Background: an optimization exercise with open tools, aiming at small area and a short achievable clock period. Do not read the settings as production practice. RTL that was checked went through simulation tests only; none was proved equivalent to the original. Not every run is shown, and edits may drop behaviour that the tests do not exercise. For runs 2 to 10, only the layout was checked, not whether the RTL still works.

### Clock routing, run 1

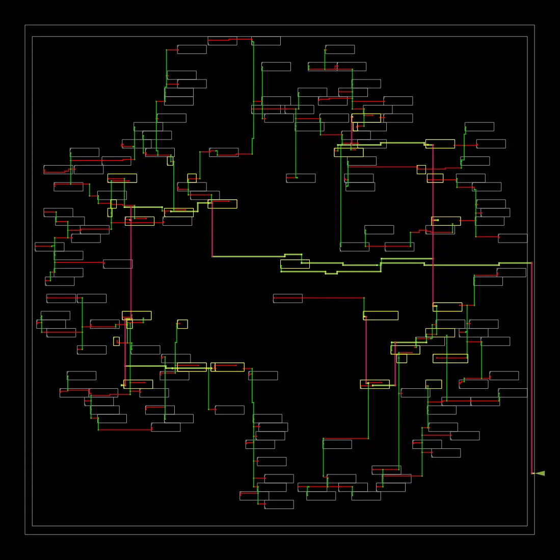
### Cell area per tile, run 1

(2 px per µm) 16 x 16 tiles, from dark blue (low) to red (high), 0 to 100% covered.
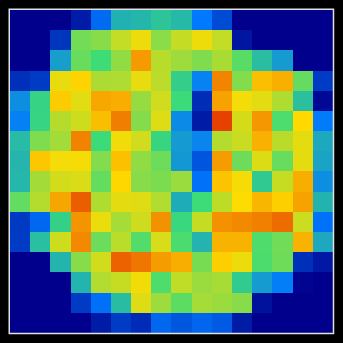
### Where the registers sit, run 1

(2 px per µm) Other sequential cells in the stronger gray, the rest of the logic in the fainter gray.
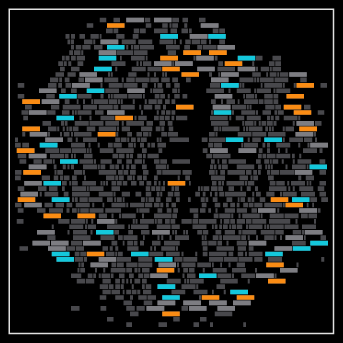
`flow/run.sh`:
```
#!/bin/bash
# synth_recipe.tcl (not shown) runs the flow's synth.tcl, then flattens the netlist and writes it again
# the make line also repeats each setting of config.mk as NAME=value (left out here)
make -C /OpenROAD-flow-scripts/flow DESIGN_CONFIG=/design/flow/config.mk WORK_HOME=/design/flow/orfs CLKGATE_MAP_FILE= SYNTH_SCRIPT=/design/flow/synth_recipe.tcl finish
```
`flow/config.mk`:
```
export PLATFORM = sky130hd
export DESIGN_NAME = iir
export DESIGN_NICKNAME = iir
export VERILOG_FILES = /design/flow/design.v
export SDC_FILE = /design/flow/constraint.sdc
export NUM_CORES = 4
export LEC_CHECK = 0
export CAP_MARGIN = 20
export CORE_MARGIN = 2
export CORE_UTILIZATION = 40
export SETUP_SLACK_MARGIN = 0.5
export SLEW_MARGIN = 20
```
`flow/constraint.sdc`:
```
create_clock -name core_clock -period 11.0 [get_ports {clk}]
set_input_delay 2.2000 -clock core_clock [delete_from_list [all_inputs] [get_ports {clk}]]
set_output_delay 2.2000 -clock core_clock [all_outputs]
set_load 0.01 [all_outputs]
```
`flow/design.v`:
```
`timescale 1ns / 1ps
module iir(
    input signed [31:0] x,
    input clk,
    input reset,
    output reg signed [31:0] y
    );
    reg signed [31:0] x1;
    reg signed [31:0] x2;
    reg signed [31:0] y1;
    reg signed [31:0] y2;
    always@* begin
        y = 32'sd6*x+32'sd1*x1+32'sd2*x2-32'sd4*y1-32'sd3*y2;
    end 
    always@(posedge clk or posedge reset)
        if(reset)
            x1 <= 32'sd0;
        else
            x1 <= x;
    always@(posedge clk or posedge reset)
        if(reset)
            x2 <= 32'sd0;
        else
            x2 <= x1;
    always@(posedge clk or posedge reset)
        if(reset)
            y1 <= 32'sd0;
        else
            y1 <= y;
    always@(posedge clk or posedge reset)
        if(reset)
            y2 <= 32'sd0;
        else
            y2 <= y1;
endmodule
```
==> results.toml, run 1 <==
[status]
status = "finished clean"

[layout]
area_growth_pct = 27.36
multi_input_area_mm2 = 0.006470
drive_gt1_frac = 0.2000
antennaDiodeCount = 0
fin_nets = 1327

[synth]
async_flop_share = 1.000
yosysTopAreaCell = "dfrtp_1"
ys_types = 53
synth_cells = 887
synth_warnings = 1
synth_top_area_frac = 0.3206
syn_nets = 1162
avgSynthCellArea_um2 = 11.18
synth.area.top_cells = "dfrtp_1, fa_1, ha_1, inv_1, xnor2_1"
ys_seq_elements = 127
yosysSeqAreaShare = 0.3206

[sta]
setup_ws_ns = 0.7327
slew_viol_final = 0
worst_pin_slew_ns = 0.4909
rsz0062_at_grt = "yes"
hold_viol_final = 0

[clocking]
clk_latency_ns = 0.43
cts.clk_slew.worst_paths_ns = 0.06
htree_levels = 4
root_buffer = "clkbuf_16"
numCtsBuffers = 17
cts_tree = "yes"

[critical_path]
arrival_ns = 8.07
required_ns = 8.80
reg2regPathDepth = 18

[floorplan]
die_w_um = 161.4
dieArea_mm2 = 0.02606

[flow_run]
drv_cap = 0

[detailed_routing]
drt_pass1_iterations = 4
vias = 6566

[placed_design]
placed_area_mm2 = 0.01148
placed_cells = 1342
gp_congestion = 0.8566
dpl_worst_slack_ns = -0.2703
numPortBuffers = 65

[global_route]
grt_use_total = 0.1722
antenna_found_initial = 0
grt_remaining_overflow = 0

[min_path]
hold_path_depth = 0
Back to the opening pictures, 'Clock routing':
# clk buffers: 22
CTS sink cnt: 127
num sequential: 127
Worst Skew: 0.008415 ns

Back to the opening pictures, 'Cell area per tile':
fullest tile	93%
tiles over 75% full	16%
emptiest ninth of the die	south-west
Initial Utilization: 0.4076
Core Util, Final: 0.5192
CORE AREA: 0.02432 mm²

Back to the opening pictures, 'Where the registers sit':
color	netlist name	flops	where
orange	`y1`	32	all over the die
cyan	`x2`	31	all over the die
Sequential Area: 0.003178 mm²
Seq/total area: 0.2517

-- run 1: final timing paths --
| path | to |
|---|---|
| worst min-delay path | y2[31] |
| max in group asynchronous | y1[31] |
| worst max register to register | y1[22] |
| worst min register to register | y2[31] |
| min in group asynchronous | y2[5] |
| worst max-delay path | y[30] |
-- run 1: metrics by stage --
| stage | setup TNS [ns] | hold slack (ns) | utilization |
|---|---|---|---|
| finish | 0 | 0.3455 | 0.5192 |
| global route | 0 | 0.3525 | 0.5192 |
| CTS | 0 | 0.3485 | 0.5027 |
| detailed placement | -0.8113 | 0.3362 | 0.4719 |
| global placement | -0.3567 | 0.3336 | 0.4719 |
| floorplan | 0 | 0.3312 | - |
-- run 1: timing repair --
item,CTS,global route
pin swaps,24,51
buffers inserted,4,10
endpoints found under the setup margin,16,15
gates cloned,0,0
gates resized for setup,66,95
-- run 1: metal layers --
layer	GRT usage	vias to the layer above	part of all wire
li1	-	3188	-
met1	0.2355	3256	0.47
met2	0.2778	92	0.48
met3	0.03082	30	0.029
met4	0.05885	0	0.021
met5	0	-	0
-- run 1: critical path: stages --
cell and delay [ns]:
dlygate4sd2_1 0.29, ha_1 0.30, ha_2 0.28, o41ai_2 0.38
a21oi_2 0.09, o22ai_4 0.21, buf_6 0.14, o31ai_4 0.08
a211oi_2 0.18, buf_4 0.16, nor3_1 0.06, or3_4 0.38
a31oi_2 0.19, xor2_1 0.22, fa_1 0.47, fa_1 0.47
fa_1 0.55, inv_1 0.04, ha_1 0.31, buf_4 0.17
nor2b_1 0.14, a311oi_2 0.26, o21bai_1 0.10, xor2_1 0.21
buf_2 0.17
-- run 1: flip-flops by register name, summed over array words and instances, names as in the netlist --
signal and flops:
x1 32, x2 31, y1 32, y2 32
-- run 1: kinds of logic after synthesis --
kind of cell               after synthesis  synth area share
AOI/OAI and AO/OA                      147           0.09693
xor gates and xnor gates                65           0.05882
adders and majority gates              241            0.3943
buffers and inverters                  204           0.07724
DFF                                    127            0.3206
muxes                                    1          0.001010
and+or+nand+nor                        102           0.05112
-- run 1: cell type report --
class	count	area share
well taps	324	0.03211
inverters	202	0.06045
repair buffers	148	0.09761
multi-input cells	556	0.5124
flip-flops and latches	127	0.2517
clock inverters	10	0.008919
clock buffers	22	0.03677
-- run 1: cell usage in the layout, fill, tap and decap left out, drive strengths merged, types with 30 or more instances in the layout --
master,netlist,final
clkbuf,2,34
dfrtp,127,127
ha,122,122
a21oi,49,49
fa,119,119
inv,202,202
xnor2,48,48
clkdlybuf4s50,0,34
buf,0,85
o21ai,30,30
==> inputs of run 2 (changes only) <==
==> flow/design.v (replaced) <==
module iir(
    input signed [31:0] x,
    input clk,
    input reset,
    output reg signed [31:0] y
    );
    reg [31:0] s1;
    reg [31:0] s2;
    always @* begin
        y = (x << 2) + (x << 1) + s1;
    end
    always @(posedge clk or posedge reset)
        if (reset) begin
            s1 <= 32'd0;
            s2 <= 32'd0;
        end else begin
            s1 <= x - (y << 2) + s2;
            s2 <= (x << 1) - y - (y << 1);
        end
endmodule
### Cell area per tile, run 2

(2 px per µm) 15 x 15 tiles, from dark blue (low) to red (high), 0 to 100% covered.
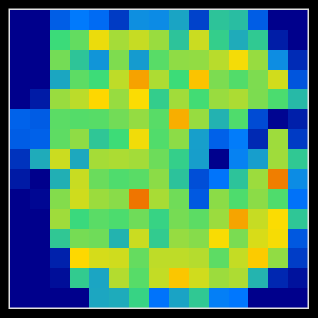
Initial Utilization: 0.4105
Core Util, Final: 0.4709
CORE AREA: 0.02043 mm²

### Clock distribution, run 2

(4 px per µm)
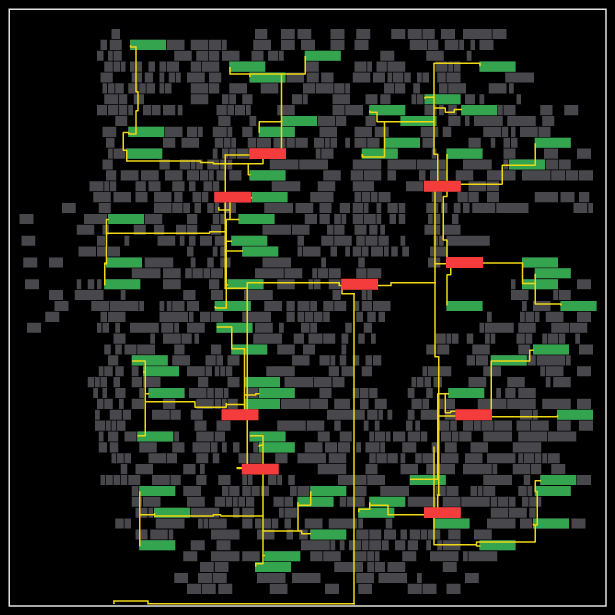
[yellow] clock wires | length: 1220 µm
[red] clock-net drivers | count: 9
[green] flip-flops | count: 64
routed clock nets	10
Worst Skew: 0.009459 ns
clock latency (worst-skew pair): 0.35 ns

==> run 2 against run 1 <==
  * Non-clock buffer count shrank 81
  * Area after synthesis shrank 15%
  * Setup slack gained 1.3 ns
  * Clock skew grew 0.0010 ns
  * Sequential share of layout area shrank 8.5 points
  * Via count shrank 0.38%
  * Wire length shrank 1.6%
  * Global-route usage grew 2.1 points
==> results.toml, run 2 <==
[synth]
synth_top_area_frac = 0.1910
syn_nets = 1100
synth_warnings = 1
yosysTopAreaCell = "dfrtp_1"
async_flop_share = 1.000
avgSynthCellArea_um2 = 9.475
yosysSeqAreaShare = 0.1910
ys_seq_elements = 64

[placed_design]
dpl_worst_slack_ns = 1.746
placed_area_mm2 = 0.009338

[layout]
final_cell_mix = "ha_1, a21oi_1, xnor2_1"
reg.largest.list = "s1 (32), s2 (32)"
fin_nets = 1166
layout_commonest_cell = "ha_1"
area_growth_pct = 14.73
antennaDiodeCount = 0
drive_gt1_frac = 0.04289

[flow_run]
drv_cap = 0

[sta]
rsz0062_at_grt = "no"
hold_viol_final = 0
setup_ws_ns = 2.027
setup_tns_ns = 0
slew_viol_final = 0

[detailed_routing]
route.met3.wl_um = 601
met2_length_um = 9242
vias = 6541
wl_met1_um = 9901

[critical_path]
reg2regPathDepth = 20
crit_chain = "clkdlybuf4s50_1 > fa_1 > ha_1 > fa_1 > a211oi_1 > o21ai_1 > a21oi_2 > o211a_1 > o21ai_1 > xor2_1 > xnor2_1 > ha_1 > ha_1 > and3_1 > and3_1 > and3_1 > a32o_1 > a2111oi_1 > o21ai_0 > a31oi_1 > xnor2_1"
max_stage_delay_ns = 0.86
cp_slowest_cell = "a2111oi_1"
arrival_ns = 9.24

[clocking]
ctsResizeCount = 0
numCtsBuffers = 9
root_buffer = "clkbuf_16"
post-cts-setup-buffers = 0

[min_path]
holdPathEnd = "s1[0]"
hold_path_depth = 1

[floorplan]
dieArea_mm2 = 0.02214
die_w_um = 148.8

[global_route]
grt_remaining_overflow = 0

[status]
status = "finished clean"
-- run 2: through the flow --
stage | instances
6_report | 1226
5_1_grt | 1226
4_1_cts | 1226
3_5_place_dp | 1210
3_3_place_gp | 1210
2_1_floorplan | 885
-- run 2: how the worst max path moves through the flow --
stage | slack, ns | to | depth (start not counted)
floorplan | 3.48 | s2[31] | 21
global placement | 1.65 | s2[31] | 21
detailed placement | 1.75 | s2[31] | 21
CTS | 2.06 | s2[31] | 21
global route | 1.61 | s2[31] | 21
finish | 2.03 | s2[31] | 21
-- run 2: per-layer routing --
metal / vias to the layer above / track usage
met2: 104 / 0.3204
met4: 0 / 0.05238
met1: 3125 / 0.2694
met5: - / 0
met3: 15 / 0.02141
li1: 3297 / -
-- run 2: critical path: cells and delay by family --
family / cells / cell delay, ns
AOI/OAI and AO/OA: 9 / 2.78
xor gates and xnor gates: 3 / 0.95
and+or+nand+nor: 3 / 0.71
adders and majority gates: 5 / 1.99
buffers and inverters: 1 / 0.58
-- run 2: cell families after synthesis --
logic type | Yosys count | share of synthesized area
buffers and inverters | 88 | 0.04029
XOR/XNOR | 111 | 0.1203
AND/OR/NAND/NOR | 173 | 0.1046
flip-flops | 64 | 0.1910
multiplexers | 1 | 0.001194
AO/OA/AOI/OAI | 267 | 0.2171
adder cells (fa/ha/maj) | 181 | 0.3256
-- run 2: area by class of cell --
class | count | area, µm² | area share
clock buffers | 13 | 240.2 | 0.02497
flip-flops and latches | 64 | 1602 | 0.1665
well taps | 270 | 337.8 | 0.03512
multi-input cells | 733 | 6447 | 0.6702
repair buffers | 67 | 665.6 | 0.06919
clock inverters | 3 | 42.54 | 0.004422
inverters | 76 | 285.3 | 0.02965
==> inputs of run 3 (changes only) <==
--- a/flow/config.mk
+++ b/flow/config.mk
@@ -10,3 +10,3 @@
 export CORE_UTILIZATION = 40
-export SETUP_SLACK_MARGIN = 0.5
+export SETUP_SLACK_MARGIN = 5
 export SLEW_MARGIN = 20
### Clock routing, run 3

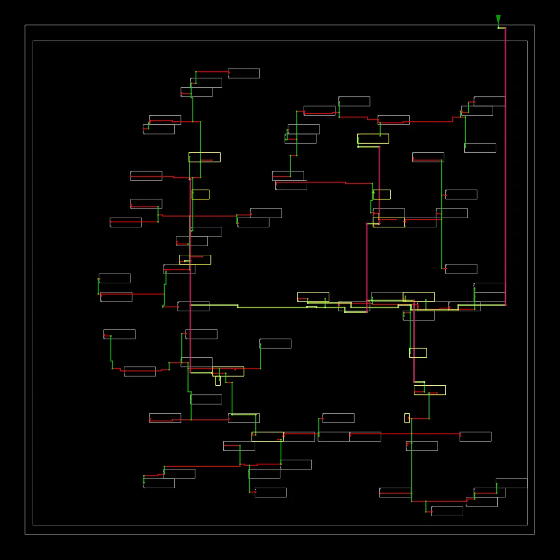
# clk buffers: 14
num sequential: 64
CTS Buf Count: 9

### Cell classes on the final placement, run 3

(4 px per µm)
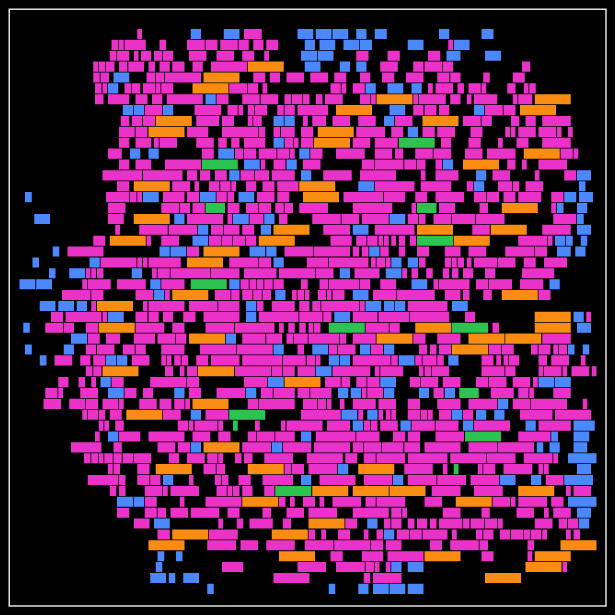
color	class	cells	share of their area
orange	registers	64	13%
green	clock drivers and dummy loads	14	2.3%
blue	remaining buffers and delay cells	198	14%
magenta	remaining logic cells	809	70%

==> run 3 against run 2 <==
  * Clock skew about the same
  * Wire length up 22%
  * Area after synthesis unchanged
  * Count of clock-buffer cells in the layout up 1
  * Register-to-register slack better by 0.92 ns
  * Die area unchanged
  * Design area up 29%
  * Via count up 13%
  * Utilization up 14 points
  * Highest routed layer unchanged
==> results.toml, run 3 <==
[layout]
drive_gt1_frac = 0.3991
final_cell_mix = "buf_4, ha_1, inv_1"
stdcell_count = 1355
area_growth_pct = 48.42
reg.largest.list = "s1 (32), s2 (32)"
final_core_util = 0.6092
antennaDiodeCount = 0
fin_nets = 1297
layout_commonest_cell = "buf_4"

[floorplan]
initial_utilization = 0.4105
dieArea_mm2 = 0.02214
die_w_um = 148.8
core_area_mm2 = 0.02043

[synth]
synth_warnings = 1
yosysTopAreaCell = "dfrtp_1"
avgSynthCellArea_um2 = 9.475
syn_nets = 1100
yosysSeqAreaShare = 0.1910
ys_seq_elements = 64

[sta]
slew_viol_final = 0
setup_ws_ns = 3.494
hold_viol_final = 0
skew_ns = 0.009412
rsz0062_at_grt = "yes"
slew_headroom = 0.3941

[critical_path]
required_ns = 8.80
max_stage_delay_ns = 0.58
crit_chain = "buf_12 > fa_2 > ha_4 > a211oi_2 > o211ai_2 > a221oi_4 > and2b_2 > o21a_1 > o21a_1 > o21a_1 > nor2_4 > buf_4 > xnor2_2 > buf_2"
crit_buf_inv = 3
crit_family = "compound AO/OA/AOI/OAI gates"
arrival_ns = 5.31
cp_slowest_cell = "fa_2"

[detailed_routing]
vias = 7384

[status]
status = "finished clean"

[min_path]
hold_path_depth = 1
holdPathEnd = "s1[0]"

[placed_design]
placed_area_mm2 = 0.009714
[run 3: changes by cell type in the layout (fill, tap and decap cells not counted), moves of 11 or more]
| cell | delta |
|---|---|
| buf_4 | +96 |
| clkdlybuf4s50_1 | -57 |
| buf_6 | +54 |
| ha_1 | -44 |
| ha_4 | +35 |
| a21oi_1 | -32 |
| a21oi_2 | +22 |
| buf_2 | +20 |
| xnor2_1 | -16 |
| o21ai_0 | -13 |
| xor2_1 | -11 |
[run 3: worst max path at each step]
stage	endpoint	slack (ns)	cells after the start
after global placement	y[30]	2.52	13
after floorplan	s2[30]	3.91	22
after global routing	s2[28]	3.39	26
final	y[17]	3.49	14
after detailed placement	y[30]	2.51	13
after CTS	y[30]	3.59	12
[run 3: area by class of cell]
type,count,area [µm²],share of cell area
Sequential cell,64,1602,0.1287
Clock buffer,14,274.0,0.02202
Multi-Input combinational cell,733,8213,0.6599
Inverter,76,290.3,0.02332
Tap cell,270,337.8,0.02714
Timing Repair Buffer,198,1729,0.1389
[run 3: what timing repair did]
item | in CTS | in global routing
buffers inserted | 80 | 52
gates resized for setup | 421 | 111
hold buffers | 0 | 0
pin swaps | 82 | 100
setup endpoints to repair | 76 | 69
[run 3: worst register-to-register path, cell delays in order, from the launching register on]
cell,delay [ns]
dfrtp_1,0.40
fa_2,0.62
ha_4,0.21
a211oi_2,0.27
o211ai_2,0.18
a221oi_4,0.33
and2b_2,0.27
o21a_1,0.19
o21a_1,0.21
o21a_1,0.20
nor2_4,0.13
buf_6,0.12
xor2_4,0.16
fa_2,0.49
ha_4,0.27
a21oi_4,0.15
o21ai_2,0.09
a21oi_2,0.16
nor2_4,0.07
o41ai_4,0.39
a211o_1,0.29
buf_4,0.15
buf_6,0.09
o21bai_1,0.07
a211oi_1,0.20
nor2_1,0.07
[run 3: metal layers]
layer  global-route usage  up-vias  part of all wire
met1               0.3065     3685              0.46
met5                    0        -                 0
met2               0.3701      125              0.50
li1                     -     3551                 -
met3              0.02385       23             0.029
met4              0.06095        0             0.013
[run 3: kinds of logic (layout without fill, tap and decap cells)]
logic type	after synthesis	after routing	share of synthesized area
buffers and inverters	88	288	0.04029
AOI/OAI and AO/OA	267	267	0.2171
DFF	64	64	0.1910
and+or+nand+nor	173	173	0.1046
muxes	1	1	0.001194
adders and majority gates	181	181	0.3256
xor gates and xnor gates	111	111	0.1203
[run 3: metrics by stage]
step / hold slack (ns)
6_report: 0.4879
5_1_grt: 0.4960
4_1_cts: 0.4903
3_5_place_dp: 0.4777
3_3_place_gp: 0.4716
2_1_floorplan: 0.4430
==> inputs of run 4 (changes only) <==
--- a/flow/config.mk
+++ b/flow/config.mk
@@ -10,3 +10,3 @@
 export CORE_UTILIZATION = 40
-export SETUP_SLACK_MARGIN = 5
+export SETUP_SLACK_MARGIN = 3
 export SLEW_MARGIN = 20
### Cell classes on the final placement, run 4

(4 px per µm)
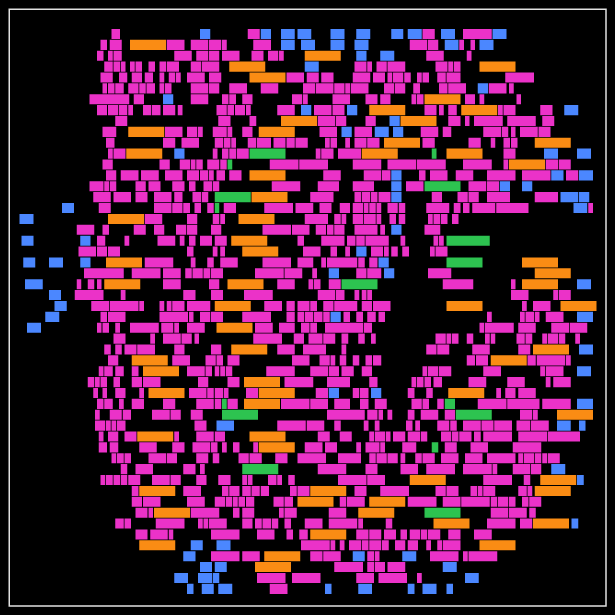
color	class	cells	share of their area
magenta	remaining logic cells	809	72%
green	clock drivers and dummy loads	16	2.9%
blue	remaining buffers and delay cells	92	8.4%
orange	registers	64	17%

### Clock distribution, run 4

(4 px per µm)
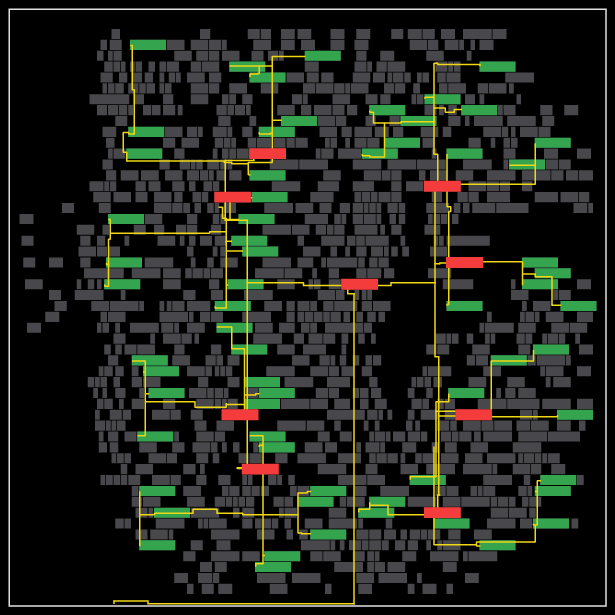
Worst Skew: 0.008896 ns

==> run 4 against run 3 <==
  * Utilization down 12 points
  * Global-route usage down 2.4 points
  * Via count down 9.5%
  * Synthesized cell count unchanged
  * First-iteration DRC count up 29%
  * Sequential cell count unchanged
  * Hold slack about the same
  * Register-to-register slack worse by 0.07 ns
  * Critical path depth unchanged
  * Highest routed layer unchanged
==> results.toml, run 4 <==
[clocking]
hold_buffers = 0
numCtsBuffers = 9

[synth]
yosysTopAreaCell = "dfrtp_1"
synth_warnings = 1
syn_nets = 1100
yosysSeqAreaShare = 0.1910
async_flop_share = 1.000
avgSynthCellArea_um2 = 9.475
ys_seq_elements = 64
yosysMostFrequentCell = "ha_1"

[sta]
hold_viol_final = 0
rsz0062_at_grt = "yes"
fin_crit_ns = 7.861
slew_headroom = 0.4126
slew_viol_final = 0
setup_ws_ns = 3.139

[critical_path]
arrival_ns = 5.66
timing.rr.end = "s2[30]"
required_ns = 8.80
max_stage_delay_ns = 0.49
crit_chain = "clkdlybuf4s15_2 > fa_2 > ha_1 > fa_2 > a211oi_2 > o21ai_1 > a21oi_2 > buf_4 > nand3_1 > a31oi_1 > o21bai_1 > a2111oi_2 > nor2_2 > dlygate4sd2_1"
cp_slowest_cell = "fa_2"

[detailed_routing]
vias = 6681

[floorplan]
die_w_um = 148.8
core_area_mm2 = 0.02043
dieArea_mm2 = 0.02214
initial_utilization = 0.4105

[layout]
drive_gt1_frac = 0.1009
stdcell_count = 1251
layout_commonest_cell = "ha_1"
fin_nets = 1191
reg.largest.list = "s1 (32), s2 (32)"
antennaDiodeCount = 0
final_cell_mix = "ha_1, a21oi_1, inv_1"
area_growth_pct = 18.85

[global_route]
grt_use_total = 0.1973
antenna_found_initial = 0

[status]
status = "finished clean"

[min_path]
hold_path_depth = 1
-- run 4: how the worst max path moves through the flow --
stage | depth (start not counted) | slack [ns] | startpoint | to
final | 14 | 3.14 | x[0] | y[26]
after global routing | 11 | 2.98 | x[16] | y[23]
after CTS | 11 | 2.93 | x[0] | y[18]
after detailed placement | 21 | 1.75 | x[0] | s2[31]
after global placement | 21 | 1.65 | x[0] | s2[31]
after floorplan | 21 | 3.48 | x[0] | s2[31]
-- run 4: kinds of logic (layout without fill, tap and decap cells) --
family	count (synthesis)	in the layout	synth area share
AOI/OAI and AO/OA	267	267	0.2171
and+or+nand+nor	173	173	0.1046
adders and majority gates	181	181	0.3256
buffers and inverters	88	184	0.04029
muxes	1	1	0.001194
xor gates and xnor gates	111	111	0.1203
DFF	64	64	0.1910
-- run 4: repair_timing --
item,4_1_cts,5_1_grt
gates cloned,0,0
setup endpoints to repair,28,20
pin swaps,6,12
buffers inserted,15,10
gates resized for setup,48,30
-- run 4: final cells by class --
type / count / area, µm² / area share
Multi-Input combinational cell: 733 / 6651 / 0.6674
Sequential cell: 64 / 1602 / 0.1607
Timing Repair Buffer: 92 / 807.0 / 0.08098
Tap cell: 270 / 337.8 / 0.03390
Inverter: 76 / 285.3 / 0.02863
Clock buffer: 13 / 240.2 / 0.02411
Clock inverter: 3 / 42.54 / 0.004269
-- run 4: critical path: cells and delay by family --
kind,cells,cell delay (ns)
simple gates,2,0.16
compound gates,6,1.39
fa+ha+maj,3,1.19
buf+inv,3,0.72
-- run 4: per-layer routing --
layer	track usage	vias to the layer above	part of all wire
met1	0.2724	3205	0.48
met4	0.05381	0	0.013
li1	-	3338	-
met2	0.3306	120	0.47
met3	0.02171	18	0.030
met5	0	-	0
-- run 4: stage by stage --
stage	instance area, µm²	hold WS (ns)	util
after global routing	9966	0.5186	0.4878
after detailed placement	9338	0.4812	0.4571
after CTS	9831	0.4928	0.4812
final	9966	0.4882	0.4878
after global placement	9336	0.4719	0.4570
after floorplan	8386	0.4430	-
--- run 5 (changed files replaced; the others as in run 4) ---
==> flow/design.v <==
module iir(
    input signed [31:0] x,
    input clk,
    input reset,
    output signed [31:0] y
    );
    reg [31:0] s1;
    reg [31:0] s2;
    wire [31:0] yv;
    wire [31:0] s1n;
    wire [31:0] s2n;
    wire yas1 = s1[2] ^ x[1] ^ x[0];
    wire yac2 = (s1[2] & x[1]) | (s1[2] & x[0]) | (x[1] & x[0]);
    wire yas3 = s1[3] ^ x[2] ^ x[1];
    wire yac4 = (s1[3] & x[2]) | (s1[3] & x[1]) | (x[2] & x[1]);
    wire yas5 = s1[4] ^ x[3] ^ x[2];
    wire yac6 = (s1[4] & x[3]) | (s1[4] & x[2]) | (x[3] & x[2]);
    wire yas7 = s1[5] ^ x[4] ^ x[3];
    wire yac8 = (s1[5] & x[4]) | (s1[5] & x[3]) | (x[4] & x[3]);
    wire yas9 = s1[6] ^ x[5] ^ x[4];
    wire yac10 = (s1[6] & x[5]) | (s1[6] & x[4]) | (x[5] & x[4]);
    wire yas11 = s1[7] ^ x[6] ^ x[5];
    wire yac12 = (s1[7] & x[6]) | (s1[7] & x[5]) | (x[6] & x[5]);
    wire yas13 = s1[8] ^ x[7] ^ x[6];
    wire yac14 = (s1[8] & x[7]) | (s1[8] & x[6]) | (x[7] & x[6]);
    wire yas15 = s1[9] ^ x[8] ^ x[7];
    wire yac16 = (s1[9] & x[8]) | (s1[9] & x[7]) | (x[8] & x[7]);
    wire yas17 = s1[10] ^ x[9] ^ x[8];
    wire yac18 = (s1[10] & x[9]) | (s1[10] & x[8]) | (x[9] & x[8]);
    wire yas19 = s1[11] ^ x[10] ^ x[9];
    wire yac20 = (s1[11] & x[10]) | (s1[11] & x[9]) | (x[10] & x[9]);
    wire yas21 = s1[12] ^ x[11] ^ x[10];
    wire yac22 = (s1[12] & x[11]) | (s1[12] & x[10]) | (x[11] & x[10]);
    wire yas23 = s1[13] ^ x[12] ^ x[11];
    wire yac24 = (s1[13] & x[12]) | (s1[13] & x[11]) | (x[12] & x[11]);
    wire yas25 = s1[14] ^ x[13] ^ x[12];
    wire yac26 = (s1[14] & x[13]) | (s1[14] & x[12]) | (x[13] & x[12]);
    wire yas27 = s1[15] ^ x[14] ^ x[13];
    wire yac28 = (s1[15] & x[14]) | (s1[15] & x[13]) | (x[14] & x[13]);
    wire yas29 = s1[16] ^ x[15] ^ x[14];
    wire yac30 = (s1[16] & x[15]) | (s1[16] & x[14]) | (x[15] & x[14]);
    wire yas31 = s1[17] ^ x[16] ^ x[15];
    wire yac32 = (s1[17] & x[16]) | (s1[17] & x[15]) | (x[16] & x[15]);
    wire yas33 = s1[18] ^ x[17] ^ x[16];
    wire yac34 = (s1[18] & x[17]) | (s1[18] & x[16]) | (x[17] & x[16]);
    wire yas35 = s1[19] ^ x[18] ^ x[17];
    wire yac36 = (s1[19] & x[18]) | (s1[19] & x[17]) | (x[18] & x[17]);
    wire yas37 = s1[20] ^ x[19] ^ x[18];
    wire yac38 = (s1[20] & x[19]) | (s1[20] & x[18]) | (x[19] & x[18]);
    wire yas39 = s1[21] ^ x[20] ^ x[19];
    wire yac40 = (s1[21] & x[20]) | (s1[21] & x[19]) | (x[20] & x[19]);
    wire yas41 = s1[22] ^ x[21] ^ x[20];
    wire yac42 = (s1[22] & x[21]) | (s1[22] & x[20]) | (x[21] & x[20]);
    wire yas43 = s1[23] ^ x[22] ^ x[21];
    wire yac44 = (s1[23] & x[22]) | (s1[23] & x[21]) | (x[22] & x[21]);
    wire yas45 = s1[24] ^ x[23] ^ x[22];
    wire yac46 = (s1[24] & x[23]) | (s1[24] & x[22]) | (x[23] & x[22]);
    wire yas47 = s1[25] ^ x[24] ^ x[23];
    wire yac48 = (s1[25] & x[24]) | (s1[25] & x[23]) | (x[24] & x[23]);
    wire yas49 = s1[26] ^ x[25] ^ x[24];
    wire yac50 = (s1[26] & x[25]) | (s1[26] & x[24]) | (x[25] & x[24]);
    wire yas51 = s1[27] ^ x[26] ^ x[25];
    wire yac52 = (s1[27] & x[26]) | (s1[27] & x[25]) | (x[26] & x[25]);
    wire yas53 = s1[28] ^ x[27] ^ x[26];
    wire yac54 = (s1[28] & x[27]) | (s1[28] & x[26]) | (x[27] & x[26]);
    wire yas55 = s1[29] ^ x[28] ^ x[27];
    wire yac56 = (s1[29] & x[28]) | (s1[29] & x[27]) | (x[28] & x[27]);
    wire yas57 = s1[30] ^ x[29] ^ x[28];
    wire yac58 = (s1[30] & x[29]) | (s1[30] & x[28]) | (x[29] & x[28]);
    wire yas59 = s1[31] ^ x[30] ^ x[29];
    wire yac60 = (s1[31] & x[30]) | (s1[31] & x[29]) | (x[30] & x[29]);
    wire yvg61 = s1[0] & 1'b0;
    wire yvp62 = s1[0] ^ 1'b0;
    wire yvg63 = s1[1] & x[0];
    wire yvp64 = s1[1] ^ x[0];
    wire yvg65 = yas1 & 1'b0;
    wire yvp66 = yas1 ^ 1'b0;
    wire yvg67 = yas3 & yac2;
    wire yvp68 = yas3 ^ yac2;
    wire yvg69 = yas5 & yac4;
    wire yvp70 = yas5 ^ yac4;
    wire yvg71 = yas7 & yac6;
    wire yvp72 = yas7 ^ yac6;
    wire yvg73 = yas9 & yac8;
    wire yvp74 = yas9 ^ yac8;
    wire yvg75 = yas11 & yac10;
    wire yvp76 = yas11 ^ yac10;
    wire yvg77 = yas13 & yac12;
    wire yvp78 = yas13 ^ yac12;
    wire yvg79 = yas15 & yac14;
    wire yvp80 = yas15 ^ yac14;
    wire yvg81 = yas17 & yac16;
    wire yvp82 = yas17 ^ yac16;
    wire yvg83 = yas19 & yac18;
    wire yvp84 = yas19 ^ yac18;
    wire yvg85 = yas21 & yac20;
    wire yvp86 = yas21 ^ yac20;
    wire yvg87 = yas23 & yac22;
    wire yvp88 = yas23 ^ yac22;
    wire yvg89 = yas25 & yac24;
    wire yvp90 = yas25 ^ yac24;
    wire yvg91 = yas27 & yac26;
    wire yvp92 = yas27 ^ yac26;
    wire yvg93 = yas29 & yac28;
    wire yvp94 = yas29 ^ yac28;
    wire yvg95 = yas31 & yac30;
    wire yvp96 = yas31 ^ yac30;
    wire yvg97 = yas33 & yac32;
    wire yvp98 = yas33 ^ yac32;
    wire yvg99 = yas35 & yac34;
    wire yvp100 = yas35 ^ yac34;
    wire yvg101 = yas37 & yac36;
    wire yvp102 = yas37 ^ yac36;
    wire yvg103 = yas39 & yac38;
    wire yvp104 = yas39 ^ yac38;
    wire yvg105 = yas41 & yac40;
    wire yvp106 = yas41 ^ yac40;
    wire yvg107 = yas43 & yac42;
    wire yvp108 = yas43 ^ yac42;
    wire yvg109 = yas45 & yac44;
    wire yvp110 = yas45 ^ yac44;
    wire yvg111 = yas47 & yac46;
    wire yvp112 = yas47 ^ yac46;
    wire yvg113 = yas49 & yac48;
    wire yvp114 = yas49 ^ yac48;
    wire yvg115 = yas51 & yac50;
    wire yvp116 = yas51 ^ yac50;
    wire yvg117 = yas53 & yac52;
    wire yvp118 = yas53 ^ yac52;
    wire yvg119 = yas55 & yac54;
    wire yvp120 = yas55 ^ yac54;
    wire yvg121 = yas57 & yac56;
    wire yvp122 = yas57 ^ yac56;
    wire yvg123 = yas59 & yac58;
    wire yvp124 = yas59 ^ yac58;
    wire yvG125 = yvg63 | (yvp64 & yvg61);
    wire yvP126 = yvp64 & yvp62;
    wire yvG127 = yvg67 | (yvp68 & yvg65);
    wire yvP128 = yvp68 & yvp66;
    wire yvG129 = yvg71 | (yvp72 & yvg69);
    wire yvP130 = yvp72 & yvp70;
    wire yvG131 = yvg75 | (yvp76 & yvg73);
    wire yvP132 = yvp76 & yvp74;
    wire yvG133 = yvg79 | (yvp80 & yvg77);
    wire yvP134 = yvp80 & yvp78;
    wire yvG135 = yvg83 | (yvp84 & yvg81);
    wire yvP136 = yvp84 & yvp82;
    wire yvG137 = yvg87 | (yvp88 & yvg85);
    wire yvP138 = yvp88 & yvp86;
    wire yvG139 = yvg91 | (yvp92 & yvg89);
    wire yvP140 = yvp92 & yvp90;
    wire yvG141 = yvg95 | (yvp96 & yvg93);
    wire yvP142 = yvp96 & yvp94;
    wire yvG143 = yvg99 | (yvp100 & yvg97);
    wire yvP144 = yvp100 & yvp98;
    wire yvG145 = yvg103 | (yvp104 & yvg101);
    wire yvP146 = yvp104 & yvp102;
    wire yvG147 = yvg107 | (yvp108 & yvg105);
    wire yvP148 = yvp108 & yvp106;
    wire yvG149 = yvg111 | (yvp112 & yvg109);
    wire yvP150 = yvp112 & yvp110;
    wire yvG151 = yvg115 | (yvp116 & yvg113);
    wire yvP152 = yvp116 & yvp114;
    wire yvG153 = yvg119 | (yvp120 & yvg117);
    wire yvP154 = yvp120 & yvp118;
    wire yvG155 = yvg123 | (yvp124 & yvg121);
    wire yvP156 = yvp124 & yvp122;
    wire yvG157 = yvG127 | (yvP128 & yvG125);
    wire yvP158 = yvP128 & yvP126;
    wire yvG159 = yvG131 | (yvP132 & yvG129);
    wire yvP160 = yvP132 & yvP130;
    wire yvG161 = yvG135 | (yvP136 & yvG133);
    wire yvP162 = yvP136 & yvP134;
    wire yvG163 = yvG139 | (yvP140 & yvG137);
    wire yvP164 = yvP140 & yvP138;
    wire yvG165 = yvG143 | (yvP144 & yvG141);
    wire yvP166 = yvP144 & yvP142;
    wire yvG167 = yvG147 | (yvP148 & yvG145);
    wire yvP168 = yvP148 & yvP146;
    wire yvG169 = yvG151 | (yvP152 & yvG149);
    wire yvP170 = yvP152 & yvP150;
    wire yvG171 = yvG155 | (yvP156 & yvG153);
    wire yvP172 = yvP156 & yvP154;
    wire yvG173 = yvG159 | (yvP160 & yvG157);
    wire yvP174 = yvP160 & yvP158;
    wire yvG175 = yvG163 | (yvP164 & yvG161);
    wire yvP176 = yvP164 & yvP162;
    wire yvG177 = yvG167 | (yvP168 & yvG165);
    wire yvP178 = yvP168 & yvP166;
    wire yvG179 = yvG171 | (yvP172 & yvG169);
    wire yvP180 = yvP172 & yvP170;
    wire yvG181 = yvG175 | (yvP176 & yvG173);
    wire yvP182 = yvP176 & yvP174;
    wire yvG183 = yvG179 | (yvP180 & yvG177);
    wire yvP184 = yvP180 & yvP178;
    wire yvG185 = yvG183 | (yvP184 & yvG181);
    wire yvP186 = yvP184 & yvP182;
    wire yvG187 = yvG177 | (yvP178 & yvG181);
    wire yvP188 = yvP178 & yvP182;
    wire yvG189 = yvG161 | (yvP162 & yvG173);
    wire yvP190 = yvP162 & yvP174;
    wire yvG191 = yvG165 | (yvP166 & yvG181);
    wire yvP192 = yvP166 & yvP182;
    wire yvG193 = yvG169 | (yvP170 & yvG187);
    wire yvP194 = yvP170 & yvP188;
    wire yvG195 = yvG129 | (yvP130 & yvG157);
    wire yvP196 = yvP130 & yvP158;
    wire yvG197 = yvG133 | (yvP134 & yvG173);
    wire yvP198 = yvP134 & yvP174;
    wire yvG199 = yvG137 | (yvP138 & yvG189);
    wire yvP200 = yvP138 & yvP190;
    wire yvG201 = yvG141 | (yvP142 & yvG181);
    wire yvP202 = yvP142 & yvP182;
    wire yvG203 = yvG145 | (yvP146 & yvG191);
    wire yvP204 = yvP146 & yvP192;
    wire yvG205 = yvG149 | (yvP150 & yvG187);
    wire yvP206 = yvP150 & yvP188;
    wire yvG207 = yvG153 | (yvP154 & yvG193);
    wire yvP208 = yvP154 & yvP194;
    wire yvG209 = yvg65 | (yvp66 & yvG125);
    wire yvP210 = yvp66 & yvP126;
    wire yvG211 = yvg69 | (yvp70 & yvG157);
    wire yvP212 = yvp70 & yvP158;
    wire yvG213 = yvg73 | (yvp74 & yvG195);
    wire yvP214 = yvp74 & yvP196;
    wire yvG215 = yvg77 | (yvp78 & yvG173);
    wire yvP216 = yvp78 & yvP174;
    wire yvG217 = yvg81 | (yvp82 & yvG197);
    wire yvP218 = yvp82 & yvP198;
    wire yvG219 = yvg85 | (yvp86 & yvG189);
    wire yvP220 = yvp86 & yvP190;
    wire yvG221 = yvg89 | (yvp90 & yvG199);
    wire yvP222 = yvp90 & yvP200;
    wire yvG223 = yvg93 | (yvp94 & yvG181);
    wire yvP224 = yvp94 & yvP182;
    wire yvG225 = yvg97 | (yvp98 & yvG201);
    wire yvP226 = yvp98 & yvP202;
    wire yvG227 = yvg101 | (yvp102 & yvG191);
    wire yvP228 = yvp102 & yvP192;
    wire yvG229 = yvg105 | (yvp106 & yvG203);
    wire yvP230 = yvp106 & yvP204;
    wire yvG231 = yvg109 | (yvp110 & yvG187);
    wire yvP232 = yvp110 & yvP188;
    wire yvG233 = yvg113 | (yvp114 & yvG205);
    wire yvP234 = yvp114 & yvP206;
    wire yvG235 = yvg117 | (yvp118 & yvG193);
    wire yvP236 = yvp118 & yvP194;
    wire yvG237 = yvg121 | (yvp122 & yvG207);
    wire yvP238 = yvp122 & yvP208;
    wire sas239 = s2[2] ^ x[2] ^ ~yv[0];
    wire sac240 = (s2[2] & x[2]) | (s2[2] & ~yv[0]) | (x[2] & ~yv[0]);
    wire sas241 = s2[3] ^ x[3] ^ ~yv[1];
    wire sac242 = (s2[3] & x[3]) | (s2[3] & ~yv[1]) | (x[3] & ~yv[1]);
    wire sas243 = s2[4] ^ x[4] ^ ~yv[2];
    wire sac244 = (s2[4] & x[4]) | (s2[4] & ~yv[2]) | (x[4] & ~yv[2]);
    wire sas245 = s2[5] ^ x[5] ^ ~yv[3];
    wire sac246 = (s2[5] & x[5]) | (s2[5] & ~yv[3]) | (x[5] & ~yv[3]);
    wire sas247 = s2[6] ^ x[6] ^ ~yv[4];
    wire sac248 = (s2[6] & x[6]) | (s2[6] & ~yv[4]) | (x[6] & ~yv[4]);
    wire sas249 = s2[7] ^ x[7] ^ ~yv[5];
    wire sac250 = (s2[7] & x[7]) | (s2[7] & ~yv[5]) | (x[7] & ~yv[5]);
    wire sas251 = s2[8] ^ x[8] ^ ~yv[6];
    wire sac252 = (s2[8] & x[8]) | (s2[8] & ~yv[6]) | (x[8] & ~yv[6]);
    wire sas253 = s2[9] ^ x[9] ^ ~yv[7];
    wire sac254 = (s2[9] & x[9]) | (s2[9] & ~yv[7]) | (x[9] & ~yv[7]);
    wire sas255 = s2[10] ^ x[10] ^ ~yv[8];
    wire sac256 = (s2[10] & x[10]) | (s2[10] & ~yv[8]) | (x[10] & ~yv[8]);
    wire sas257 = s2[11] ^ x[11] ^ ~yv[9];
    wire sac258 = (s2[11] & x[11]) | (s2[11] & ~yv[9]) | (x[11] & ~yv[9]);
    wire sas259 = s2[12] ^ x[12] ^ ~yv[10];
    wire sac260 = (s2[12] & x[12]) | (s2[12] & ~yv[10]) | (x[12] & ~yv[10]);
    wire sas261 = s2[13] ^ x[13] ^ ~yv[11];
    wire sac262 = (s2[13] & x[13]) | (s2[13] & ~yv[11]) | (x[13] & ~yv[11]);
    wire sas263 = s2[14] ^ x[14] ^ ~yv[12];
    wire sac264 = (s2[14] & x[14]) | (s2[14] & ~yv[12]) | (x[14] & ~yv[12]);
    wire sas265 = s2[15] ^ x[15] ^ ~yv[13];
    wire sac266 = (s2[15] & x[15]) | (s2[15] & ~yv[13]) | (x[15] & ~yv[13]);
    wire sas267 = s2[16] ^ x[16] ^ ~yv[14];
    wire sac268 = (s2[16] & x[16]) | (s2[16] & ~yv[14]) | (x[16] & ~yv[14]);
    wire sas269 = s2[17] ^ x[17] ^ ~yv[15];
    wire sac270 = (s2[17] & x[17]) | (s2[17] & ~yv[15]) | (x[17] & ~yv[15]);
    wire sas271 = s2[18] ^ x[18] ^ ~yv[16];
    wire sac272 = (s2[18] & x[18]) | (s2[18] & ~yv[16]) | (x[18] & ~yv[16]);
    wire sas273 = s2[19] ^ x[19] ^ ~yv[17];
    wire sac274 = (s2[19] & x[19]) | (s2[19] & ~yv[17]) | (x[19] & ~yv[17]);
    wire sas275 = s2[20] ^ x[20] ^ ~yv[18];
    wire sac276 = (s2[20] & x[20]) | (s2[20] & ~yv[18]) | (x[20] & ~yv[18]);
    wire sas277 = s2[21] ^ x[21] ^ ~yv[19];
    wire sac278 = (s2[21] & x[21]) | (s2[21] & ~yv[19]) | (x[21] & ~yv[19]);
    wire sas279 = s2[22] ^ x[22] ^ ~yv[20];
    wire sac280 = (s2[22] & x[22]) | (s2[22] & ~yv[20]) | (x[22] & ~yv[20]);
    wire sas281 = s2[23] ^ x[23] ^ ~yv[21];
    wire sac282 = (s2[23] & x[23]) | (s2[23] & ~yv[21]) | (x[23] & ~yv[21]);
    wire sas283 = s2[24] ^ x[24] ^ ~yv[22];
    wire sac284 = (s2[24] & x[24]) | (s2[24] & ~yv[22]) | (x[24] & ~yv[22]);
    wire sas285 = s2[25] ^ x[25] ^ ~yv[23];
    wire sac286 = (s2[25] & x[25]) | (s2[25] & ~yv[23]) | (x[25] & ~yv[23]);
    wire sas287 = s2[26] ^ x[26] ^ ~yv[24];
    wire sac288 = (s2[26] & x[26]) | (s2[26] & ~yv[24]) | (x[26] & ~yv[24]);
    wire sas289 = s2[27] ^ x[27] ^ ~yv[25];
    wire sac290 = (s2[27] & x[27]) | (s2[27] & ~yv[25]) | (x[27] & ~yv[25]);
    wire sas291 = s2[28] ^ x[28] ^ ~yv[26];
    wire sac292 = (s2[28] & x[28]) | (s2[28] & ~yv[26]) | (x[28] & ~yv[26]);
    wire sas293 = s2[29] ^ x[29] ^ ~yv[27];
    wire sac294 = (s2[29] & x[29]) | (s2[29] & ~yv[27]) | (x[29] & ~yv[27]);
    wire sas295 = s2[30] ^ x[30] ^ ~yv[28];
    wire sac296 = (s2[30] & x[30]) | (s2[30] & ~yv[28]) | (x[30] & ~yv[28]);
    wire sas297 = s2[31] ^ x[31] ^ ~yv[29];
    wire sac298 = (s2[31] & x[31]) | (s2[31] & ~yv[29]) | (x[31] & ~yv[29]);
    wire s1ng299 = s2[0] & x[0];
    wire s1np300 = s2[0] ^ x[0];
    wire s1ng301 = s2[1] & x[1];
    wire s1np302 = s2[1] ^ x[1];
    wire s1ng303 = 1'b1 & sas239;
    wire s1np304 = 1'b1 ^ sas239;
    wire s1ng305 = sas241 & sac240;
    wire s1np306 = sas241 ^ sac240;
    wire s1ng307 = sas243 & sac242;
    wire s1np308 = sas243 ^ sac242;
    wire s1ng309 = sas245 & sac244;
    wire s1np310 = sas245 ^ sac244;
    wire s1ng311 = sas247 & sac246;
    wire s1np312 = sas247 ^ sac246;
    wire s1ng313 = sas249 & sac248;
    wire s1np314 = sas249 ^ sac248;
    wire s1ng315 = sas251 & sac250;
    wire s1np316 = sas251 ^ sac250;
    wire s1ng317 = sas253 & sac252;
    wire s1np318 = sas253 ^ sac252;
    wire s1ng319 = sas255 & sac254;
    wire s1np320 = sas255 ^ sac254;
    wire s1ng321 = sas257 & sac256;
    wire s1np322 = sas257 ^ sac256;
    wire s1ng323 = sas259 & sac258;
    wire s1np324 = sas259 ^ sac258;
    wire s1ng325 = sas261 & sac260;
    wire s1np326 = sas261 ^ sac260;
    wire s1ng327 = sas263 & sac262;
    wire s1np328 = sas263 ^ sac262;
    wire s1ng329 = sas265 & sac264;
    wire s1np330 = sas265 ^ sac264;
    wire s1ng331 = sas267 & sac266;
    wire s1np332 = sas267 ^ sac266;
    wire s1ng333 = sas269 & sac268;
    wire s1np334 = sas269 ^ sac268;
    wire s1ng335 = sas271 & sac270;
    wire s1np336 = sas271 ^ sac270;
    wire s1ng337 = sas273 & sac272;
    wire s1np338 = sas273 ^ sac272;
    wire s1ng339 = sas275 & sac274;
    wire s1np340 = sas275 ^ sac274;
    wire s1ng341 = sas277 & sac276;
    wire s1np342 = sas277 ^ sac276;
    wire s1ng343 = sas279 & sac278;
    wire s1np344 = sas279 ^ sac278;
    wire s1ng345 = sas281 & sac280;
    wire s1np346 = sas281 ^ sac280;
    wire s1ng347 = sas283 & sac282;
    wire s1np348 = sas283 ^ sac282;
    wire s1ng349 = sas285 & sac284;
    wire s1np350 = sas285 ^ sac284;
    wire s1ng351 = sas287 & sac286;
    wire s1np352 = sas287 ^ sac286;
    wire s1ng353 = sas289 & sac288;
    wire s1np354 = sas289 ^ sac288;
    wire s1ng355 = sas291 & sac290;
    wire s1np356 = sas291 ^ sac290;
    wire s1ng357 = sas293 & sac292;
    wire s1np358 = sas293 ^ sac292;
    wire s1ng359 = sas295 & sac294;
    wire s1np360 = sas295 ^ sac294;
    wire s1ng361 = sas297 & sac296;
    wire s1np362 = sas297 ^ sac296;
    wire s1nG363 = s1ng301 | (s1np302 & s1ng299);
    wire s1nP364 = s1np302 & s1np300;
    wire s1nG365 = s1ng305 | (s1np306 & s1ng303);
    wire s1nP366 = s1np306 & s1np304;
    wire s1nG367 = s1ng309 | (s1np310 & s1ng307);
    wire s1nP368 = s1np310 & s1np308;
    wire s1nG369 = s1ng313 | (s1np314 & s1ng311);
    wire s1nP370 = s1np314 & s1np312;
    wire s1nG371 = s1ng317 | (s1np318 & s1ng315);
    wire s1nP372 = s1np318 & s1np316;
    wire s1nG373 = s1ng321 | (s1np322 & s1ng319);
    wire s1nP374 = s1np322 & s1np320;
    wire s1nG375 = s1ng325 | (s1np326 & s1ng323);
    wire s1nP376 = s1np326 & s1np324;
    wire s1nG377 = s1ng329 | (s1np330 & s1ng327);
    wire s1nP378 = s1np330 & s1np328;
    wire s1nG379 = s1ng333 | (s1np334 & s1ng331);
    wire s1nP380 = s1np334 & s1np332;
    wire s1nG381 = s1ng337 | (s1np338 & s1ng335);
    wire s1nP382 = s1np338 & s1np336;
    wire s1nG383 = s1ng341 | (s1np342 & s1ng339);
    wire s1nP384 = s1np342 & s1np340;
    wire s1nG385 = s1ng345 | (s1np346 & s1ng343);
    wire s1nP386 = s1np346 & s1np344;
    wire s1nG387 = s1ng349 | (s1np350 & s1ng347);
    wire s1nP388 = s1np350 & s1np348;
    wire s1nG389 = s1ng353 | (s1np354 & s1ng351);
    wire s1nP390 = s1np354 & s1np352;
    wire s1nG391 = s1ng357 | (s1np358 & s1ng355);
    wire s1nP392 = s1np358 & s1np356;
    wire s1nG393 = s1ng361 | (s1np362 & s1ng359);
    wire s1nP394 = s1np362 & s1np360;
    wire s1nG395 = s1nG365 | (s1nP366 & s1nG363);
    wire s1nP396 = s1nP366 & s1nP364;
    wire s1nG397 = s1nG369 | (s1nP370 & s1nG367);
    wire s1nP398 = s1nP370 & s1nP368;
    wire s1nG399 = s1nG373 | (s1nP374 & s1nG371);
    wire s1nP400 = s1nP374 & s1nP372;
    wire s1nG401 = s1nG377 | (s1nP378 & s1nG375);
    wire s1nP402 = s1nP378 & s1nP376;
    wire s1nG403 = s1nG381 | (s1nP382 & s1nG379);
    wire s1nP404 = s1nP382 & s1nP380;
    wire s1nG405 = s1nG385 | (s1nP386 & s1nG383);
    wire s1nP406 = s1nP386 & s1nP384;
    wire s1nG407 = s1nG389 | (s1nP390 & s1nG387);
    wire s1nP408 = s1nP390 & s1nP388;
    wire s1nG409 = s1nG393 | (s1nP394 & s1nG391);
    wire s1nP410 = s1nP394 & s1nP392;
    wire s1nG411 = s1nG397 | (s1nP398 & s1nG395);
    wire s1nP412 = s1nP398 & s1nP396;
    wire s1nG413 = s1nG401 | (s1nP402 & s1nG399);
    wire s1nP414 = s1nP402 & s1nP400;
    wire s1nG415 = s1nG405 | (s1nP406 & s1nG403);
    wire s1nP416 = s1nP406 & s1nP404;
    wire s1nG417 = s1nG409 | (s1nP410 & s1nG407);
    wire s1nP418 = s1nP410 & s1nP408;
    wire s1nG419 = s1nG413 | (s1nP414 & s1nG411);
    wire s1nP420 = s1nP414 & s1nP412;
    wire s1nG421 = s1nG417 | (s1nP418 & s1nG415);
    wire s1nP422 = s1nP418 & s1nP416;
    wire s1nG423 = s1nG421 | (s1nP422 & s1nG419);
    wire s1nP424 = s1nP422 & s1nP420;
    wire s1nG425 = s1nG415 | (s1nP416 & s1nG419);
    wire s1nP426 = s1nP416 & s1nP420;
    wire s1nG427 = s1nG399 | (s1nP400 & s1nG411);
    wire s1nP428 = s1nP400 & s1nP412;
    wire s1nG429 = s1nG403 | (s1nP404 & s1nG419);
    wire s1nP430 = s1nP404 & s1nP420;
    wire s1nG431 = s1nG407 | (s1nP408 & s1nG425);
    wire s1nP432 = s1nP408 & s1nP426;
    wire s1nG433 = s1nG367 | (s1nP368 & s1nG395);
    wire s1nP434 = s1nP368 & s1nP396;
    wire s1nG435 = s1nG371 | (s1nP372 & s1nG411);
    wire s1nP436 = s1nP372 & s1nP412;
    wire s1nG437 = s1nG375 | (s1nP376 & s1nG427);
    wire s1nP438 = s1nP376 & s1nP428;
    wire s1nG439 = s1nG379 | (s1nP380 & s1nG419);
    wire s1nP440 = s1nP380 & s1nP420;
    wire s1nG441 = s1nG383 | (s1nP384 & s1nG429);
    wire s1nP442 = s1nP384 & s1nP430;
    wire s1nG443 = s1nG387 | (s1nP388 & s1nG425);
    wire s1nP444 = s1nP388 & s1nP426;
    wire s1nG445 = s1nG391 | (s1nP392 & s1nG431);
    wire s1nP446 = s1nP392 & s1nP432;
    wire s1nG447 = s1ng303 | (s1np304 & s1nG363);
    wire s1nP448 = s1np304 & s1nP364;
    wire s1nG449 = s1ng307 | (s1np308 & s1nG395);
    wire s1nP450 = s1np308 & s1nP396;
    wire s1nG451 = s1ng311 | (s1np312 & s1nG433);
    wire s1nP452 = s1np312 & s1nP434;
    wire s1nG453 = s1ng315 | (s1np316 & s1nG411);
    wire s1nP454 = s1np316 & s1nP412;
    wire s1nG455 = s1ng319 | (s1np320 & s1nG435);
    wire s1nP456 = s1np320 & s1nP436;
    wire s1nG457 = s1ng323 | (s1np324 & s1nG427);
    wire s1nP458 = s1np324 & s1nP428;
    wire s1nG459 = s1ng327 | (s1np328 & s1nG437);
    wire s1nP460 = s1np328 & s1nP438;
    wire s1nG461 = s1ng331 | (s1np332 & s1nG419);
    wire s1nP462 = s1np332 & s1nP420;
    wire s1nG463 = s1ng335 | (s1np336 & s1nG439);
    wire s1nP464 = s1np336 & s1nP440;
    wire s1nG465 = s1ng339 | (s1np340 & s1nG429);
    wire s1nP466 = s1np340 & s1nP430;
    wire s1nG467 = s1ng343 | (s1np344 & s1nG441);
    wire s1nP468 = s1np344 & s1nP442;
    wire s1nG469 = s1ng347 | (s1np348 & s1nG425);
    wire s1nP470 = s1np348 & s1nP426;
    wire s1nG471 = s1ng351 | (s1np352 & s1nG443);
    wire s1nP472 = s1np352 & s1nP444;
    wire s1nG473 = s1ng355 | (s1np356 & s1nG431);
    wire s1nP474 = s1np356 & s1nP432;
    wire s1nG475 = s1ng359 | (s1np360 & s1nG445);
    wire s1nP476 = s1np360 & s1nP446;
    wire sbs477 = x[0] ^ ~yv[1] ^ ~yv[0];
    wire sbc478 = (x[0] & ~yv[1]) | (x[0] & ~yv[0]) | (~yv[1] & ~yv[0]);
    wire sbs479 = x[1] ^ ~yv[2] ^ ~yv[1];
    wire sbc480 = (x[1] & ~yv[2]) | (x[1] & ~yv[1]) | (~yv[2] & ~yv[1]);
    wire sbs481 = x[2] ^ ~yv[3] ^ ~yv[2];
    wire sbc482 = (x[2] & ~yv[3]) | (x[2] & ~yv[2]) | (~yv[3] & ~yv[2]);
    wire sbs483 = x[3] ^ ~yv[4] ^ ~yv[3];
    wire sbc484 = (x[3] & ~yv[4]) | (x[3] & ~yv[3]) | (~yv[4] & ~yv[3]);
    wire sbs485 = x[4] ^ ~yv[5] ^ ~yv[4];
    wire sbc486 = (x[4] & ~yv[5]) | (x[4] & ~yv[4]) | (~yv[5] & ~yv[4]);
    wire sbs487 = x[5] ^ ~yv[6] ^ ~yv[5];
    wire sbc488 = (x[5] & ~yv[6]) | (x[5] & ~yv[5]) | (~yv[6] & ~yv[5]);
    wire sbs489 = x[6] ^ ~yv[7] ^ ~yv[6];
    wire sbc490 = (x[6] & ~yv[7]) | (x[6] & ~yv[6]) | (~yv[7] & ~yv[6]);
    wire sbs491 = x[7] ^ ~yv[8] ^ ~yv[7];
    wire sbc492 = (x[7] & ~yv[8]) | (x[7] & ~yv[7]) | (~yv[8] & ~yv[7]);
    wire sbs493 = x[8] ^ ~yv[9] ^ ~yv[8];
    wire sbc494 = (x[8] & ~yv[9]) | (x[8] & ~yv[8]) | (~yv[9] & ~yv[8]);
    wire sbs495 = x[9] ^ ~yv[10] ^ ~yv[9];
    wire sbc496 = (x[9] & ~yv[10]) | (x[9] & ~yv[9]) | (~yv[10] & ~yv[9]);
    wire sbs497 = x[10] ^ ~yv[11] ^ ~yv[10];
    wire sbc498 = (x[10] & ~yv[11]) | (x[10] & ~yv[10]) | (~yv[11] & ~yv[10]);
    wire sbs499 = x[11] ^ ~yv[12] ^ ~yv[11];
    wire sbc500 = (x[11] & ~yv[12]) | (x[11] & ~yv[11]) | (~yv[12] & ~yv[11]);
    wire sbs501 = x[12] ^ ~yv[13] ^ ~yv[12];
    wire sbc502 = (x[12] & ~yv[13]) | (x[12] & ~yv[12]) | (~yv[13] & ~yv[12]);
    wire sbs503 = x[13] ^ ~yv[14] ^ ~yv[13];
    wire sbc504 = (x[13] & ~yv[14]) | (x[13] & ~yv[13]) | (~yv[14] & ~yv[13]);
    wire sbs505 = x[14] ^ ~yv[15] ^ ~yv[14];
    wire sbc506 = (x[14] & ~yv[15]) | (x[14] & ~yv[14]) | (~yv[15] & ~yv[14]);
    wire sbs507 = x[15] ^ ~yv[16] ^ ~yv[15];
    wire sbc508 = (x[15] & ~yv[16]) | (x[15] & ~yv[15]) | (~yv[16] & ~yv[15]);
    wire sbs509 = x[16] ^ ~yv[17] ^ ~yv[16];
    wire sbc510 = (x[16] & ~yv[17]) | (x[16] & ~yv[16]) | (~yv[17] & ~yv[16]);
    wire sbs511 = x[17] ^ ~yv[18] ^ ~yv[17];
    wire sbc512 = (x[17] & ~yv[18]) | (x[17] & ~yv[17]) | (~yv[18] & ~yv[17]);
    wire sbs513 = x[18] ^ ~yv[19] ^ ~yv[18];
    wire sbc514 = (x[18] & ~yv[19]) | (x[18] & ~yv[18]) | (~yv[19] & ~yv[18]);
    wire sbs515 = x[19] ^ ~yv[20] ^ ~yv[19];
    wire sbc516 = (x[19] & ~yv[20]) | (x[19] & ~yv[19]) | (~yv[20] & ~yv[19]);
    wire sbs517 = x[20] ^ ~yv[21] ^ ~yv[20];
    wire sbc518 = (x[20] & ~yv[21]) | (x[20] & ~yv[20]) | (~yv[21] & ~yv[20]);
    wire sbs519 = x[21] ^ ~yv[22] ^ ~yv[21];
    wire sbc520 = (x[21] & ~yv[22]) | (x[21] & ~yv[21]) | (~yv[22] & ~yv[21]);
    wire sbs521 = x[22] ^ ~yv[23] ^ ~yv[22];
    wire sbc522 = (x[22] & ~yv[23]) | (x[22] & ~yv[22]) | (~yv[23] & ~yv[22]);
    wire sbs523 = x[23] ^ ~yv[24] ^ ~yv[23];
    wire sbc524 = (x[23] & ~yv[24]) | (x[23] & ~yv[23]) | (~yv[24] & ~yv[23]);
    wire sbs525 = x[24] ^ ~yv[25] ^ ~yv[24];
    wire sbc526 = (x[24] & ~yv[25]) | (x[24] & ~yv[24]) | (~yv[25] & ~yv[24]);
    wire sbs527 = x[25] ^ ~yv[26] ^ ~yv[25];
    wire sbc528 = (x[25] & ~yv[26]) | (x[25] & ~yv[25]) | (~yv[26] & ~yv[25]);
    wire sbs529 = x[26] ^ ~yv[27] ^ ~yv[26];
    wire sbc530 = (x[26] & ~yv[27]) | (x[26] & ~yv[26]) | (~yv[27] & ~yv[26]);
    wire sbs531 = x[27] ^ ~yv[28] ^ ~yv[27];
    wire sbc532 = (x[27] & ~yv[28]) | (x[27] & ~yv[27]) | (~yv[28] & ~yv[27]);
    wire sbs533 = x[28] ^ ~yv[29] ^ ~yv[28];
    wire sbc534 = (x[28] & ~yv[29]) | (x[28] & ~yv[28]) | (~yv[29] & ~yv[28]);
    wire sbs535 = x[29] ^ ~yv[30] ^ ~yv[29];
    wire sbc536 = (x[29] & ~yv[30]) | (x[29] & ~yv[29]) | (~yv[30] & ~yv[29]);
    wire sbs537 = x[30] ^ ~yv[31] ^ ~yv[30];
    wire sbc538 = (x[30] & ~yv[31]) | (x[30] & ~yv[30]) | (~yv[31] & ~yv[30]);
    wire s2ng539 = ~yv[0] & 1'b1;
    wire s2np540 = ~yv[0] ^ 1'b1;
    wire s2ng541 = 1'b1 & sbs477;
    wire s2np542 = 1'b1 ^ sbs477;
    wire s2ng543 = sbs479 & sbc478;
    wire s2np544 = sbs479 ^ sbc478;
    wire s2ng545 = sbs481 & sbc480;
    wire s2np546 = sbs481 ^ sbc480;
    wire s2ng547 = sbs483 & sbc482;
    wire s2np548 = sbs483 ^ sbc482;
    wire s2ng549 = sbs485 & sbc484;
    wire s2np550 = sbs485 ^ sbc484;
    wire s2ng551 = sbs487 & sbc486;
    wire s2np552 = sbs487 ^ sbc486;
    wire s2ng553 = sbs489 & sbc488;
    wire s2np554 = sbs489 ^ sbc488;
    wire s2ng555 = sbs491 & sbc490;
    wire s2np556 = sbs491 ^ sbc490;
    wire s2ng557 = sbs493 & sbc492;
    wire s2np558 = sbs493 ^ sbc492;
    wire s2ng559 = sbs495 & sbc494;
    wire s2np560 = sbs495 ^ sbc494;
    wire s2ng561 = sbs497 & sbc496;
    wire s2np562 = sbs497 ^ sbc496;
    wire s2ng563 = sbs499 & sbc498;
    wire s2np564 = sbs499 ^ sbc498;
    wire s2ng565 = sbs501 & sbc500;
    wire s2np566 = sbs501 ^ sbc500;
    wire s2ng567 = sbs503 & sbc502;
    wire s2np568 = sbs503 ^ sbc502;
    wire s2ng569 = sbs505 & sbc504;
    wire s2np570 = sbs505 ^ sbc504;
    wire s2ng571 = sbs507 & sbc506;
    wire s2np572 = sbs507 ^ sbc506;
    wire s2ng573 = sbs509 & sbc508;
    wire s2np574 = sbs509 ^ sbc508;
    wire s2ng575 = sbs511 & sbc510;
    wire s2np576 = sbs511 ^ sbc510;
    wire s2ng577 = sbs513 & sbc512;
    wire s2np578 = sbs513 ^ sbc512;
    wire s2ng579 = sbs515 & sbc514;
    wire s2np580 = sbs515 ^ sbc514;
    wire s2ng581 = sbs517 & sbc516;
    wire s2np582 = sbs517 ^ sbc516;
    wire s2ng583 = sbs519 & sbc518;
    wire s2np584 = sbs519 ^ sbc518;
    wire s2ng585 = sbs521 & sbc520;
    wire s2np586 = sbs521 ^ sbc520;
    wire s2ng587 = sbs523 & sbc522;
    wire s2np588 = sbs523 ^ sbc522;
    wire s2ng589 = sbs525 & sbc524;
    wire s2np590 = sbs525 ^ sbc524;
    wire s2ng591 = sbs527 & sbc526;
    wire s2np592 = sbs527 ^ sbc526;
    wire s2ng593 = sbs529 & sbc528;
    wire s2np594 = sbs529 ^ sbc528;
    wire s2ng595 = sbs531 & sbc530;
    wire s2np596 = sbs531 ^ sbc530;
    wire s2ng597 = sbs533 & sbc532;
    wire s2np598 = sbs533 ^ sbc532;
    wire s2ng599 = sbs535 & sbc534;
    wire s2np600 = sbs535 ^ sbc534;
    wire s2ng601 = sbs537 & sbc536;
    wire s2np602 = sbs537 ^ sbc536;
    wire s2nG603 = s2ng541 | (s2np542 & s2ng539);
    wire s2nP604 = s2np542 & s2np540;
    wire s2nG605 = s2ng545 | (s2np546 & s2ng543);
    wire s2nP606 = s2np546 & s2np544;
    wire s2nG607 = s2ng549 | (s2np550 & s2ng547);
    wire s2nP608 = s2np550 & s2np548;
    wire s2nG609 = s2ng553 | (s2np554 & s2ng551);
    wire s2nP610 = s2np554 & s2np552;
    wire s2nG611 = s2ng557 | (s2np558 & s2ng555);
    wire s2nP612 = s2np558 & s2np556;
    wire s2nG613 = s2ng561 | (s2np562 & s2ng559);
    wire s2nP614 = s2np562 & s2np560;
    wire s2nG615 = s2ng565 | (s2np566 & s2ng563);
    wire s2nP616 = s2np566 & s2np564;
    wire s2nG617 = s2ng569 | (s2np570 & s2ng567);
    wire s2nP618 = s2np570 & s2np568;
    wire s2nG619 = s2ng573 | (s2np574 & s2ng571);
    wire s2nP620 = s2np574 & s2np572;
    wire s2nG621 = s2ng577 | (s2np578 & s2ng575);
    wire s2nP622 = s2np578 & s2np576;
    wire s2nG623 = s2ng581 | (s2np582 & s2ng579);
    wire s2nP624 = s2np582 & s2np580;
    wire s2nG625 = s2ng585 | (s2np586 & s2ng583);
    wire s2nP626 = s2np586 & s2np584;
    wire s2nG627 = s2ng589 | (s2np590 & s2ng587);
    wire s2nP628 = s2np590 & s2np588;
    wire s2nG629 = s2ng593 | (s2np594 & s2ng591);
    wire s2nP630 = s2np594 & s2np592;
    wire s2nG631 = s2ng597 | (s2np598 & s2ng595);
    wire s2nP632 = s2np598 & s2np596;
    wire s2nG633 = s2ng601 | (s2np602 & s2ng599);
    wire s2nP634 = s2np602 & s2np600;
    wire s2nG635 = s2nG605 | (s2nP606 & s2nG603);
    wire s2nP636 = s2nP606 & s2nP604;
    wire s2nG637 = s2nG609 | (s2nP610 & s2nG607);
    wire s2nP638 = s2nP610 & s2nP608;
    wire s2nG639 = s2nG613 | (s2nP614 & s2nG611);
    wire s2nP640 = s2nP614 & s2nP612;
    wire s2nG641 = s2nG617 | (s2nP618 & s2nG615);
    wire s2nP642 = s2nP618 & s2nP616;
    wire s2nG643 = s2nG621 | (s2nP622 & s2nG619);
    wire s2nP644 = s2nP622 & s2nP620;
    wire s2nG645 = s2nG625 | (s2nP626 & s2nG623);
    wire s2nP646 = s2nP626 & s2nP624;
    wire s2nG647 = s2nG629 | (s2nP630 & s2nG627);
    wire s2nP648 = s2nP630 & s2nP628;
    wire s2nG649 = s2nG633 | (s2nP634 & s2nG631);
    wire s2nP650 = s2nP634 & s2nP632;
    wire s2nG651 = s2nG637 | (s2nP638 & s2nG635);
    wire s2nP652 = s2nP638 & s2nP636;
    wire s2nG653 = s2nG641 | (s2nP642 & s2nG639);
    wire s2nP654 = s2nP642 & s2nP640;
    wire s2nG655 = s2nG645 | (s2nP646 & s2nG643);
    wire s2nP656 = s2nP646 & s2nP644;
    wire s2nG657 = s2nG649 | (s2nP650 & s2nG647);
    wire s2nP658 = s2nP650 & s2nP648;
    wire s2nG659 = s2nG653 | (s2nP654 & s2nG651);
    wire s2nP660 = s2nP654 & s2nP652;
    wire s2nG661 = s2nG657 | (s2nP658 & s2nG655);
    wire s2nP662 = s2nP658 & s2nP656;
    wire s2nG663 = s2nG661 | (s2nP662 & s2nG659);
    wire s2nP664 = s2nP662 & s2nP660;
    wire s2nG665 = s2nG655 | (s2nP656 & s2nG659);
    wire s2nP666 = s2nP656 & s2nP660;
    wire s2nG667 = s2nG639 | (s2nP640 & s2nG651);
    wire s2nP668 = s2nP640 & s2nP652;
    wire s2nG669 = s2nG643 | (s2nP644 & s2nG659);
    wire s2nP670 = s2nP644 & s2nP660;
    wire s2nG671 = s2nG647 | (s2nP648 & s2nG665);
    wire s2nP672 = s2nP648 & s2nP666;
    wire s2nG673 = s2nG607 | (s2nP608 & s2nG635);
    wire s2nP674 = s2nP608 & s2nP636;
    wire s2nG675 = s2nG611 | (s2nP612 & s2nG651);
    wire s2nP676 = s2nP612 & s2nP652;
    wire s2nG677 = s2nG615 | (s2nP616 & s2nG667);
    wire s2nP678 = s2nP616 & s2nP668;
    wire s2nG679 = s2nG619 | (s2nP620 & s2nG659);
    wire s2nP680 = s2nP620 & s2nP660;
    wire s2nG681 = s2nG623 | (s2nP624 & s2nG669);
    wire s2nP682 = s2nP624 & s2nP670;
    wire s2nG683 = s2nG627 | (s2nP628 & s2nG665);
    wire s2nP684 = s2nP628 & s2nP666;
    wire s2nG685 = s2nG631 | (s2nP632 & s2nG671);
    wire s2nP686 = s2nP632 & s2nP672;
    wire s2nG687 = s2ng543 | (s2np544 & s2nG603);
    wire s2nP688 = s2np544 & s2nP604;
    wire s2nG689 = s2ng547 | (s2np548 & s2nG635);
    wire s2nP690 = s2np548 & s2nP636;
    wire s2nG691 = s2ng551 | (s2np552 & s2nG673);
    wire s2nP692 = s2np552 & s2nP674;
    wire s2nG693 = s2ng555 | (s2np556 & s2nG651);
    wire s2nP694 = s2np556 & s2nP652;
    wire s2nG695 = s2ng559 | (s2np560 & s2nG675);
    wire s2nP696 = s2np560 & s2nP676;
    wire s2nG697 = s2ng563 | (s2np564 & s2nG667);
    wire s2nP698 = s2np564 & s2nP668;
    wire s2nG699 = s2ng567 | (s2np568 & s2nG677);
    wire s2nP700 = s2np568 & s2nP678;
    wire s2nG701 = s2ng571 | (s2np572 & s2nG659);
    wire s2nP702 = s2np572 & s2nP660;
    wire s2nG703 = s2ng575 | (s2np576 & s2nG679);
    wire s2nP704 = s2np576 & s2nP680;
    wire s2nG705 = s2ng579 | (s2np580 & s2nG669);
    wire s2nP706 = s2np580 & s2nP670;
    wire s2nG707 = s2ng583 | (s2np584 & s2nG681);
    wire s2nP708 = s2np584 & s2nP682;
    wire s2nG709 = s2ng587 | (s2np588 & s2nG665);
    wire s2nP710 = s2np588 & s2nP666;
    wire s2nG711 = s2ng591 | (s2np592 & s2nG683);
    wire s2nP712 = s2np592 & s2nP684;
    wire s2nG713 = s2ng595 | (s2np596 & s2nG671);
    wire s2nP714 = s2np596 & s2nP672;
    wire s2nG715 = s2ng599 | (s2np600 & s2nG685);
    wire s2nP716 = s2np600 & s2nP686;
    assign yv[0] = yvp62;
    assign yv[1] = yvp64 ^ yvg61;
    assign yv[2] = yvp66 ^ yvG125;
    assign yv[3] = yvp68 ^ yvG209;
    assign yv[4] = yvp70 ^ yvG157;
    assign yv[5] = yvp72 ^ yvG211;
    assign yv[6] = yvp74 ^ yvG195;
    assign yv[7] = yvp76 ^ yvG213;
    assign yv[8] = yvp78 ^ yvG173;
    assign yv[9] = yvp80 ^ yvG215;
    assign yv[10] = yvp82 ^ yvG197;
    assign yv[11] = yvp84 ^ yvG217;
    assign yv[12] = yvp86 ^ yvG189;
    assign yv[13] = yvp88 ^ yvG219;
    assign yv[14] = yvp90 ^ yvG199;
    assign yv[15] = yvp92 ^ yvG221;
    assign yv[16] = yvp94 ^ yvG181;
    assign yv[17] = yvp96 ^ yvG223;
    assign yv[18] = yvp98 ^ yvG201;
    assign yv[19] = yvp100 ^ yvG225;
    assign yv[20] = yvp102 ^ yvG191;
    assign yv[21] = yvp104 ^ yvG227;
    assign yv[22] = yvp106 ^ yvG203;
    assign yv[23] = yvp108 ^ yvG229;
    assign yv[24] = yvp110 ^ yvG187;
    assign yv[25] = yvp112 ^ yvG231;
    assign yv[26] = yvp114 ^ yvG205;
    assign yv[27] = yvp116 ^ yvG233;
    assign yv[28] = yvp118 ^ yvG193;
    assign yv[29] = yvp120 ^ yvG235;
    assign yv[30] = yvp122 ^ yvG207;
    assign yv[31] = yvp124 ^ yvG237;
    assign s1n[0] = s1np300;
    assign s1n[1] = s1np302 ^ s1ng299;
    assign s1n[2] = s1np304 ^ s1nG363;
    assign s1n[3] = s1np306 ^ s1nG447;
    assign s1n[4] = s1np308 ^ s1nG395;
    assign s1n[5] = s1np310 ^ s1nG449;
    assign s1n[6] = s1np312 ^ s1nG433;
    assign s1n[7] = s1np314 ^ s1nG451;
    assign s1n[8] = s1np316 ^ s1nG411;
    assign s1n[9] = s1np318 ^ s1nG453;
    assign s1n[10] = s1np320 ^ s1nG435;
    assign s1n[11] = s1np322 ^ s1nG455;
    assign s1n[12] = s1np324 ^ s1nG427;
    assign s1n[13] = s1np326 ^ s1nG457;
    assign s1n[14] = s1np328 ^ s1nG437;
    assign s1n[15] = s1np330 ^ s1nG459;
    assign s1n[16] = s1np332 ^ s1nG419;
    assign s1n[17] = s1np334 ^ s1nG461;
    assign s1n[18] = s1np336 ^ s1nG439;
    assign s1n[19] = s1np338 ^ s1nG463;
    assign s1n[20] = s1np340 ^ s1nG429;
    assign s1n[21] = s1np342 ^ s1nG465;
    assign s1n[22] = s1np344 ^ s1nG441;
    assign s1n[23] = s1np346 ^ s1nG467;
    assign s1n[24] = s1np348 ^ s1nG425;
    assign s1n[25] = s1np350 ^ s1nG469;
    assign s1n[26] = s1np352 ^ s1nG443;
    assign s1n[27] = s1np354 ^ s1nG471;
    assign s1n[28] = s1np356 ^ s1nG431;
    assign s1n[29] = s1np358 ^ s1nG473;
    assign s1n[30] = s1np360 ^ s1nG445;
    assign s1n[31] = s1np362 ^ s1nG475;
    assign s2n[0] = s2np540;
    assign s2n[1] = s2np542 ^ s2ng539;
    assign s2n[2] = s2np544 ^ s2nG603;
    assign s2n[3] = s2np546 ^ s2nG687;
    assign s2n[4] = s2np548 ^ s2nG635;
    assign s2n[5] = s2np550 ^ s2nG689;
    assign s2n[6] = s2np552 ^ s2nG673;
    assign s2n[7] = s2np554 ^ s2nG691;
    assign s2n[8] = s2np556 ^ s2nG651;
    assign s2n[9] = s2np558 ^ s2nG693;
    assign s2n[10] = s2np560 ^ s2nG675;
    assign s2n[11] = s2np562 ^ s2nG695;
    assign s2n[12] = s2np564 ^ s2nG667;
    assign s2n[13] = s2np566 ^ s2nG697;
    assign s2n[14] = s2np568 ^ s2nG677;
    assign s2n[15] = s2np570 ^ s2nG699;
    assign s2n[16] = s2np572 ^ s2nG659;
    assign s2n[17] = s2np574 ^ s2nG701;
    assign s2n[18] = s2np576 ^ s2nG679;
    assign s2n[19] = s2np578 ^ s2nG703;
    assign s2n[20] = s2np580 ^ s2nG669;
    assign s2n[21] = s2np582 ^ s2nG705;
    assign s2n[22] = s2np584 ^ s2nG681;
    assign s2n[23] = s2np586 ^ s2nG707;
    assign s2n[24] = s2np588 ^ s2nG665;
    assign s2n[25] = s2np590 ^ s2nG709;
    assign s2n[26] = s2np592 ^ s2nG683;
    assign s2n[27] = s2np594 ^ s2nG711;
    assign s2n[28] = s2np596 ^ s2nG671;
    assign s2n[29] = s2np598 ^ s2nG713;
    assign s2n[30] = s2np600 ^ s2nG685;
    assign s2n[31] = s2np602 ^ s2nG715;
    assign y = yv;
    always @(posedge clk or posedge reset)
        if (reset) begin
            s1 <= 32'd0;
            s2 <= 32'd0;
        end else begin
            s1 <= s1n;
            s2 <= s2n;
        end
endmodule
==> flow/config.mk <==
export PLATFORM = sky130hd
export DESIGN_NAME = iir
export DESIGN_NICKNAME = iir
export VERILOG_FILES = /design/flow/design.v
export SDC_FILE = /design/flow/constraint.sdc
export NUM_CORES = 4
export LEC_CHECK = 0
export ABC_AREA = 1
export CAP_MARGIN = 20
export CORE_MARGIN = 2
export CORE_UTILIZATION = 40
export SETUP_SLACK_MARGIN = 3
export SLEW_MARGIN = 20
### Cell area per tile, run 5

(3 px per µm) 14 x 14 tiles, from dark blue (low) to red (high), 0 to 100% covered.
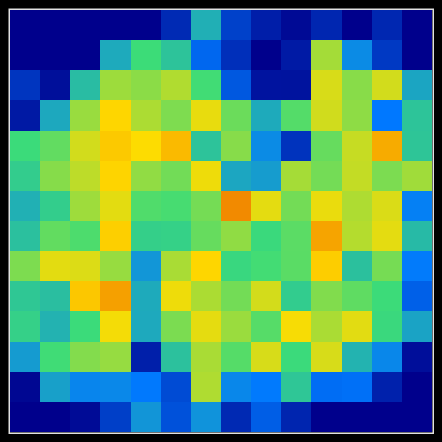
tiles over 75% full	6.1%
mean over tiles	43%
fullest tile	84%
nearly empty tiles	10%

### Clock distribution, run 5

(4 px per µm)
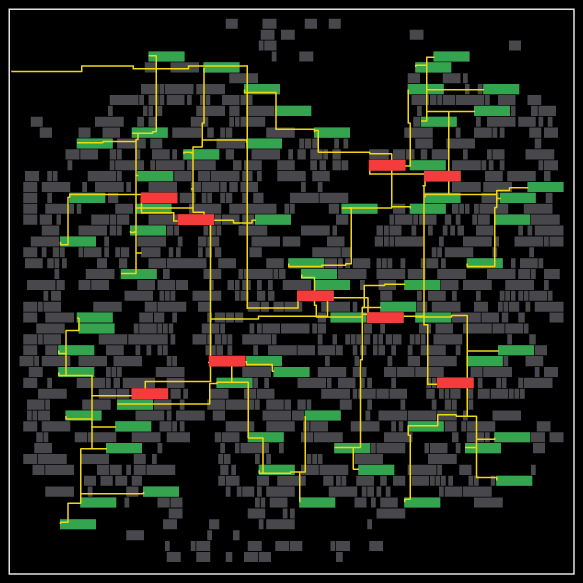
[green] flip-flops | count: 64
[red] clock-net drivers | count: 9
[yellow] clock wires | length: 1290 µm
routed clock nets	10
flops lie	all over the die
clock latency (worst-skew pair): 0.34 ns
Worst Skew: 0.006754 ns

==> run 5 against run 4 <==
  * Still clean
  * Count of clock-buffer cells in the layout is the same
  * Sequential cell count is the same
  * Wire length shrank 29%
  * Hold slack lost 0.022 ns
  * Cell count shrank 16%
  * Setup slack gained 0.12 ns
  * Design area shrank 12%
  * Critical path type unchanged
  * Critical endpoint is now y[19]
==> results.toml, run 5 <==
[synth]
synth_warnings = 1
syn_nets = 980
async_flop_share = 1.000
yosysMostFrequentCell = "inv_1"
yosysSeqAreaShare = 0.2139

[global_route]
antenna_found_initial = 1
grt_use_total = 0.1684
grt_util_met2 = 0.2942

[layout]
fin_nets = 1057
antennaDiodeCount = 0
layout_commonest_cell = "inv_1"
final_core_util = 0.4717
area_growth_pct = 16.66

[floorplan]
dieArea_mm2 = 0.01983
die_w_um = 140.8

[critical_path]
max_stage_delay_ns = 0.64
crit_chain = "dlygate4sd2_1 > fa_1 > ha_1 > nand2_1 > nor2_1 > inv_1 > nor2_1 > nand2_1 > nand2_2 > a31oi_1 > fa_1 > xnor2_1 > clkdlybuf4s50_1"
cp_slowest_cell = "clkdlybuf4s50_1"
required_ns = 8.80
crit_buf_inv = 3

[sta]
hold_ws_ns = 0.4663
setup_ws_ns = 3.259
rsz0062_at_grt = "yes"

[clocking]
numCtsBuffers = 9

[status]
status = "finished clean"

[detailed_routing]
vias = 4848
-- run 5: through the flow --
stage	cells	area, µm²
final	1045	8735
after floorplan	730	7487
after global routing	1045	8735
after global placement	1028	8423
after CTS	1044	8707
after detailed placement	1028	8423
-- run 5: metal layers --
layer	share of wire	routed length [µm]
met1	0.44	6558
met2	0.52	7601
met3	0.028	418
met4	0.010	151
met5	0.00088	13
-- run 5: logic make-up (layout without fill, tap and decap cells) --
family	Yosys count	after routing	synth area share
and+or+nand+nor	162	162	0.09442
adders and majority gates	216	216	0.4893
xor gates and xnor gates	57	57	0.06668
AOI/OAI and AO/OA	58	58	0.04796
DFF	64	64	0.2139
buffers and inverters	173	254	0.08773
-- run 5: final cells by class --
class / instances / share of cell area
tap: 234 / 0.03352
timing repair buffer: 68 / 0.07105
inverter: 171 / 0.07349
sequential: 64 / 0.1834
clock inverter: 2 / 0.001432
clock buffer: 13 / 0.03209
multi-input combinational: 493 / 0.6051
-- run 5: final timing paths --
check / start / endpoint / slack, ns / cells after the start
setup / recovery: x[12] / y[19] / 3.26 / 13
min in group asynchronous: reset / s2[31] / 2.47 / 3
hold reg to reg: s2[0] / s1[0] / 0.47 / 1
setup reg to reg: s1[3] / s2[31] / 5.41 / 29
hold / removal: s2[0] / s1[0] / 0.47 / 1
max in group asynchronous: reset / s2[6] / 7.95 / 3
-- run 5: timing repair --
item                       CTS  global route
setup endpoints to repair   18            11
gates resized for setup     33            24
buffers inserted             1             1
pin swaps                    1             4
==> inputs of run 6 (changes only) <==
==> flow/flow/run.sh (new file) <==
#!/bin/bash
# The standard ORFS layout with extra make settings:
#   BUFFER_PORTS_ARGS="-buffer_cell sky130_fd_sc_hd__buf_2"
# Each ORFS step keeps its full log under orfs/logs; make's own output goes to flow.log.
set -o pipefail
bash standard.sh BUFFER_PORTS_ARGS="-buffer_cell sky130_fd_sc_hd__buf_2" finish > flow.log 2>&1
==> flow/standard.sh (new file) <==
#!/bin/bash
# synth_recipe.tcl (not shown) runs the flow's synth.tcl, then flattens the netlist and writes it again
# the make line also repeats each setting of config.mk as NAME=value (left out here)
make -C /OpenROAD-flow-scripts/flow DESIGN_CONFIG=/design/flow/config.mk WORK_HOME=/design/flow/orfs CLKGATE_MAP_FILE= SYNTH_SCRIPT=/design/flow/synth_recipe.tcl "${@:-finish}"
removed: flow/run.sh
### I/O nets highlighted, run 6

(3 px per µm)
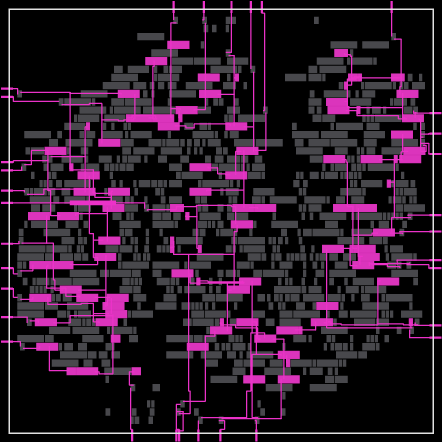
color	port	bits	direction	edge	end cells	buffers	wire
magenta	`x`	32	input	11 west, 9 east, 6 north, 6 south	96	32	1960 µm

### Cell classes on the final placement, run 6

(4 px per µm)
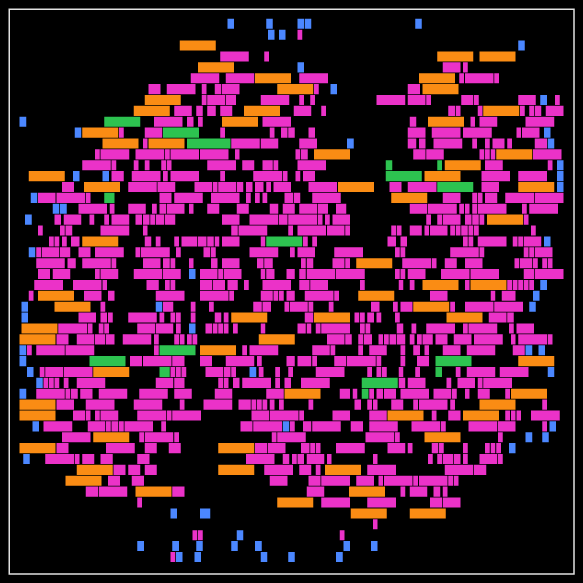
Core Util, Final: 0.4529
CORE AREA: 0.01852 mm²

==> run 6 against run 5 <==
  * Wire length about the same
  * Hold slack improved by 0.0021 ns
  * Utilization decreased by 1.9 points
==> results.toml, run 6 <==
[floorplan]
dieArea_mm2 = 0.01983
die-height_um = 140.8
die_w_um = 140.8

[clocking]
cts.sinks = 64
ctsResizeCount = 0
clk_latency_ns = 0.34
numCtsBuffers = 9
post-cts-setup-buffers = 0

[detailed_routing]
first_iter_violations = 164
vias = 4842

[critical_path]
cp-end-kind = "output port"
cp.depth = 22
worst-setup-path-type = "in2out"
cp_slowest_cell = "fa_1"
cp-endpoint = "y[31]"
timing.rr.start = "s1[5]"
reg2regPathDepth = 29
required_ns = 8.80
crit_buf_inv = 5
crit_chain = "buf_2 > inv_1 > fa_1 > inv_1 > ha_1 > nand2_1 > nor2_1 > nand2_1 > nand3_2 > nand2_1 > nand2_2 > nand2_2 > nand2_2 > nand2_1 > nand2_1 > a21oi_2 > fa_1 > xnor2_1 > xnor2_1 > xor2_1 > inv_1 > buf_2"
crit_start = "x[3]"
max_stage_delay_ns = 0.53
arrival_ns = 5.32
cp_common_cell = "nand2_1"
timing.rr.end = "s1[31]"
rrSetupSlack_ns = 5.43

[synth]
async_flop_share = 1.000
synth_warnings = 1
yosysTopAreaCell = "fa_1"
syn_nets = 980
synth-edff-count = 0
yosysSeqAreaShare = 0.2139
yosysMostFrequentCell = "inv_1"

[placed_design]
numPortBuffers = 65
placed_cells = 1028

[flow_run]
drv_cap = 0

[layout]
stdcell_count = 1044
fillCellCount = 1781
layout_commonest_cell = "inv_1"
fin_nets = 1055
antennaDiodeCount = 0
area_growth_pct = 12.02

[min_path]
hold_path.class = "reg2reg"

[sta]
fin_crit_ns = 7.520
rsz0062_at_grt = "no"
slew_viol_final = 0
skew_ns = 0.006598
period_share = 0.6836
setup_tns_ns = 0
hold_ws_ns = 0.4684
setup_ws_ns = 3.480

[status]
status = "finished clean"

[global_route]
grt_use_total = 0.1673
antenna_found_initial = 1
==> run 6: cell types whose count changed in the layout (fill, tap and decap cells not counted), moves of 2 or more <==
cell / change
dlygate4sd2_1: -13
clkdlybuf4s50_1: -41
clkbuf_2: -7
xor2_1: +2
clkbuf_8: -4
buf_2: +64
fa_2: -2
xor2_4: -2
buf_4: -2
fa_1: +2
clkinv_2: +2
==> run 6: worst min-delay path by stage <==
stage / from / to / slack [ns] / cells past startpoint
global placement: s2[0] / s1[0] / 0.45 / 1
detailed placement: s2[0] / s1[0] / 0.45 / 1
global route: s2[0] / s1[0] / 0.50 / 1
floorplan: s2[0] / s1[0] / 0.44 / 1
CTS: s2[0] / s1[0] / 0.47 / 1
finish: s2[0] / s1[0] / 0.47 / 1
==> run 6: routing by layer <==
layer / share of wire / wire (µm) / global-route usage
met2: 0.51 / 7462 / 0.2896
met1: 0.44 / 6484 / 0.2123
met4: 0.018 / 265 / 0.04684
met5: 0.00088 / 13 / 0
met3: 0.036 / 524 / 0.03668
==> run 6: worst register-to-register path: cells and delay by family (launching register included) <==
kind | cells | cell delay (ns)
AOI/OAI and AO/OA | 2 | 0.32
xor gates and xnor gates | 3 | 0.82
adders and majority gates | 6 | 2.43
buffers and inverters | 4 | 0.34
DFF | 1 | 0.32
and+or+nand+nor | 14 | 1.23
==> run 6: cell families (layout without fill, tap and decap cells) <==
logic type | count (synthesis) | in the layout | share of synthesized area
compound gates | 58 | 58 | 0.04796
xor+xnor | 57 | 57 | 0.06668
fa+ha+maj | 216 | 216 | 0.4893
buf+inv | 173 | 253 | 0.08773
flops | 64 | 64 | 0.2139
simple gates | 162 | 162 | 0.09442
==> run 6: layout make-up <==
class / count / area, µm² / share of cell area
multi-input combinational: 493 / 5229 / 0.6235
sequential: 64 / 1602 / 0.1910
inverter: 171 / 641.9 / 0.07653
timing repair buffer: 66 / 332.8 / 0.03968
tap: 234 / 292.8 / 0.03491
clock buffer: 10 / 229.0 / 0.02730
clock inverter: 6 / 60.06 / 0.007161
==> run 6: metrics by stage <==
step | utilization | area [µm²]
detailed placement | 0.4373 | 8098
global route | 0.4529 | 8387
CTS | 0.4529 | 8387
floorplan | - | 7487
finish | 0.4529 | 8387
global placement | 0.4373 | 8098
## Run 7: large edit since run 6, in outline
flow/design.v: 833 -> 971 lines; modules unchanged: 0
  iir: edited, 833 -> 971 lines
==> flow/run.sh (new file) <==
#!/bin/bash
# synth_recipe.tcl (not shown) runs the flow's synth.tcl, then flattens the netlist and writes it again
# the make line also repeats each setting of config.mk as NAME=value (left out here)
make -C /OpenROAD-flow-scripts/flow DESIGN_CONFIG=/design/flow/config.mk WORK_HOME=/design/flow/orfs CLKGATE_MAP_FILE= SYNTH_SCRIPT=/design/flow/synth_recipe.tcl finish
removed: flow/flow/run.sh
removed: flow/standard.sh
### Cell classes on the final placement, run 7

(4 px per µm)
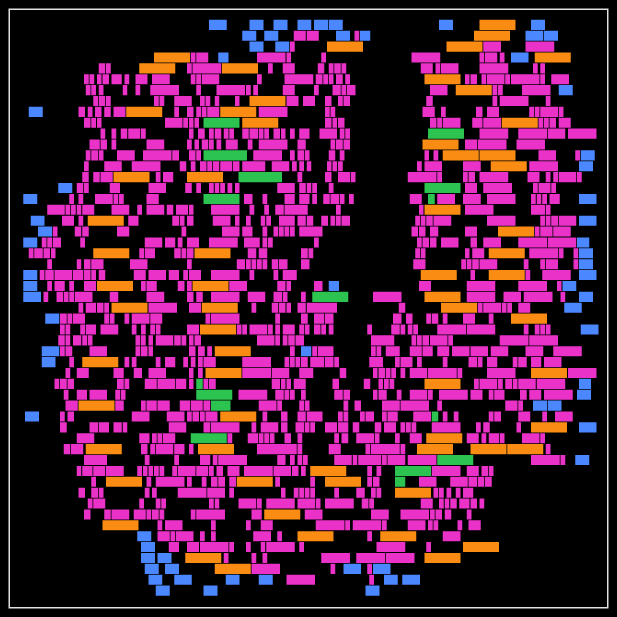
color	class	cells	share of their area
green	clock drivers and dummy loads	16	3.4%
blue	remaining buffers and delay cells	69	7.5%
orange	registers	64	17%
magenta	remaining logic cells	964	72%
Core Util, Final: 0.4706
CORE AREA: 0.02089 mm²
fin area: 0.009831 mm²
Seq/total area: 0.1629

### I/O nets highlighted, run 7

(3 px per µm)
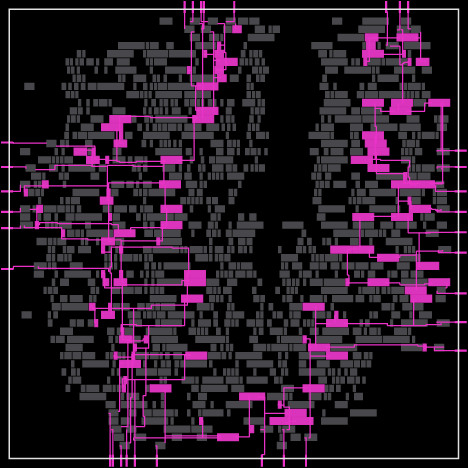
color	port	bits	direction	edge	end cells	buffers	wire
magenta	`x`	32	input	9 east, 9 south, 8 north, 6 west	108	32	1870 µm

==> run 7 against run 6 <==
  * Critical endpoint is now y[17]
  * Critical path type unchanged
  * Maximum frequency is 4.2% lower
  * Highest routed layer is now met4
  * Wire length up 21%
==> results.toml, run 7 <==
[detailed_routing]
vias = 6488
first_iter_violations = 222
drc = 0
ant_nets = 0

[floorplan]
dieArea_mm2 = 0.02227
die-height_um = 149.2
die_w_um = 149.2
initial_utilization = 0.4039

[clocking]
cts.sinks = 64
hold_buffers = 0
clk_latency_ns = 0.34
numCtsBuffers = 9

[layout]
fillCellCount = 2076
layout_commonest_cell = "nand2_1"
area_growth_pct = 16.52
antennaDiodeCount = 0
fin_nets = 1321
seq_area_mm2 = 0.001602
drive_gt1_frac = 0.08625
multi_input_area_mm2 = 0.006041

[global_route]
grt_max_degree = 65
grt_remaining_overflow = 0
grt_use_total = 0.1773
antenna_found_initial = 0

[critical_path]
crit_start = "x[11]"
cp-endpoint = "y[17]"
arrival_ns = 5.65
timing.rr.start = "s1[3]"
worst-setup-path-type = "in2out"
reg2regPathDepth = 23
rrSetupSlack_ns = 6.02
required_ns = 8.80
timing.rr.end = "s2[16]"
cp-end-kind = "output port"

[sta]
hold_ws_ns = 0.4634
period_share = 0.7134
rsz0062_at_grt = "yes"
setup_tns_ns = 0
fin_crit_ns = 7.847
skew_ns = 0.008578
slew_viol_final = 0

[synth]
syn_nets = 1246
syn_area_mm2 = 0.008437
synth_warnings = 1
synth-edff-count = 0
async_flop_share = 1.000
yosysTopAreaCell = "fa_1"
yosysSeqAreaShare = 0.1898
yosysMostFrequentCell = "nand2_1"

[placed_design]
placed_area_mm2 = 0.009389
numPortBuffers = 65

[min_path]
hold_path.class = "reg2reg"
hold_path_depth = 1

[status]
status = "finished clean"

[flow_run]
drv_cap = 0
[run 7: worst min path at each step]
stage / start / to
floorplan: s2[0] / s1[0]
global placement: s2[0] / s1[0]
detailed placement: s2[0] / s1[0]
CTS: s2[0] / s1[0]
global route: s2[0] / s1[0]
finish: s2[0] / s1[0]
[run 7: timing repair]
item                       CTS  global route
pin swaps                    0             1
setup buffers                0             3
setup endpoints to repair    5             9
resized for setup            8            18
[run 7: critical path, cell delays in order]
cell and delay (ns):
clkdlybuf4s50_1 0.56, fa_1 0.55, ha_1 0.37, inv_1 0.08, nor3_2 0.25, a21oi_4 0.11
nand2_8 0.15, inv_1 0.07, fa_1 0.44, xor2_4 0.21, inv_1 0.10, clkdlybuf4s50_1 0.55
[run 7: kinds of logic (layout without fill, tap and decap cells)]
group / after synthesis / after routing / synth area share
and+or+nand+nor: 373 / 373 / 0.2014
buffers and inverters: 220 / 300 / 0.1016
adders and majority gates: 179 / 179 / 0.3375
AOI/OAI and AO/OA: 117 / 117 / 0.08572
xor gates and xnor gates: 80 / 80 / 0.08394
DFF: 64 / 64 / 0.1898
[run 7: area by class of cell]
class	count	area share
timing repair buffer	69	0.07280
clock inverter	6	0.008400
inverter	215	0.08209
sequential	64	0.1629
clock buffer	10	0.02431
multi-input combinational	749	0.6145
tap	275	0.03500
[run 7: layer usage]
| metal | track usage | wire (µm) | part of all wire | vias to the layer above |
|---|---|---|---|---|
| met5 | 0 | 0 | 0 | - |
| met4 | 0.05190 | 310 | 0.017 | 0 |
| met3 | 0.02599 | 507 | 0.028 | 23 |
| met2 | 0.3051 | 8558 | 0.48 | 83 |
| met1 | 0.2318 | 8415 | 0.47 | 3025 |
| li1 | - | - | - | 3357 |
[run 7: metrics by stage]
step	instances	setup slack [ns]
6_report	1388	3.153
5_1_grt	1388	2.974
4_1_cts	1385	2.970
3_5_place_dp	1369	2.780
3_3_place_gp	1369	2.792
2_1_floorplan	1033	4.185
==> inputs of run 8 (changes only) <==
==> flow/flow/run.sh (new file) <==
#!/bin/bash
# The standard ORFS layout with extra make settings:
#   BUFFER_PORTS_ARGS="-buffer_cell sky130_fd_sc_hd__buf_2"
# Each ORFS step keeps its full log under orfs/logs; make's own output goes to flow.log.
set -o pipefail
bash standard.sh BUFFER_PORTS_ARGS="-buffer_cell sky130_fd_sc_hd__buf_2" finish > flow.log 2>&1
==> flow/standard.sh (new file) <==
#!/bin/bash
# synth_recipe.tcl (not shown) runs the flow's synth.tcl, then flattens the netlist and writes it again
# the make line also repeats each setting of config.mk as NAME=value (left out here)
make -C /OpenROAD-flow-scripts/flow DESIGN_CONFIG=/design/flow/config.mk WORK_HOME=/design/flow/orfs CLKGATE_MAP_FILE= SYNTH_SCRIPT=/design/flow/synth_recipe.tcl "${@:-finish}"
removed: flow/run.sh
### Clock routing, run 8

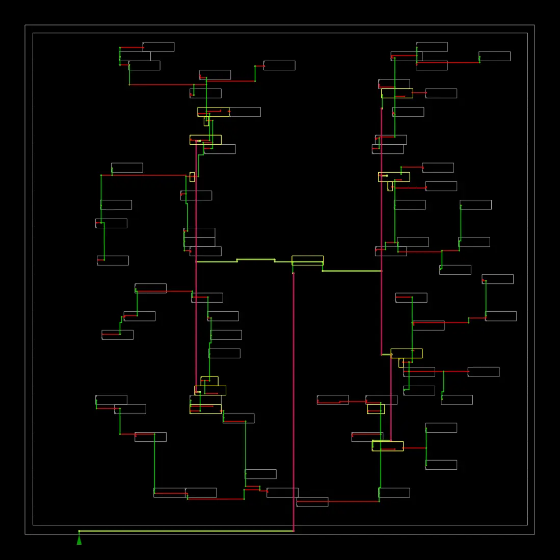
# clk buffers: 15
Worst Skew: 0.008302 ns

### Clock distribution, run 8

(4 px per µm)
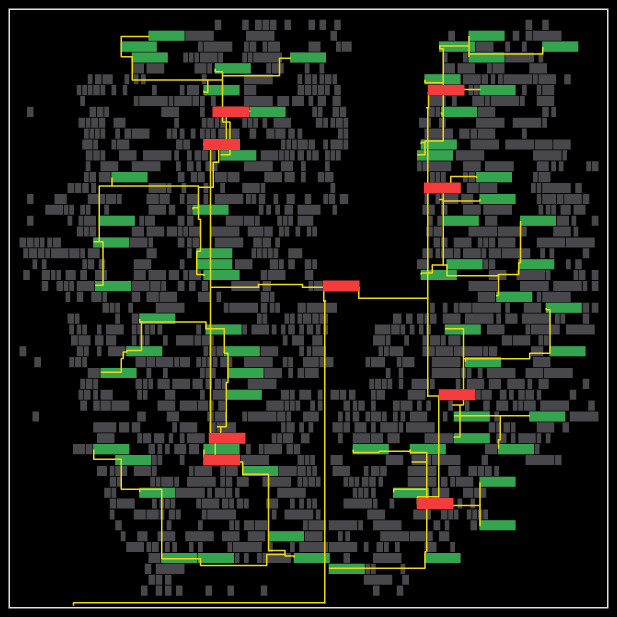
[yellow] clock wires | length: 1210 µm
[green] flip-flops | count: 64
[red] clock-net drivers | count: 9
routed clock nets	10

==> run 8 against run 7 <==
  * Sequential share of layout area rose by 0.87 points
  * Register-to-register slack is essentially flat
  * Design area down 5.1%
  * Via count shrank 0.74%
  * Setup slack better by 0.49 ns
  * Synthesized cell count unchanged
  * Die area did not move
==> results.toml, run 8 <==
[sta]
rsz0062_at_grt = "no"
slew_viol_final = 0
period_share = 0.6691
fin_crit_ns = 7.360

[detailed_routing]
ant_nets = 0
first_iter_violations = 194
drc = 0

[synth]
yosysTopAreaCell = "fa_1"
syn_area_mm2 = 0.008437
synth-edff-count = 0
synth_warnings = 1
async_flop_share = 1.000
syn_nets = 1246

[critical_path]
cp_slowest_cell = "fa_1"
cp-end-kind = "output port"
crit_family = "adder cells"
worst-setup-path-type = "in2out"
max_stage_delay_ns = 0.54
crit_chain = "buf_2 > inv_1 > fa_1 > inv_1 > ha_1 > nand3_1 > nand2_1 > nand2_1 > nand3_2 > nand2_2 > nand2_4 > inv_1 > fa_1 > xor2_1 > inv_1 > buf_2"

[clocking]
post-cts-setup-buffers = 0
hold_buffers = 0

[floorplan]
die_w_um = 149.2
die-height_um = 149.2
dieArea_mm2 = 0.02227
initial_utilization = 0.4039

[status]
status = "finished clean"

[layout]
final_core_util = 0.4467
area_growth_pct = 10.60
fin_nets = 1318
layout_commonest_cell = "nand2_1"

[min_path]
hold_path.class = "reg2reg"

[global_route]
grt_max_degree = 65
antenna_found_initial = 0
grt_use_total = 0.1708

[flow_run]
drv_cap = 0

[placed_design]
numPortBuffers = 65
-- run 8: cell families after synthesis --
family | share of synthesized area
AOI/OAI and AO/OA | 0.08572
xor gates and xnor gates | 0.08394
adders and majority gates | 0.3375
buffers and inverters | 0.1016
DFF | 0.1898
and+or+nand+nor | 0.2014
-- run 8: stage by stage --
| stage | std cells | cell area (µm²) | worst slack, ns | hold WS (ns) |
|---|---|---|---|---|
| 2_1_floorplan | 1033 | 8437 | 4.185 | 0.4430 |
| 3_3_place_gp | 1369 | 9064 | 3.633 | 0.4471 |
| 3_5_place_dp | 1369 | 9064 | 3.587 | 0.4526 |
| 4_1_cts | 1384 | 9331 | 3.586 | 0.4642 |
| 5_1_grt | 1384 | 9331 | 3.411 | 0.4894 |
| 6_report | 1384 | 9331 | 3.640 | 0.4590 |
-- run 8: final cells by class --
class / instances / area, µm²
Tap cell: 275 / 344.1
Clock buffer: 15 / 267.8
Fill cell: 2119 / 11560
Inverter: 215 / 807.0
Sequential cell: 64 / 1602
Timing Repair Buffer: 66 / 332.8
Multi-Input combinational cell: 749 / 5978
-- run 8: final timing paths --
check                      depth (start not counted)  startpoint     end
setup / recovery                                  16        x[1]   y[17]
hold / removal                                     1       s2[0]   s1[0]
setup reg to reg                                  23       s1[3]  s2[16]
hold reg to reg                                    1       s2[0]   s1[0]
max in group asynchronous                          3       reset  s1[14]
min in group asynchronous                          3       reset  s2[31]
-- run 8: metal layers --
layer  part of all wire  up-vias  global-route usage
li1                   -     3360                   -
met1               0.47     2994              0.2204
met2               0.48       73              0.2959
met3              0.032       13             0.02171
met4              0.015        0             0.05810
met5                  0        -                   0
-- run 8: worst reg2reg max path, delay by kind of cell, from the launching register on --
family                   cells  cell delay [ns]
AO/OA/AOI/OAI                1             0.18
XOR/XNOR                     1             0.36
adder cells (fa/ha/maj)      5             2.05
AND/OR/NAND/NOR              9             1.49
buffers and inverters        7             0.50
flip-flops                   1             0.32
## Run 9: large edit since run 8, in outline
flow/design.v: 971 -> 1697 lines; modules unchanged: 0
  iir: edited, 971 -> 1277 lines
  iir_fa: new, 4 lines
  iir_ha: new, 4 lines
  iir_aoi21: new, 3 lines
  iir_oai21: new, 3 lines
  iir_nand2: new, 3 lines
  iir_nor2: new, 3 lines
  iir_inv: new, 3 lines
  iir_pfx_r: new, 197 lines
  iir_pfx_s: new, 200 lines
==> module iir_oai21 as of run 9 <==
module iir_oai21(input a, input b, input c, output y);
    assign y = ~((a | b) & c);
endmodule
==> module iir_nand2 as of run 9 <==
module iir_nand2(input a, input b, output y);
    assign y = ~(a & b);
endmodule
==> module iir_aoi21 as of run 9 <==
module iir_aoi21(input a, input b, input c, output y);
    assign y = ~((a & b) | c);
endmodule
==> module iir_inv as of run 9 <==
module iir_inv(input a, output y);
    assign y = ~a;
endmodule
==> module iir_ha as of run 9 <==
module iir_ha(input a, input b, output s, output co);
    assign s = a ^ b;
    assign co = a & b;
endmodule
==> module iir_nor2 as of run 9 <==
module iir_nor2(input a, input b, output y);
    assign y = ~(a | b);
endmodule
==> module iir_fa as of run 9 <==
module iir_fa(input a, input b, input c, output s, output co);
    assign s = a ^ b ^ c;
    assign co = (a & b) | (a & c) | (b & c);
endmodule
--- a/flow/config.mk
+++ b/flow/config.mk
@@ -6,8 +6,8 @@
 export NUM_CORES = 4
 export LEC_CHECK = 0
-export ABC_AREA = 1
 export CAP_MARGIN = 20
 export CORE_MARGIN = 2
-export CORE_UTILIZATION = 40
+export CORE_UTILIZATION = 65
 export SETUP_SLACK_MARGIN = 3
 export SLEW_MARGIN = 20
+export SYNTH_HIERARCHICAL = 1
### I/O nets highlighted, run 9

(4 px per µm)
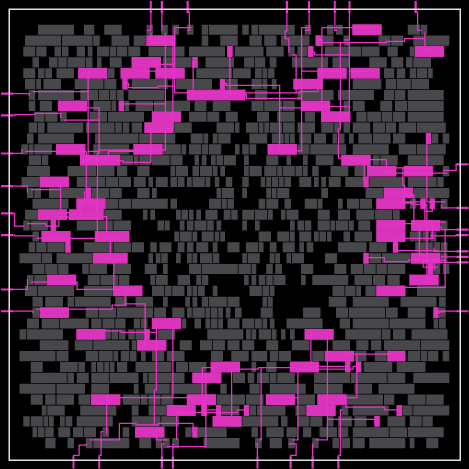
color	port	bits	direction	edge	end cells	buffers	wire
magenta	`x`	32	input	8 south, 8 west, 8 north, 8 east	91	32	1590 µm
IO Pins: 66
input/output buffers: 65

### Cell classes on the final placement, run 9

(4 px per µm)
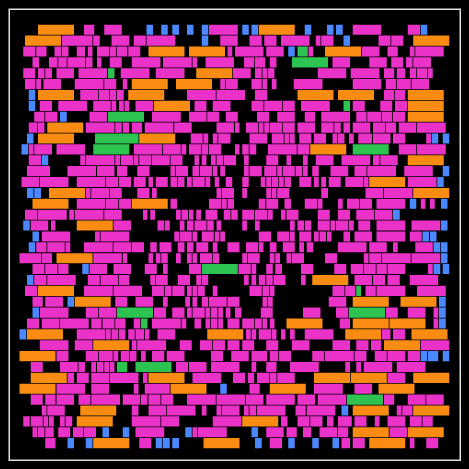
row cnt: 39
Seq/total area: 0.1902
Core Util, Final: 0.7373

==> run 9 against run 8 <==
  * Critical path type unchanged
  * Wire length rose by 7.2%
  * Highest routed layer unchanged
  * First-iteration DRC count is 96% higher
  * Largest cell class unchanged
  * Synthesized cell count fell by 29%
  * Still clean on timing, DRC and antenna
==> results.toml, run 9 <==
[synth]
yosysTopAreaCell = "fa_1"
async_flop_share = 1.000
syn_nets = 951
synth_warnings = 7
avgSynthCellArea_um2 = 10.34
ys.flop_type = "dfrtp_1"
yosysMostFrequentCell = "ha_1"
syn_area_mm2 = 0.007634

[floorplan]
initial_utilization = 0.6685
die-height_um = 112.4
die_w_um = 112.4
dieArea_mm2 = 0.01263

[sta]
rsz0062_at_grt = "no"
slew_viol_final = 0
period_share = 0.6313
fin_crit_ns = 6.944
setup_tns_ns = 0
skew_ns = 0.004937

[critical_path]
crit_family = "compound AO/OA/AOI/OAI gates"
cp-start-kind = "primary input"
worst-setup-path-type = "in2out"
cp_slowest_cell = "fa_1"
max_stage_delay_ns = 0.47
crit_chain = "buf_2 > fa_1 > ha_1 > nand2_1 > o21ai_1 > inv_1 > o21ai_1 > a21oi_2 > xnor2_1 > buf_2"
cp-end-kind = "output port"

[clocking]
cts.clk_slew.worst_paths_ns = 0.06
hold_buffers = 0
post-cts-setup-buffers = 0

[global_route]
grt_remaining_overflow = 0
antenna_found_initial = 0
grtUsageMet3 = 0.04320
grt_util_met2 = 0.5124
grt_use_total = 0.3166
grt_max_degree = 65
grtUsageMet1 = 0.4479

[layout]
multi_input_area_mm2 = 0.005826
fin_nets = 1026
fillCellCount = 874
layout_commonest_cell = "ha_1"
seq_area_mm2 = 0.001602

[min_path]
hold_path.class = "reg2reg"

[status]
status = "finished clean"

[flow_run]
drv_cap = 0

[detailed_routing]
ant_nets = 0
vias_per_cell = 6.014
drc = 0
first_iter_violations = 381
[run 9: cell count changes after synthesis, moves of 16 or more]
| cell | before | now |
|---|---|---|
| o21ai_1 | 0 | 51 |
| a21oi_1 | 61 | 21 |
| nand3_1 | 64 | 7 |
| inv_1 | 202 | 50 |
| nand2_1 | 209 | 72 |
| xor2_1 | 56 | 40 |
| a21oi_2 | 4 | 68 |
| a21o_1 | 15 | 39 |
| xnor2_1 | 23 | 51 |
| nand2_2 | 33 | 0 |
[run 9: per-module statistics from Yosys, one instance, submodules excluded]
module / cells inside / flops+latches
iir_aoi21: 1 / 0
iir_nand2: 1 / 0
iir: 193 / 64
iir_nor2: 1 / 0
iir_oai21: 1 / 0
iir_pfx_s: 79 / 0
iir_ha: 1 / 0
iir_fa: 1 / 0
iir_pfx_r: 71 / 0
iir_inv: 1 / 0
[run 9: per-layer routing]
metal  vias up  wire length [µm]
li1       2695                 -
met1      2881              8559
met2       172              8736
met3        31               832
met4         0               405
met5         -                 0
[run 9: final timing paths]
| check | startpoint | to | cells past startpoint |
|---|---|---|---|
| worst max register to register | s1[4] | s1[27] | 18 |
| worst max-delay path | x[3] | y[29] | 10 |
| worst min-delay path | s1[0] | r2[0] | 0 |
| max in group asynchronous | reset | r2[17] | 3 |
| worst min register to register | s1[0] | r2[0] | 0 |
| min in group asynchronous | reset | r2[31] | 3 |
[run 9: final cells by class]
cell class | count | area share
multi-input cells | 621 | 0.6919
flip-flops and latches | 64 | 0.1902
repair buffers | 66 | 0.03953
clock buffers | 10 | 0.02720
inverters | 51 | 0.02274
well taps | 143 | 0.02125
clock inverters | 6 | 0.007133
[run 9: kinds of logic after synthesis]
group	count (synthesis)	synth area share
flip-flops	64	0.2098
AND/OR/NAND/NOR	138	0.07638
adder cells (fa/ha/maj)	179	0.3799
buffers and inverters	53	0.02704
XOR/XNOR	91	0.1044
AO/OA/AOI/OAI	213	0.2024
[run 9: stage by stage]
stage / instance area (µm²) / setup WS [ns] / instances / utilization / hold WS (ns)
6_report: 8419 / 4.056 / 961 / 0.7373 / 0.4807
5_1_grt: 8419 / 3.913 / 961 / 0.7373 / 0.4980
4_1_cts: 8419 / 4.058 / 961 / 0.7373 / 0.4871
3_5_place_dp: 8130 / 3.983 / 945 / 0.7120 / 0.4661
3_3_place_gp: 8130 / 4.020 / 945 / 0.7120 / 0.4425
2_1_floorplan: 7634 / 4.754 / 738 / - / 0.4176
==> run 10: too many edits to list; what changed since run 9 <==
flow/design.v: 1697 -> 1531 lines; modules unchanged: 7
  iir: edited, 1277 -> 1508 lines
  removed: iir_pfx_r, iir_pfx_s
==> flow/flow/run.sh (replaced) <==
#!/bin/bash
# The standard ORFS layout with extra make settings:
#   BUFFER_PORTS_ARGS="-buffer_cell sky130_fd_sc_hd__buf_2" ABC_LOAD_IN_FF=1 CTS_ARGS="-sink_clustering_enable -repair_clock_nets -dont_use_dummy_load"
# Each ORFS step keeps its full log under orfs/logs; make's own output goes to flow.log.
set -o pipefail
bash standard.sh BUFFER_PORTS_ARGS="-buffer_cell sky130_fd_sc_hd__buf_2" ABC_LOAD_IN_FF=1 CTS_ARGS="-sink_clustering_enable -repair_clock_nets -dont_use_dummy_load" finish > flow.log 2>&1
--- a/flow/config.mk
+++ b/flow/config.mk
@@ -8,6 +8,6 @@
 export CAP_MARGIN = 20
 export CORE_MARGIN = 2
-export CORE_UTILIZATION = 65
-export SETUP_SLACK_MARGIN = 3
+export CORE_UTILIZATION = 70
+export SETUP_SLACK_MARGIN = 3.8
 export SLEW_MARGIN = 20
 export SYNTH_HIERARCHICAL = 1
### Clock routing, run 10

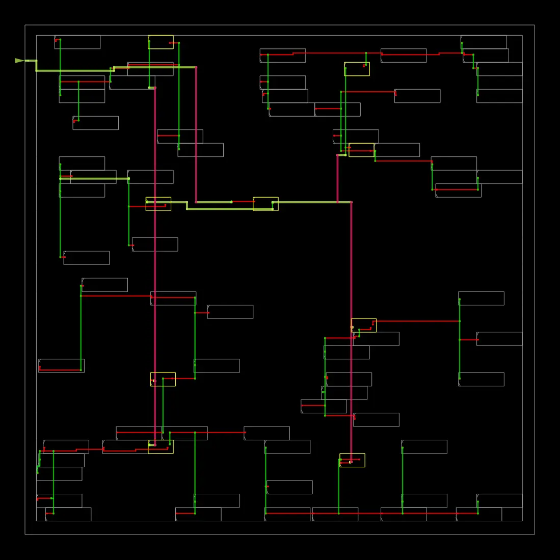
Worst Skew: 0.01128 ns
# clk buffers: 9

### Clock distribution, run 10

(6 px per µm)
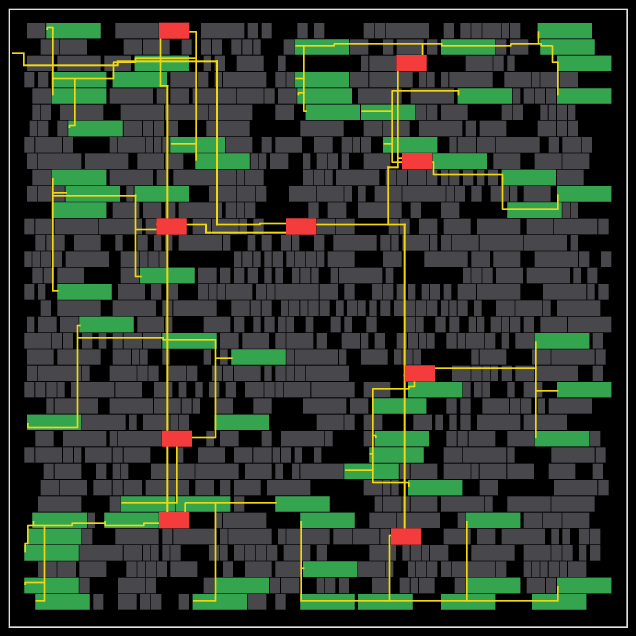
[green] flip-flops | count: 64
[red] clock-net drivers | count: 9
[yellow] clock wires | length: 912 µm
flops lie	all over the die
routed clock nets	10
clock latency (worst-skew pair): 0.35 ns

==> run 10 against run 9 <==
  * Die area decreased by 16%
  * Setup slack worse by 0.083 ns
  * Clock skew grew 0.0063 ns
  * Hold slack worse by 0.011 ns
  * Synthesized cell count shrank 7.7%
  * Critical endpoint is now y[23]
  * Largest cell class unchanged
  * Cell count shrank 7.7%
  * Register-to-register slack about the same
  * First-iteration DRC count decreased by 27%
  * Still clean
  * Design area fell by 12%
==> results.toml, run 10 <==
[synth]
async_flop_share = 1.000
yosysMostFrequentCell = "a21oi_1"
yosysTopAreaCell = "fa_1"
avgSynthCellArea_um2 = 10.02
syn_nets = 894
ys.flop_type = "dfrtp_1"

[placed_design]
placed_area_mm2 = 0.007307
numPortBuffers = 65

[flow_run]
drv_cap = 0

[critical_path]
max_stage_delay_ns = 0.47
crit_chain = "buf_2 > fa_1 > ha_1 > a21oi_1 > o21ai_1 > a21oi_1 > inv_1 > a21oi_1 > o21ai_1 > xor2_1 > buf_2"
reg2regPathDepth = 20
cp-end-kind = "output port"

[layout]
final_core_util = 0.7753
seq_area_mm2 = 0.001602

[sta]
hold_ws_ns = 0.4699
period_share = 0.6388
slew_viol_final = 0
setup_tns_ns = 0

[floorplan]
die_w_um = 102.7
num_rows = 36
ios = 66

[min_path]
min_from = "s1[0]"
hold_path_depth = 0
holdPathEnd = "r2[0]"
hold_path.class = "reg2reg"

[global_route]
grt_use_total = 0.3247
grt_remaining_overflow = 0

[detailed_routing]
vias_per_cell = 5.672

[clocking]
post-cts-setup-buffers = 0

[status]
status = "finished clean"
==> run 10: area by class of cell <==
type / instances / area share
Sequential cell: 64 / 0.2153
Tap cell: 133 / 0.02237
Multi-Input combinational cell: 533 / 0.6595
Inverter: 82 / 0.04138
Timing Repair Buffer: 66 / 0.04474
Clock buffer: 9 / 0.01665
==> run 10: Yosys stat by module (local to each module, per instance) <==
module,times used,flip-flops and latches
iir,1,64
iir_inv,48,0
iir_ha,89,0
iir_fa,88,0
iir_oai21,64,0
iir_aoi21,107,0
iir_nor2,32,0
iir_nand2,60,0
==> run 10: logic make-up (layout without fill, tap and decap cells) <==
kind of cell               count (synthesis)  count (layout)  share of synthesized area
AOI/OAI and AO/OA                        171             171                     0.1254
xor gates and xnor gates                  91              91                     0.1168
adders and majority gates                179             179                     0.4251
buffers and inverters                     84             157                    0.04731
DFF                                       64              64                     0.2347
and+or+nand+nor                           92              92                    0.05062
==> run 10: timing repair <==
action / 4_1_cts / 5_1_grt
gates resized for setup: 0 / 2
endpoints found under the hold margin: 0 / 0
endpoints found under the setup margin: 0 / 2
==> run 10: metrics by stage <==
stage	setup slack, ns
finish	3.973
global route	3.830
CTS	3.990
detailed placement	3.843
global placement	3.972
floorplan	4.619
==> run 10: worst max-delay path by stage <==
| stage | startpoint | end | slack, ns | depth (start not counted) |
|---|---|---|---|---|
| after floorplan | x[4] | y[31] | 4.62 | 9 |
| after global placement | x[9] | s1[31] | 3.97 | 21 |
| after detailed placement | x[10] | s1[31] | 3.84 | 21 |
| after CTS | x[2] | y[25] | 3.99 | 11 |
| after global routing | x[4] | y[23] | 3.83 | 11 |
| final | x[4] | y[23] | 3.97 | 11 |
==> run 10: metal layers <==
metal  up-vias  wire length [µm]  part of all wire  track usage
li1       2389                 -                 -            -
met1      2450              6297              0.41       0.4077
met2       155              7991              0.52       0.5641
met3        37               599             0.039      0.04339
met4         0               513             0.033       0.1436
met5         -                 0                 0            0

==> notes/layouts.md <==
Pictures saved along the way, in no particular order.

I/O nets highlighted.
panel A
(3 px per µm)
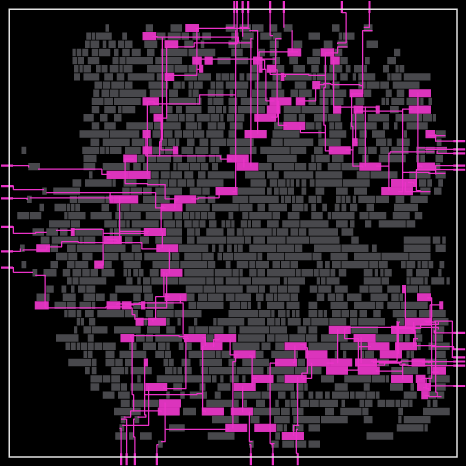
panel B
(3 px per µm)
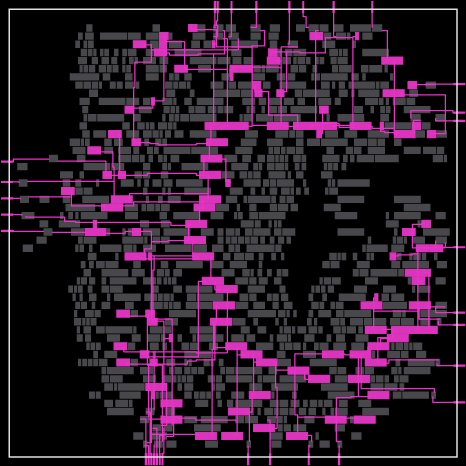
panel C
(4 px per µm)
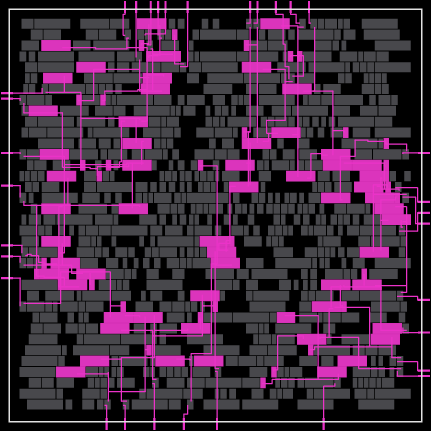
panel D
(3 px per µm)
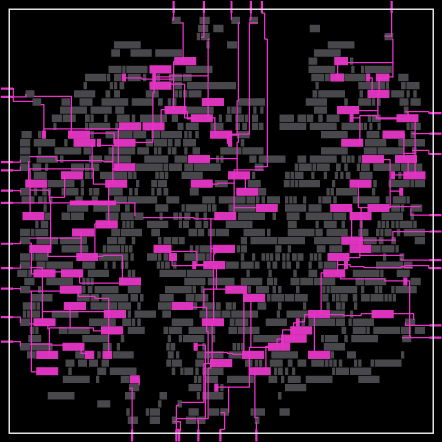
panel E
(3 px per µm)
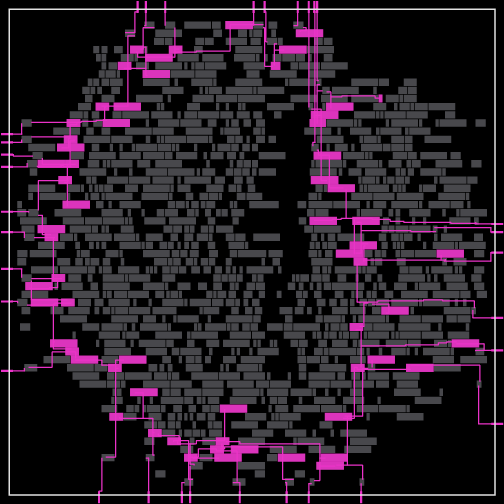
panel F
(3 px per µm)
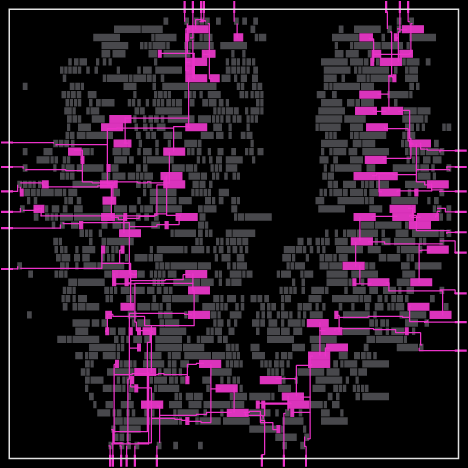
| picture | from |
|---|---|
| panel A | run 3 |
| panel C | run 10 |
| panel F | run 8 |
| panel E | run 1 |
| panel D | run 5 |
| panel B | run 4 |
- fewest cells: panel C


## Gallery

Cell classes on the final placement.
image #1
(4 px per µm)
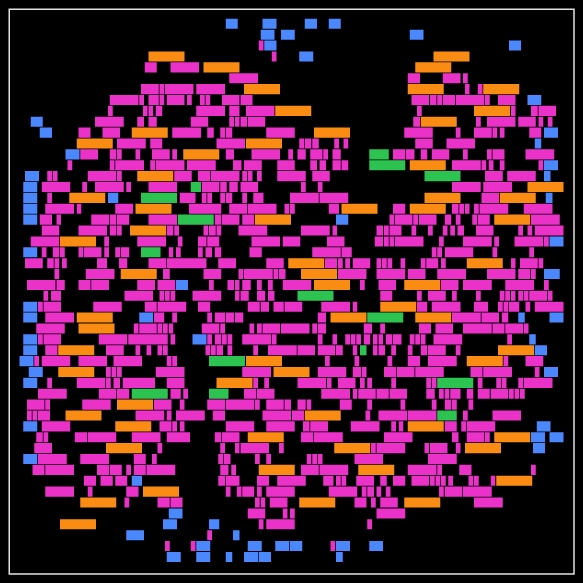
image #2
(4 px per µm)
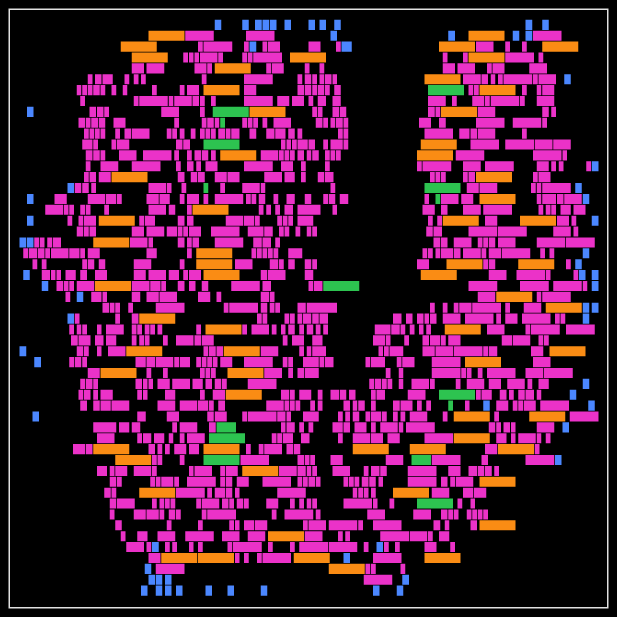
image #3
(6 px per µm)
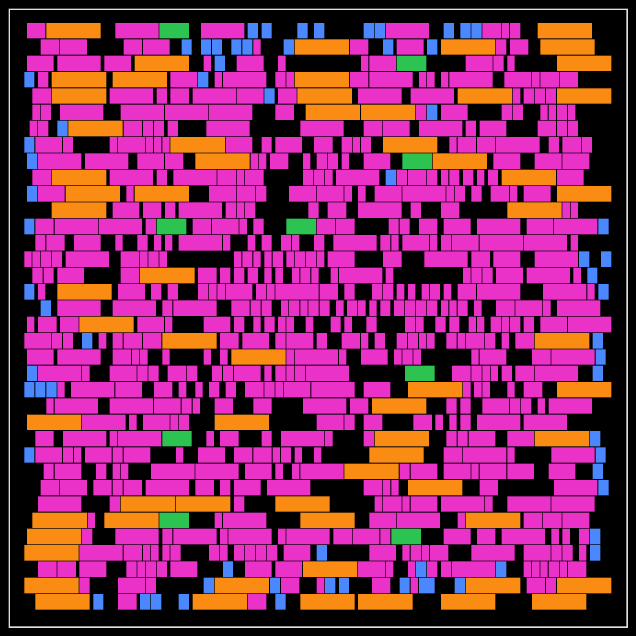
image #4
(4 px per µm)
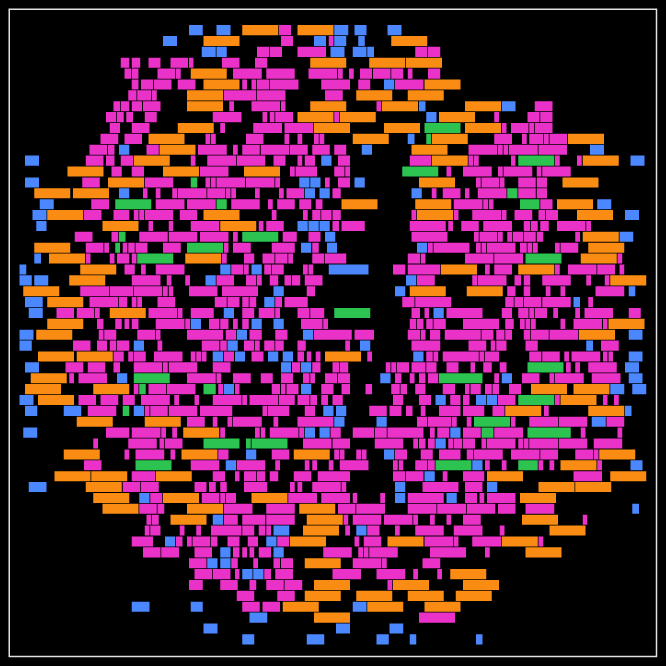
image #5
(4 px per µm)
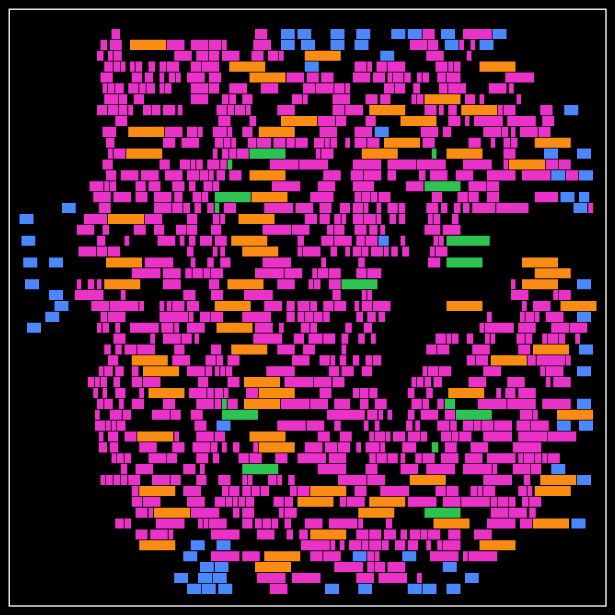
run 10 -> image #3
run 5 -> image #1
run 1 -> image #4
run 2 -> image #5
run 8 -> image #2

-- static timing again, ports no longer ideal --
Ports are ideal in the flow. The routed layouts listed here were re-timed in OpenROAD.
Step 1 assumes that a clkbuf_16 drives the clock port and a buf_2 every other input.
Step 2 times the ports against the registers' clock, not the clock port: input delays grow and output delays shrink by t, the midpoint of the rising clock arrivals with the driver on.
a / b / c = ideal ports / drivers / drivers and shift; a / b = the first two.
| run | shift t [ns] | slack for setup (ns) | hold slack, ns | cell pins on the clock port's net |
|---|---|---|---|---|
| run 1 | 0.471 | 0.733 / 0.715 / 0.715 | 0.345 / 0.345 / 0.345 | 1 |
| run 2 | 0.386 | 2.027 / 2.046 / 1.661 | 0.494 / 0.494 / 0.494 | 1 |
| run 3 | 0.392 | 3.494 / 3.446 / 3.196 | 0.488 / 0.488 / 0.488 | 1 |
| run 4 | 0.386 | 3.139 / 3.117 / 2.900 | 0.488 / 0.488 / 0.488 | 1 |
| run 5 | 0.379 | 3.259 / 3.240 / 3.175 | 0.466 / 0.466 / 0.466 | 1 |
| run 6 | 0.378 | 3.480 / 3.458 / 3.282 | 0.468 / 0.468 / 0.468 | 1 |
| run 7 | 0.383 | 3.153 / 3.130 / 3.130 | 0.463 / 0.463 / 0.463 | 1 |
| run 8 | 0.383 | 3.640 / 3.618 / 3.618 | 0.459 / 0.459 / 0.459 | 1 |
| run 9 | 0.388 | 4.056 / 4.037 / 3.876 | 0.481 / 0.481 / 0.481 | 1 |
| run 10 | 0.373 | 3.973 / 3.953 / 3.875 | 0.470 / 0.470 / 0.470 | 1 |
After both steps setup and hold are still met in every run listed. For run 2, which loses most, drivers alone change the setup slack by +0.019 ns; drivers and shift together by -0.366 ns.
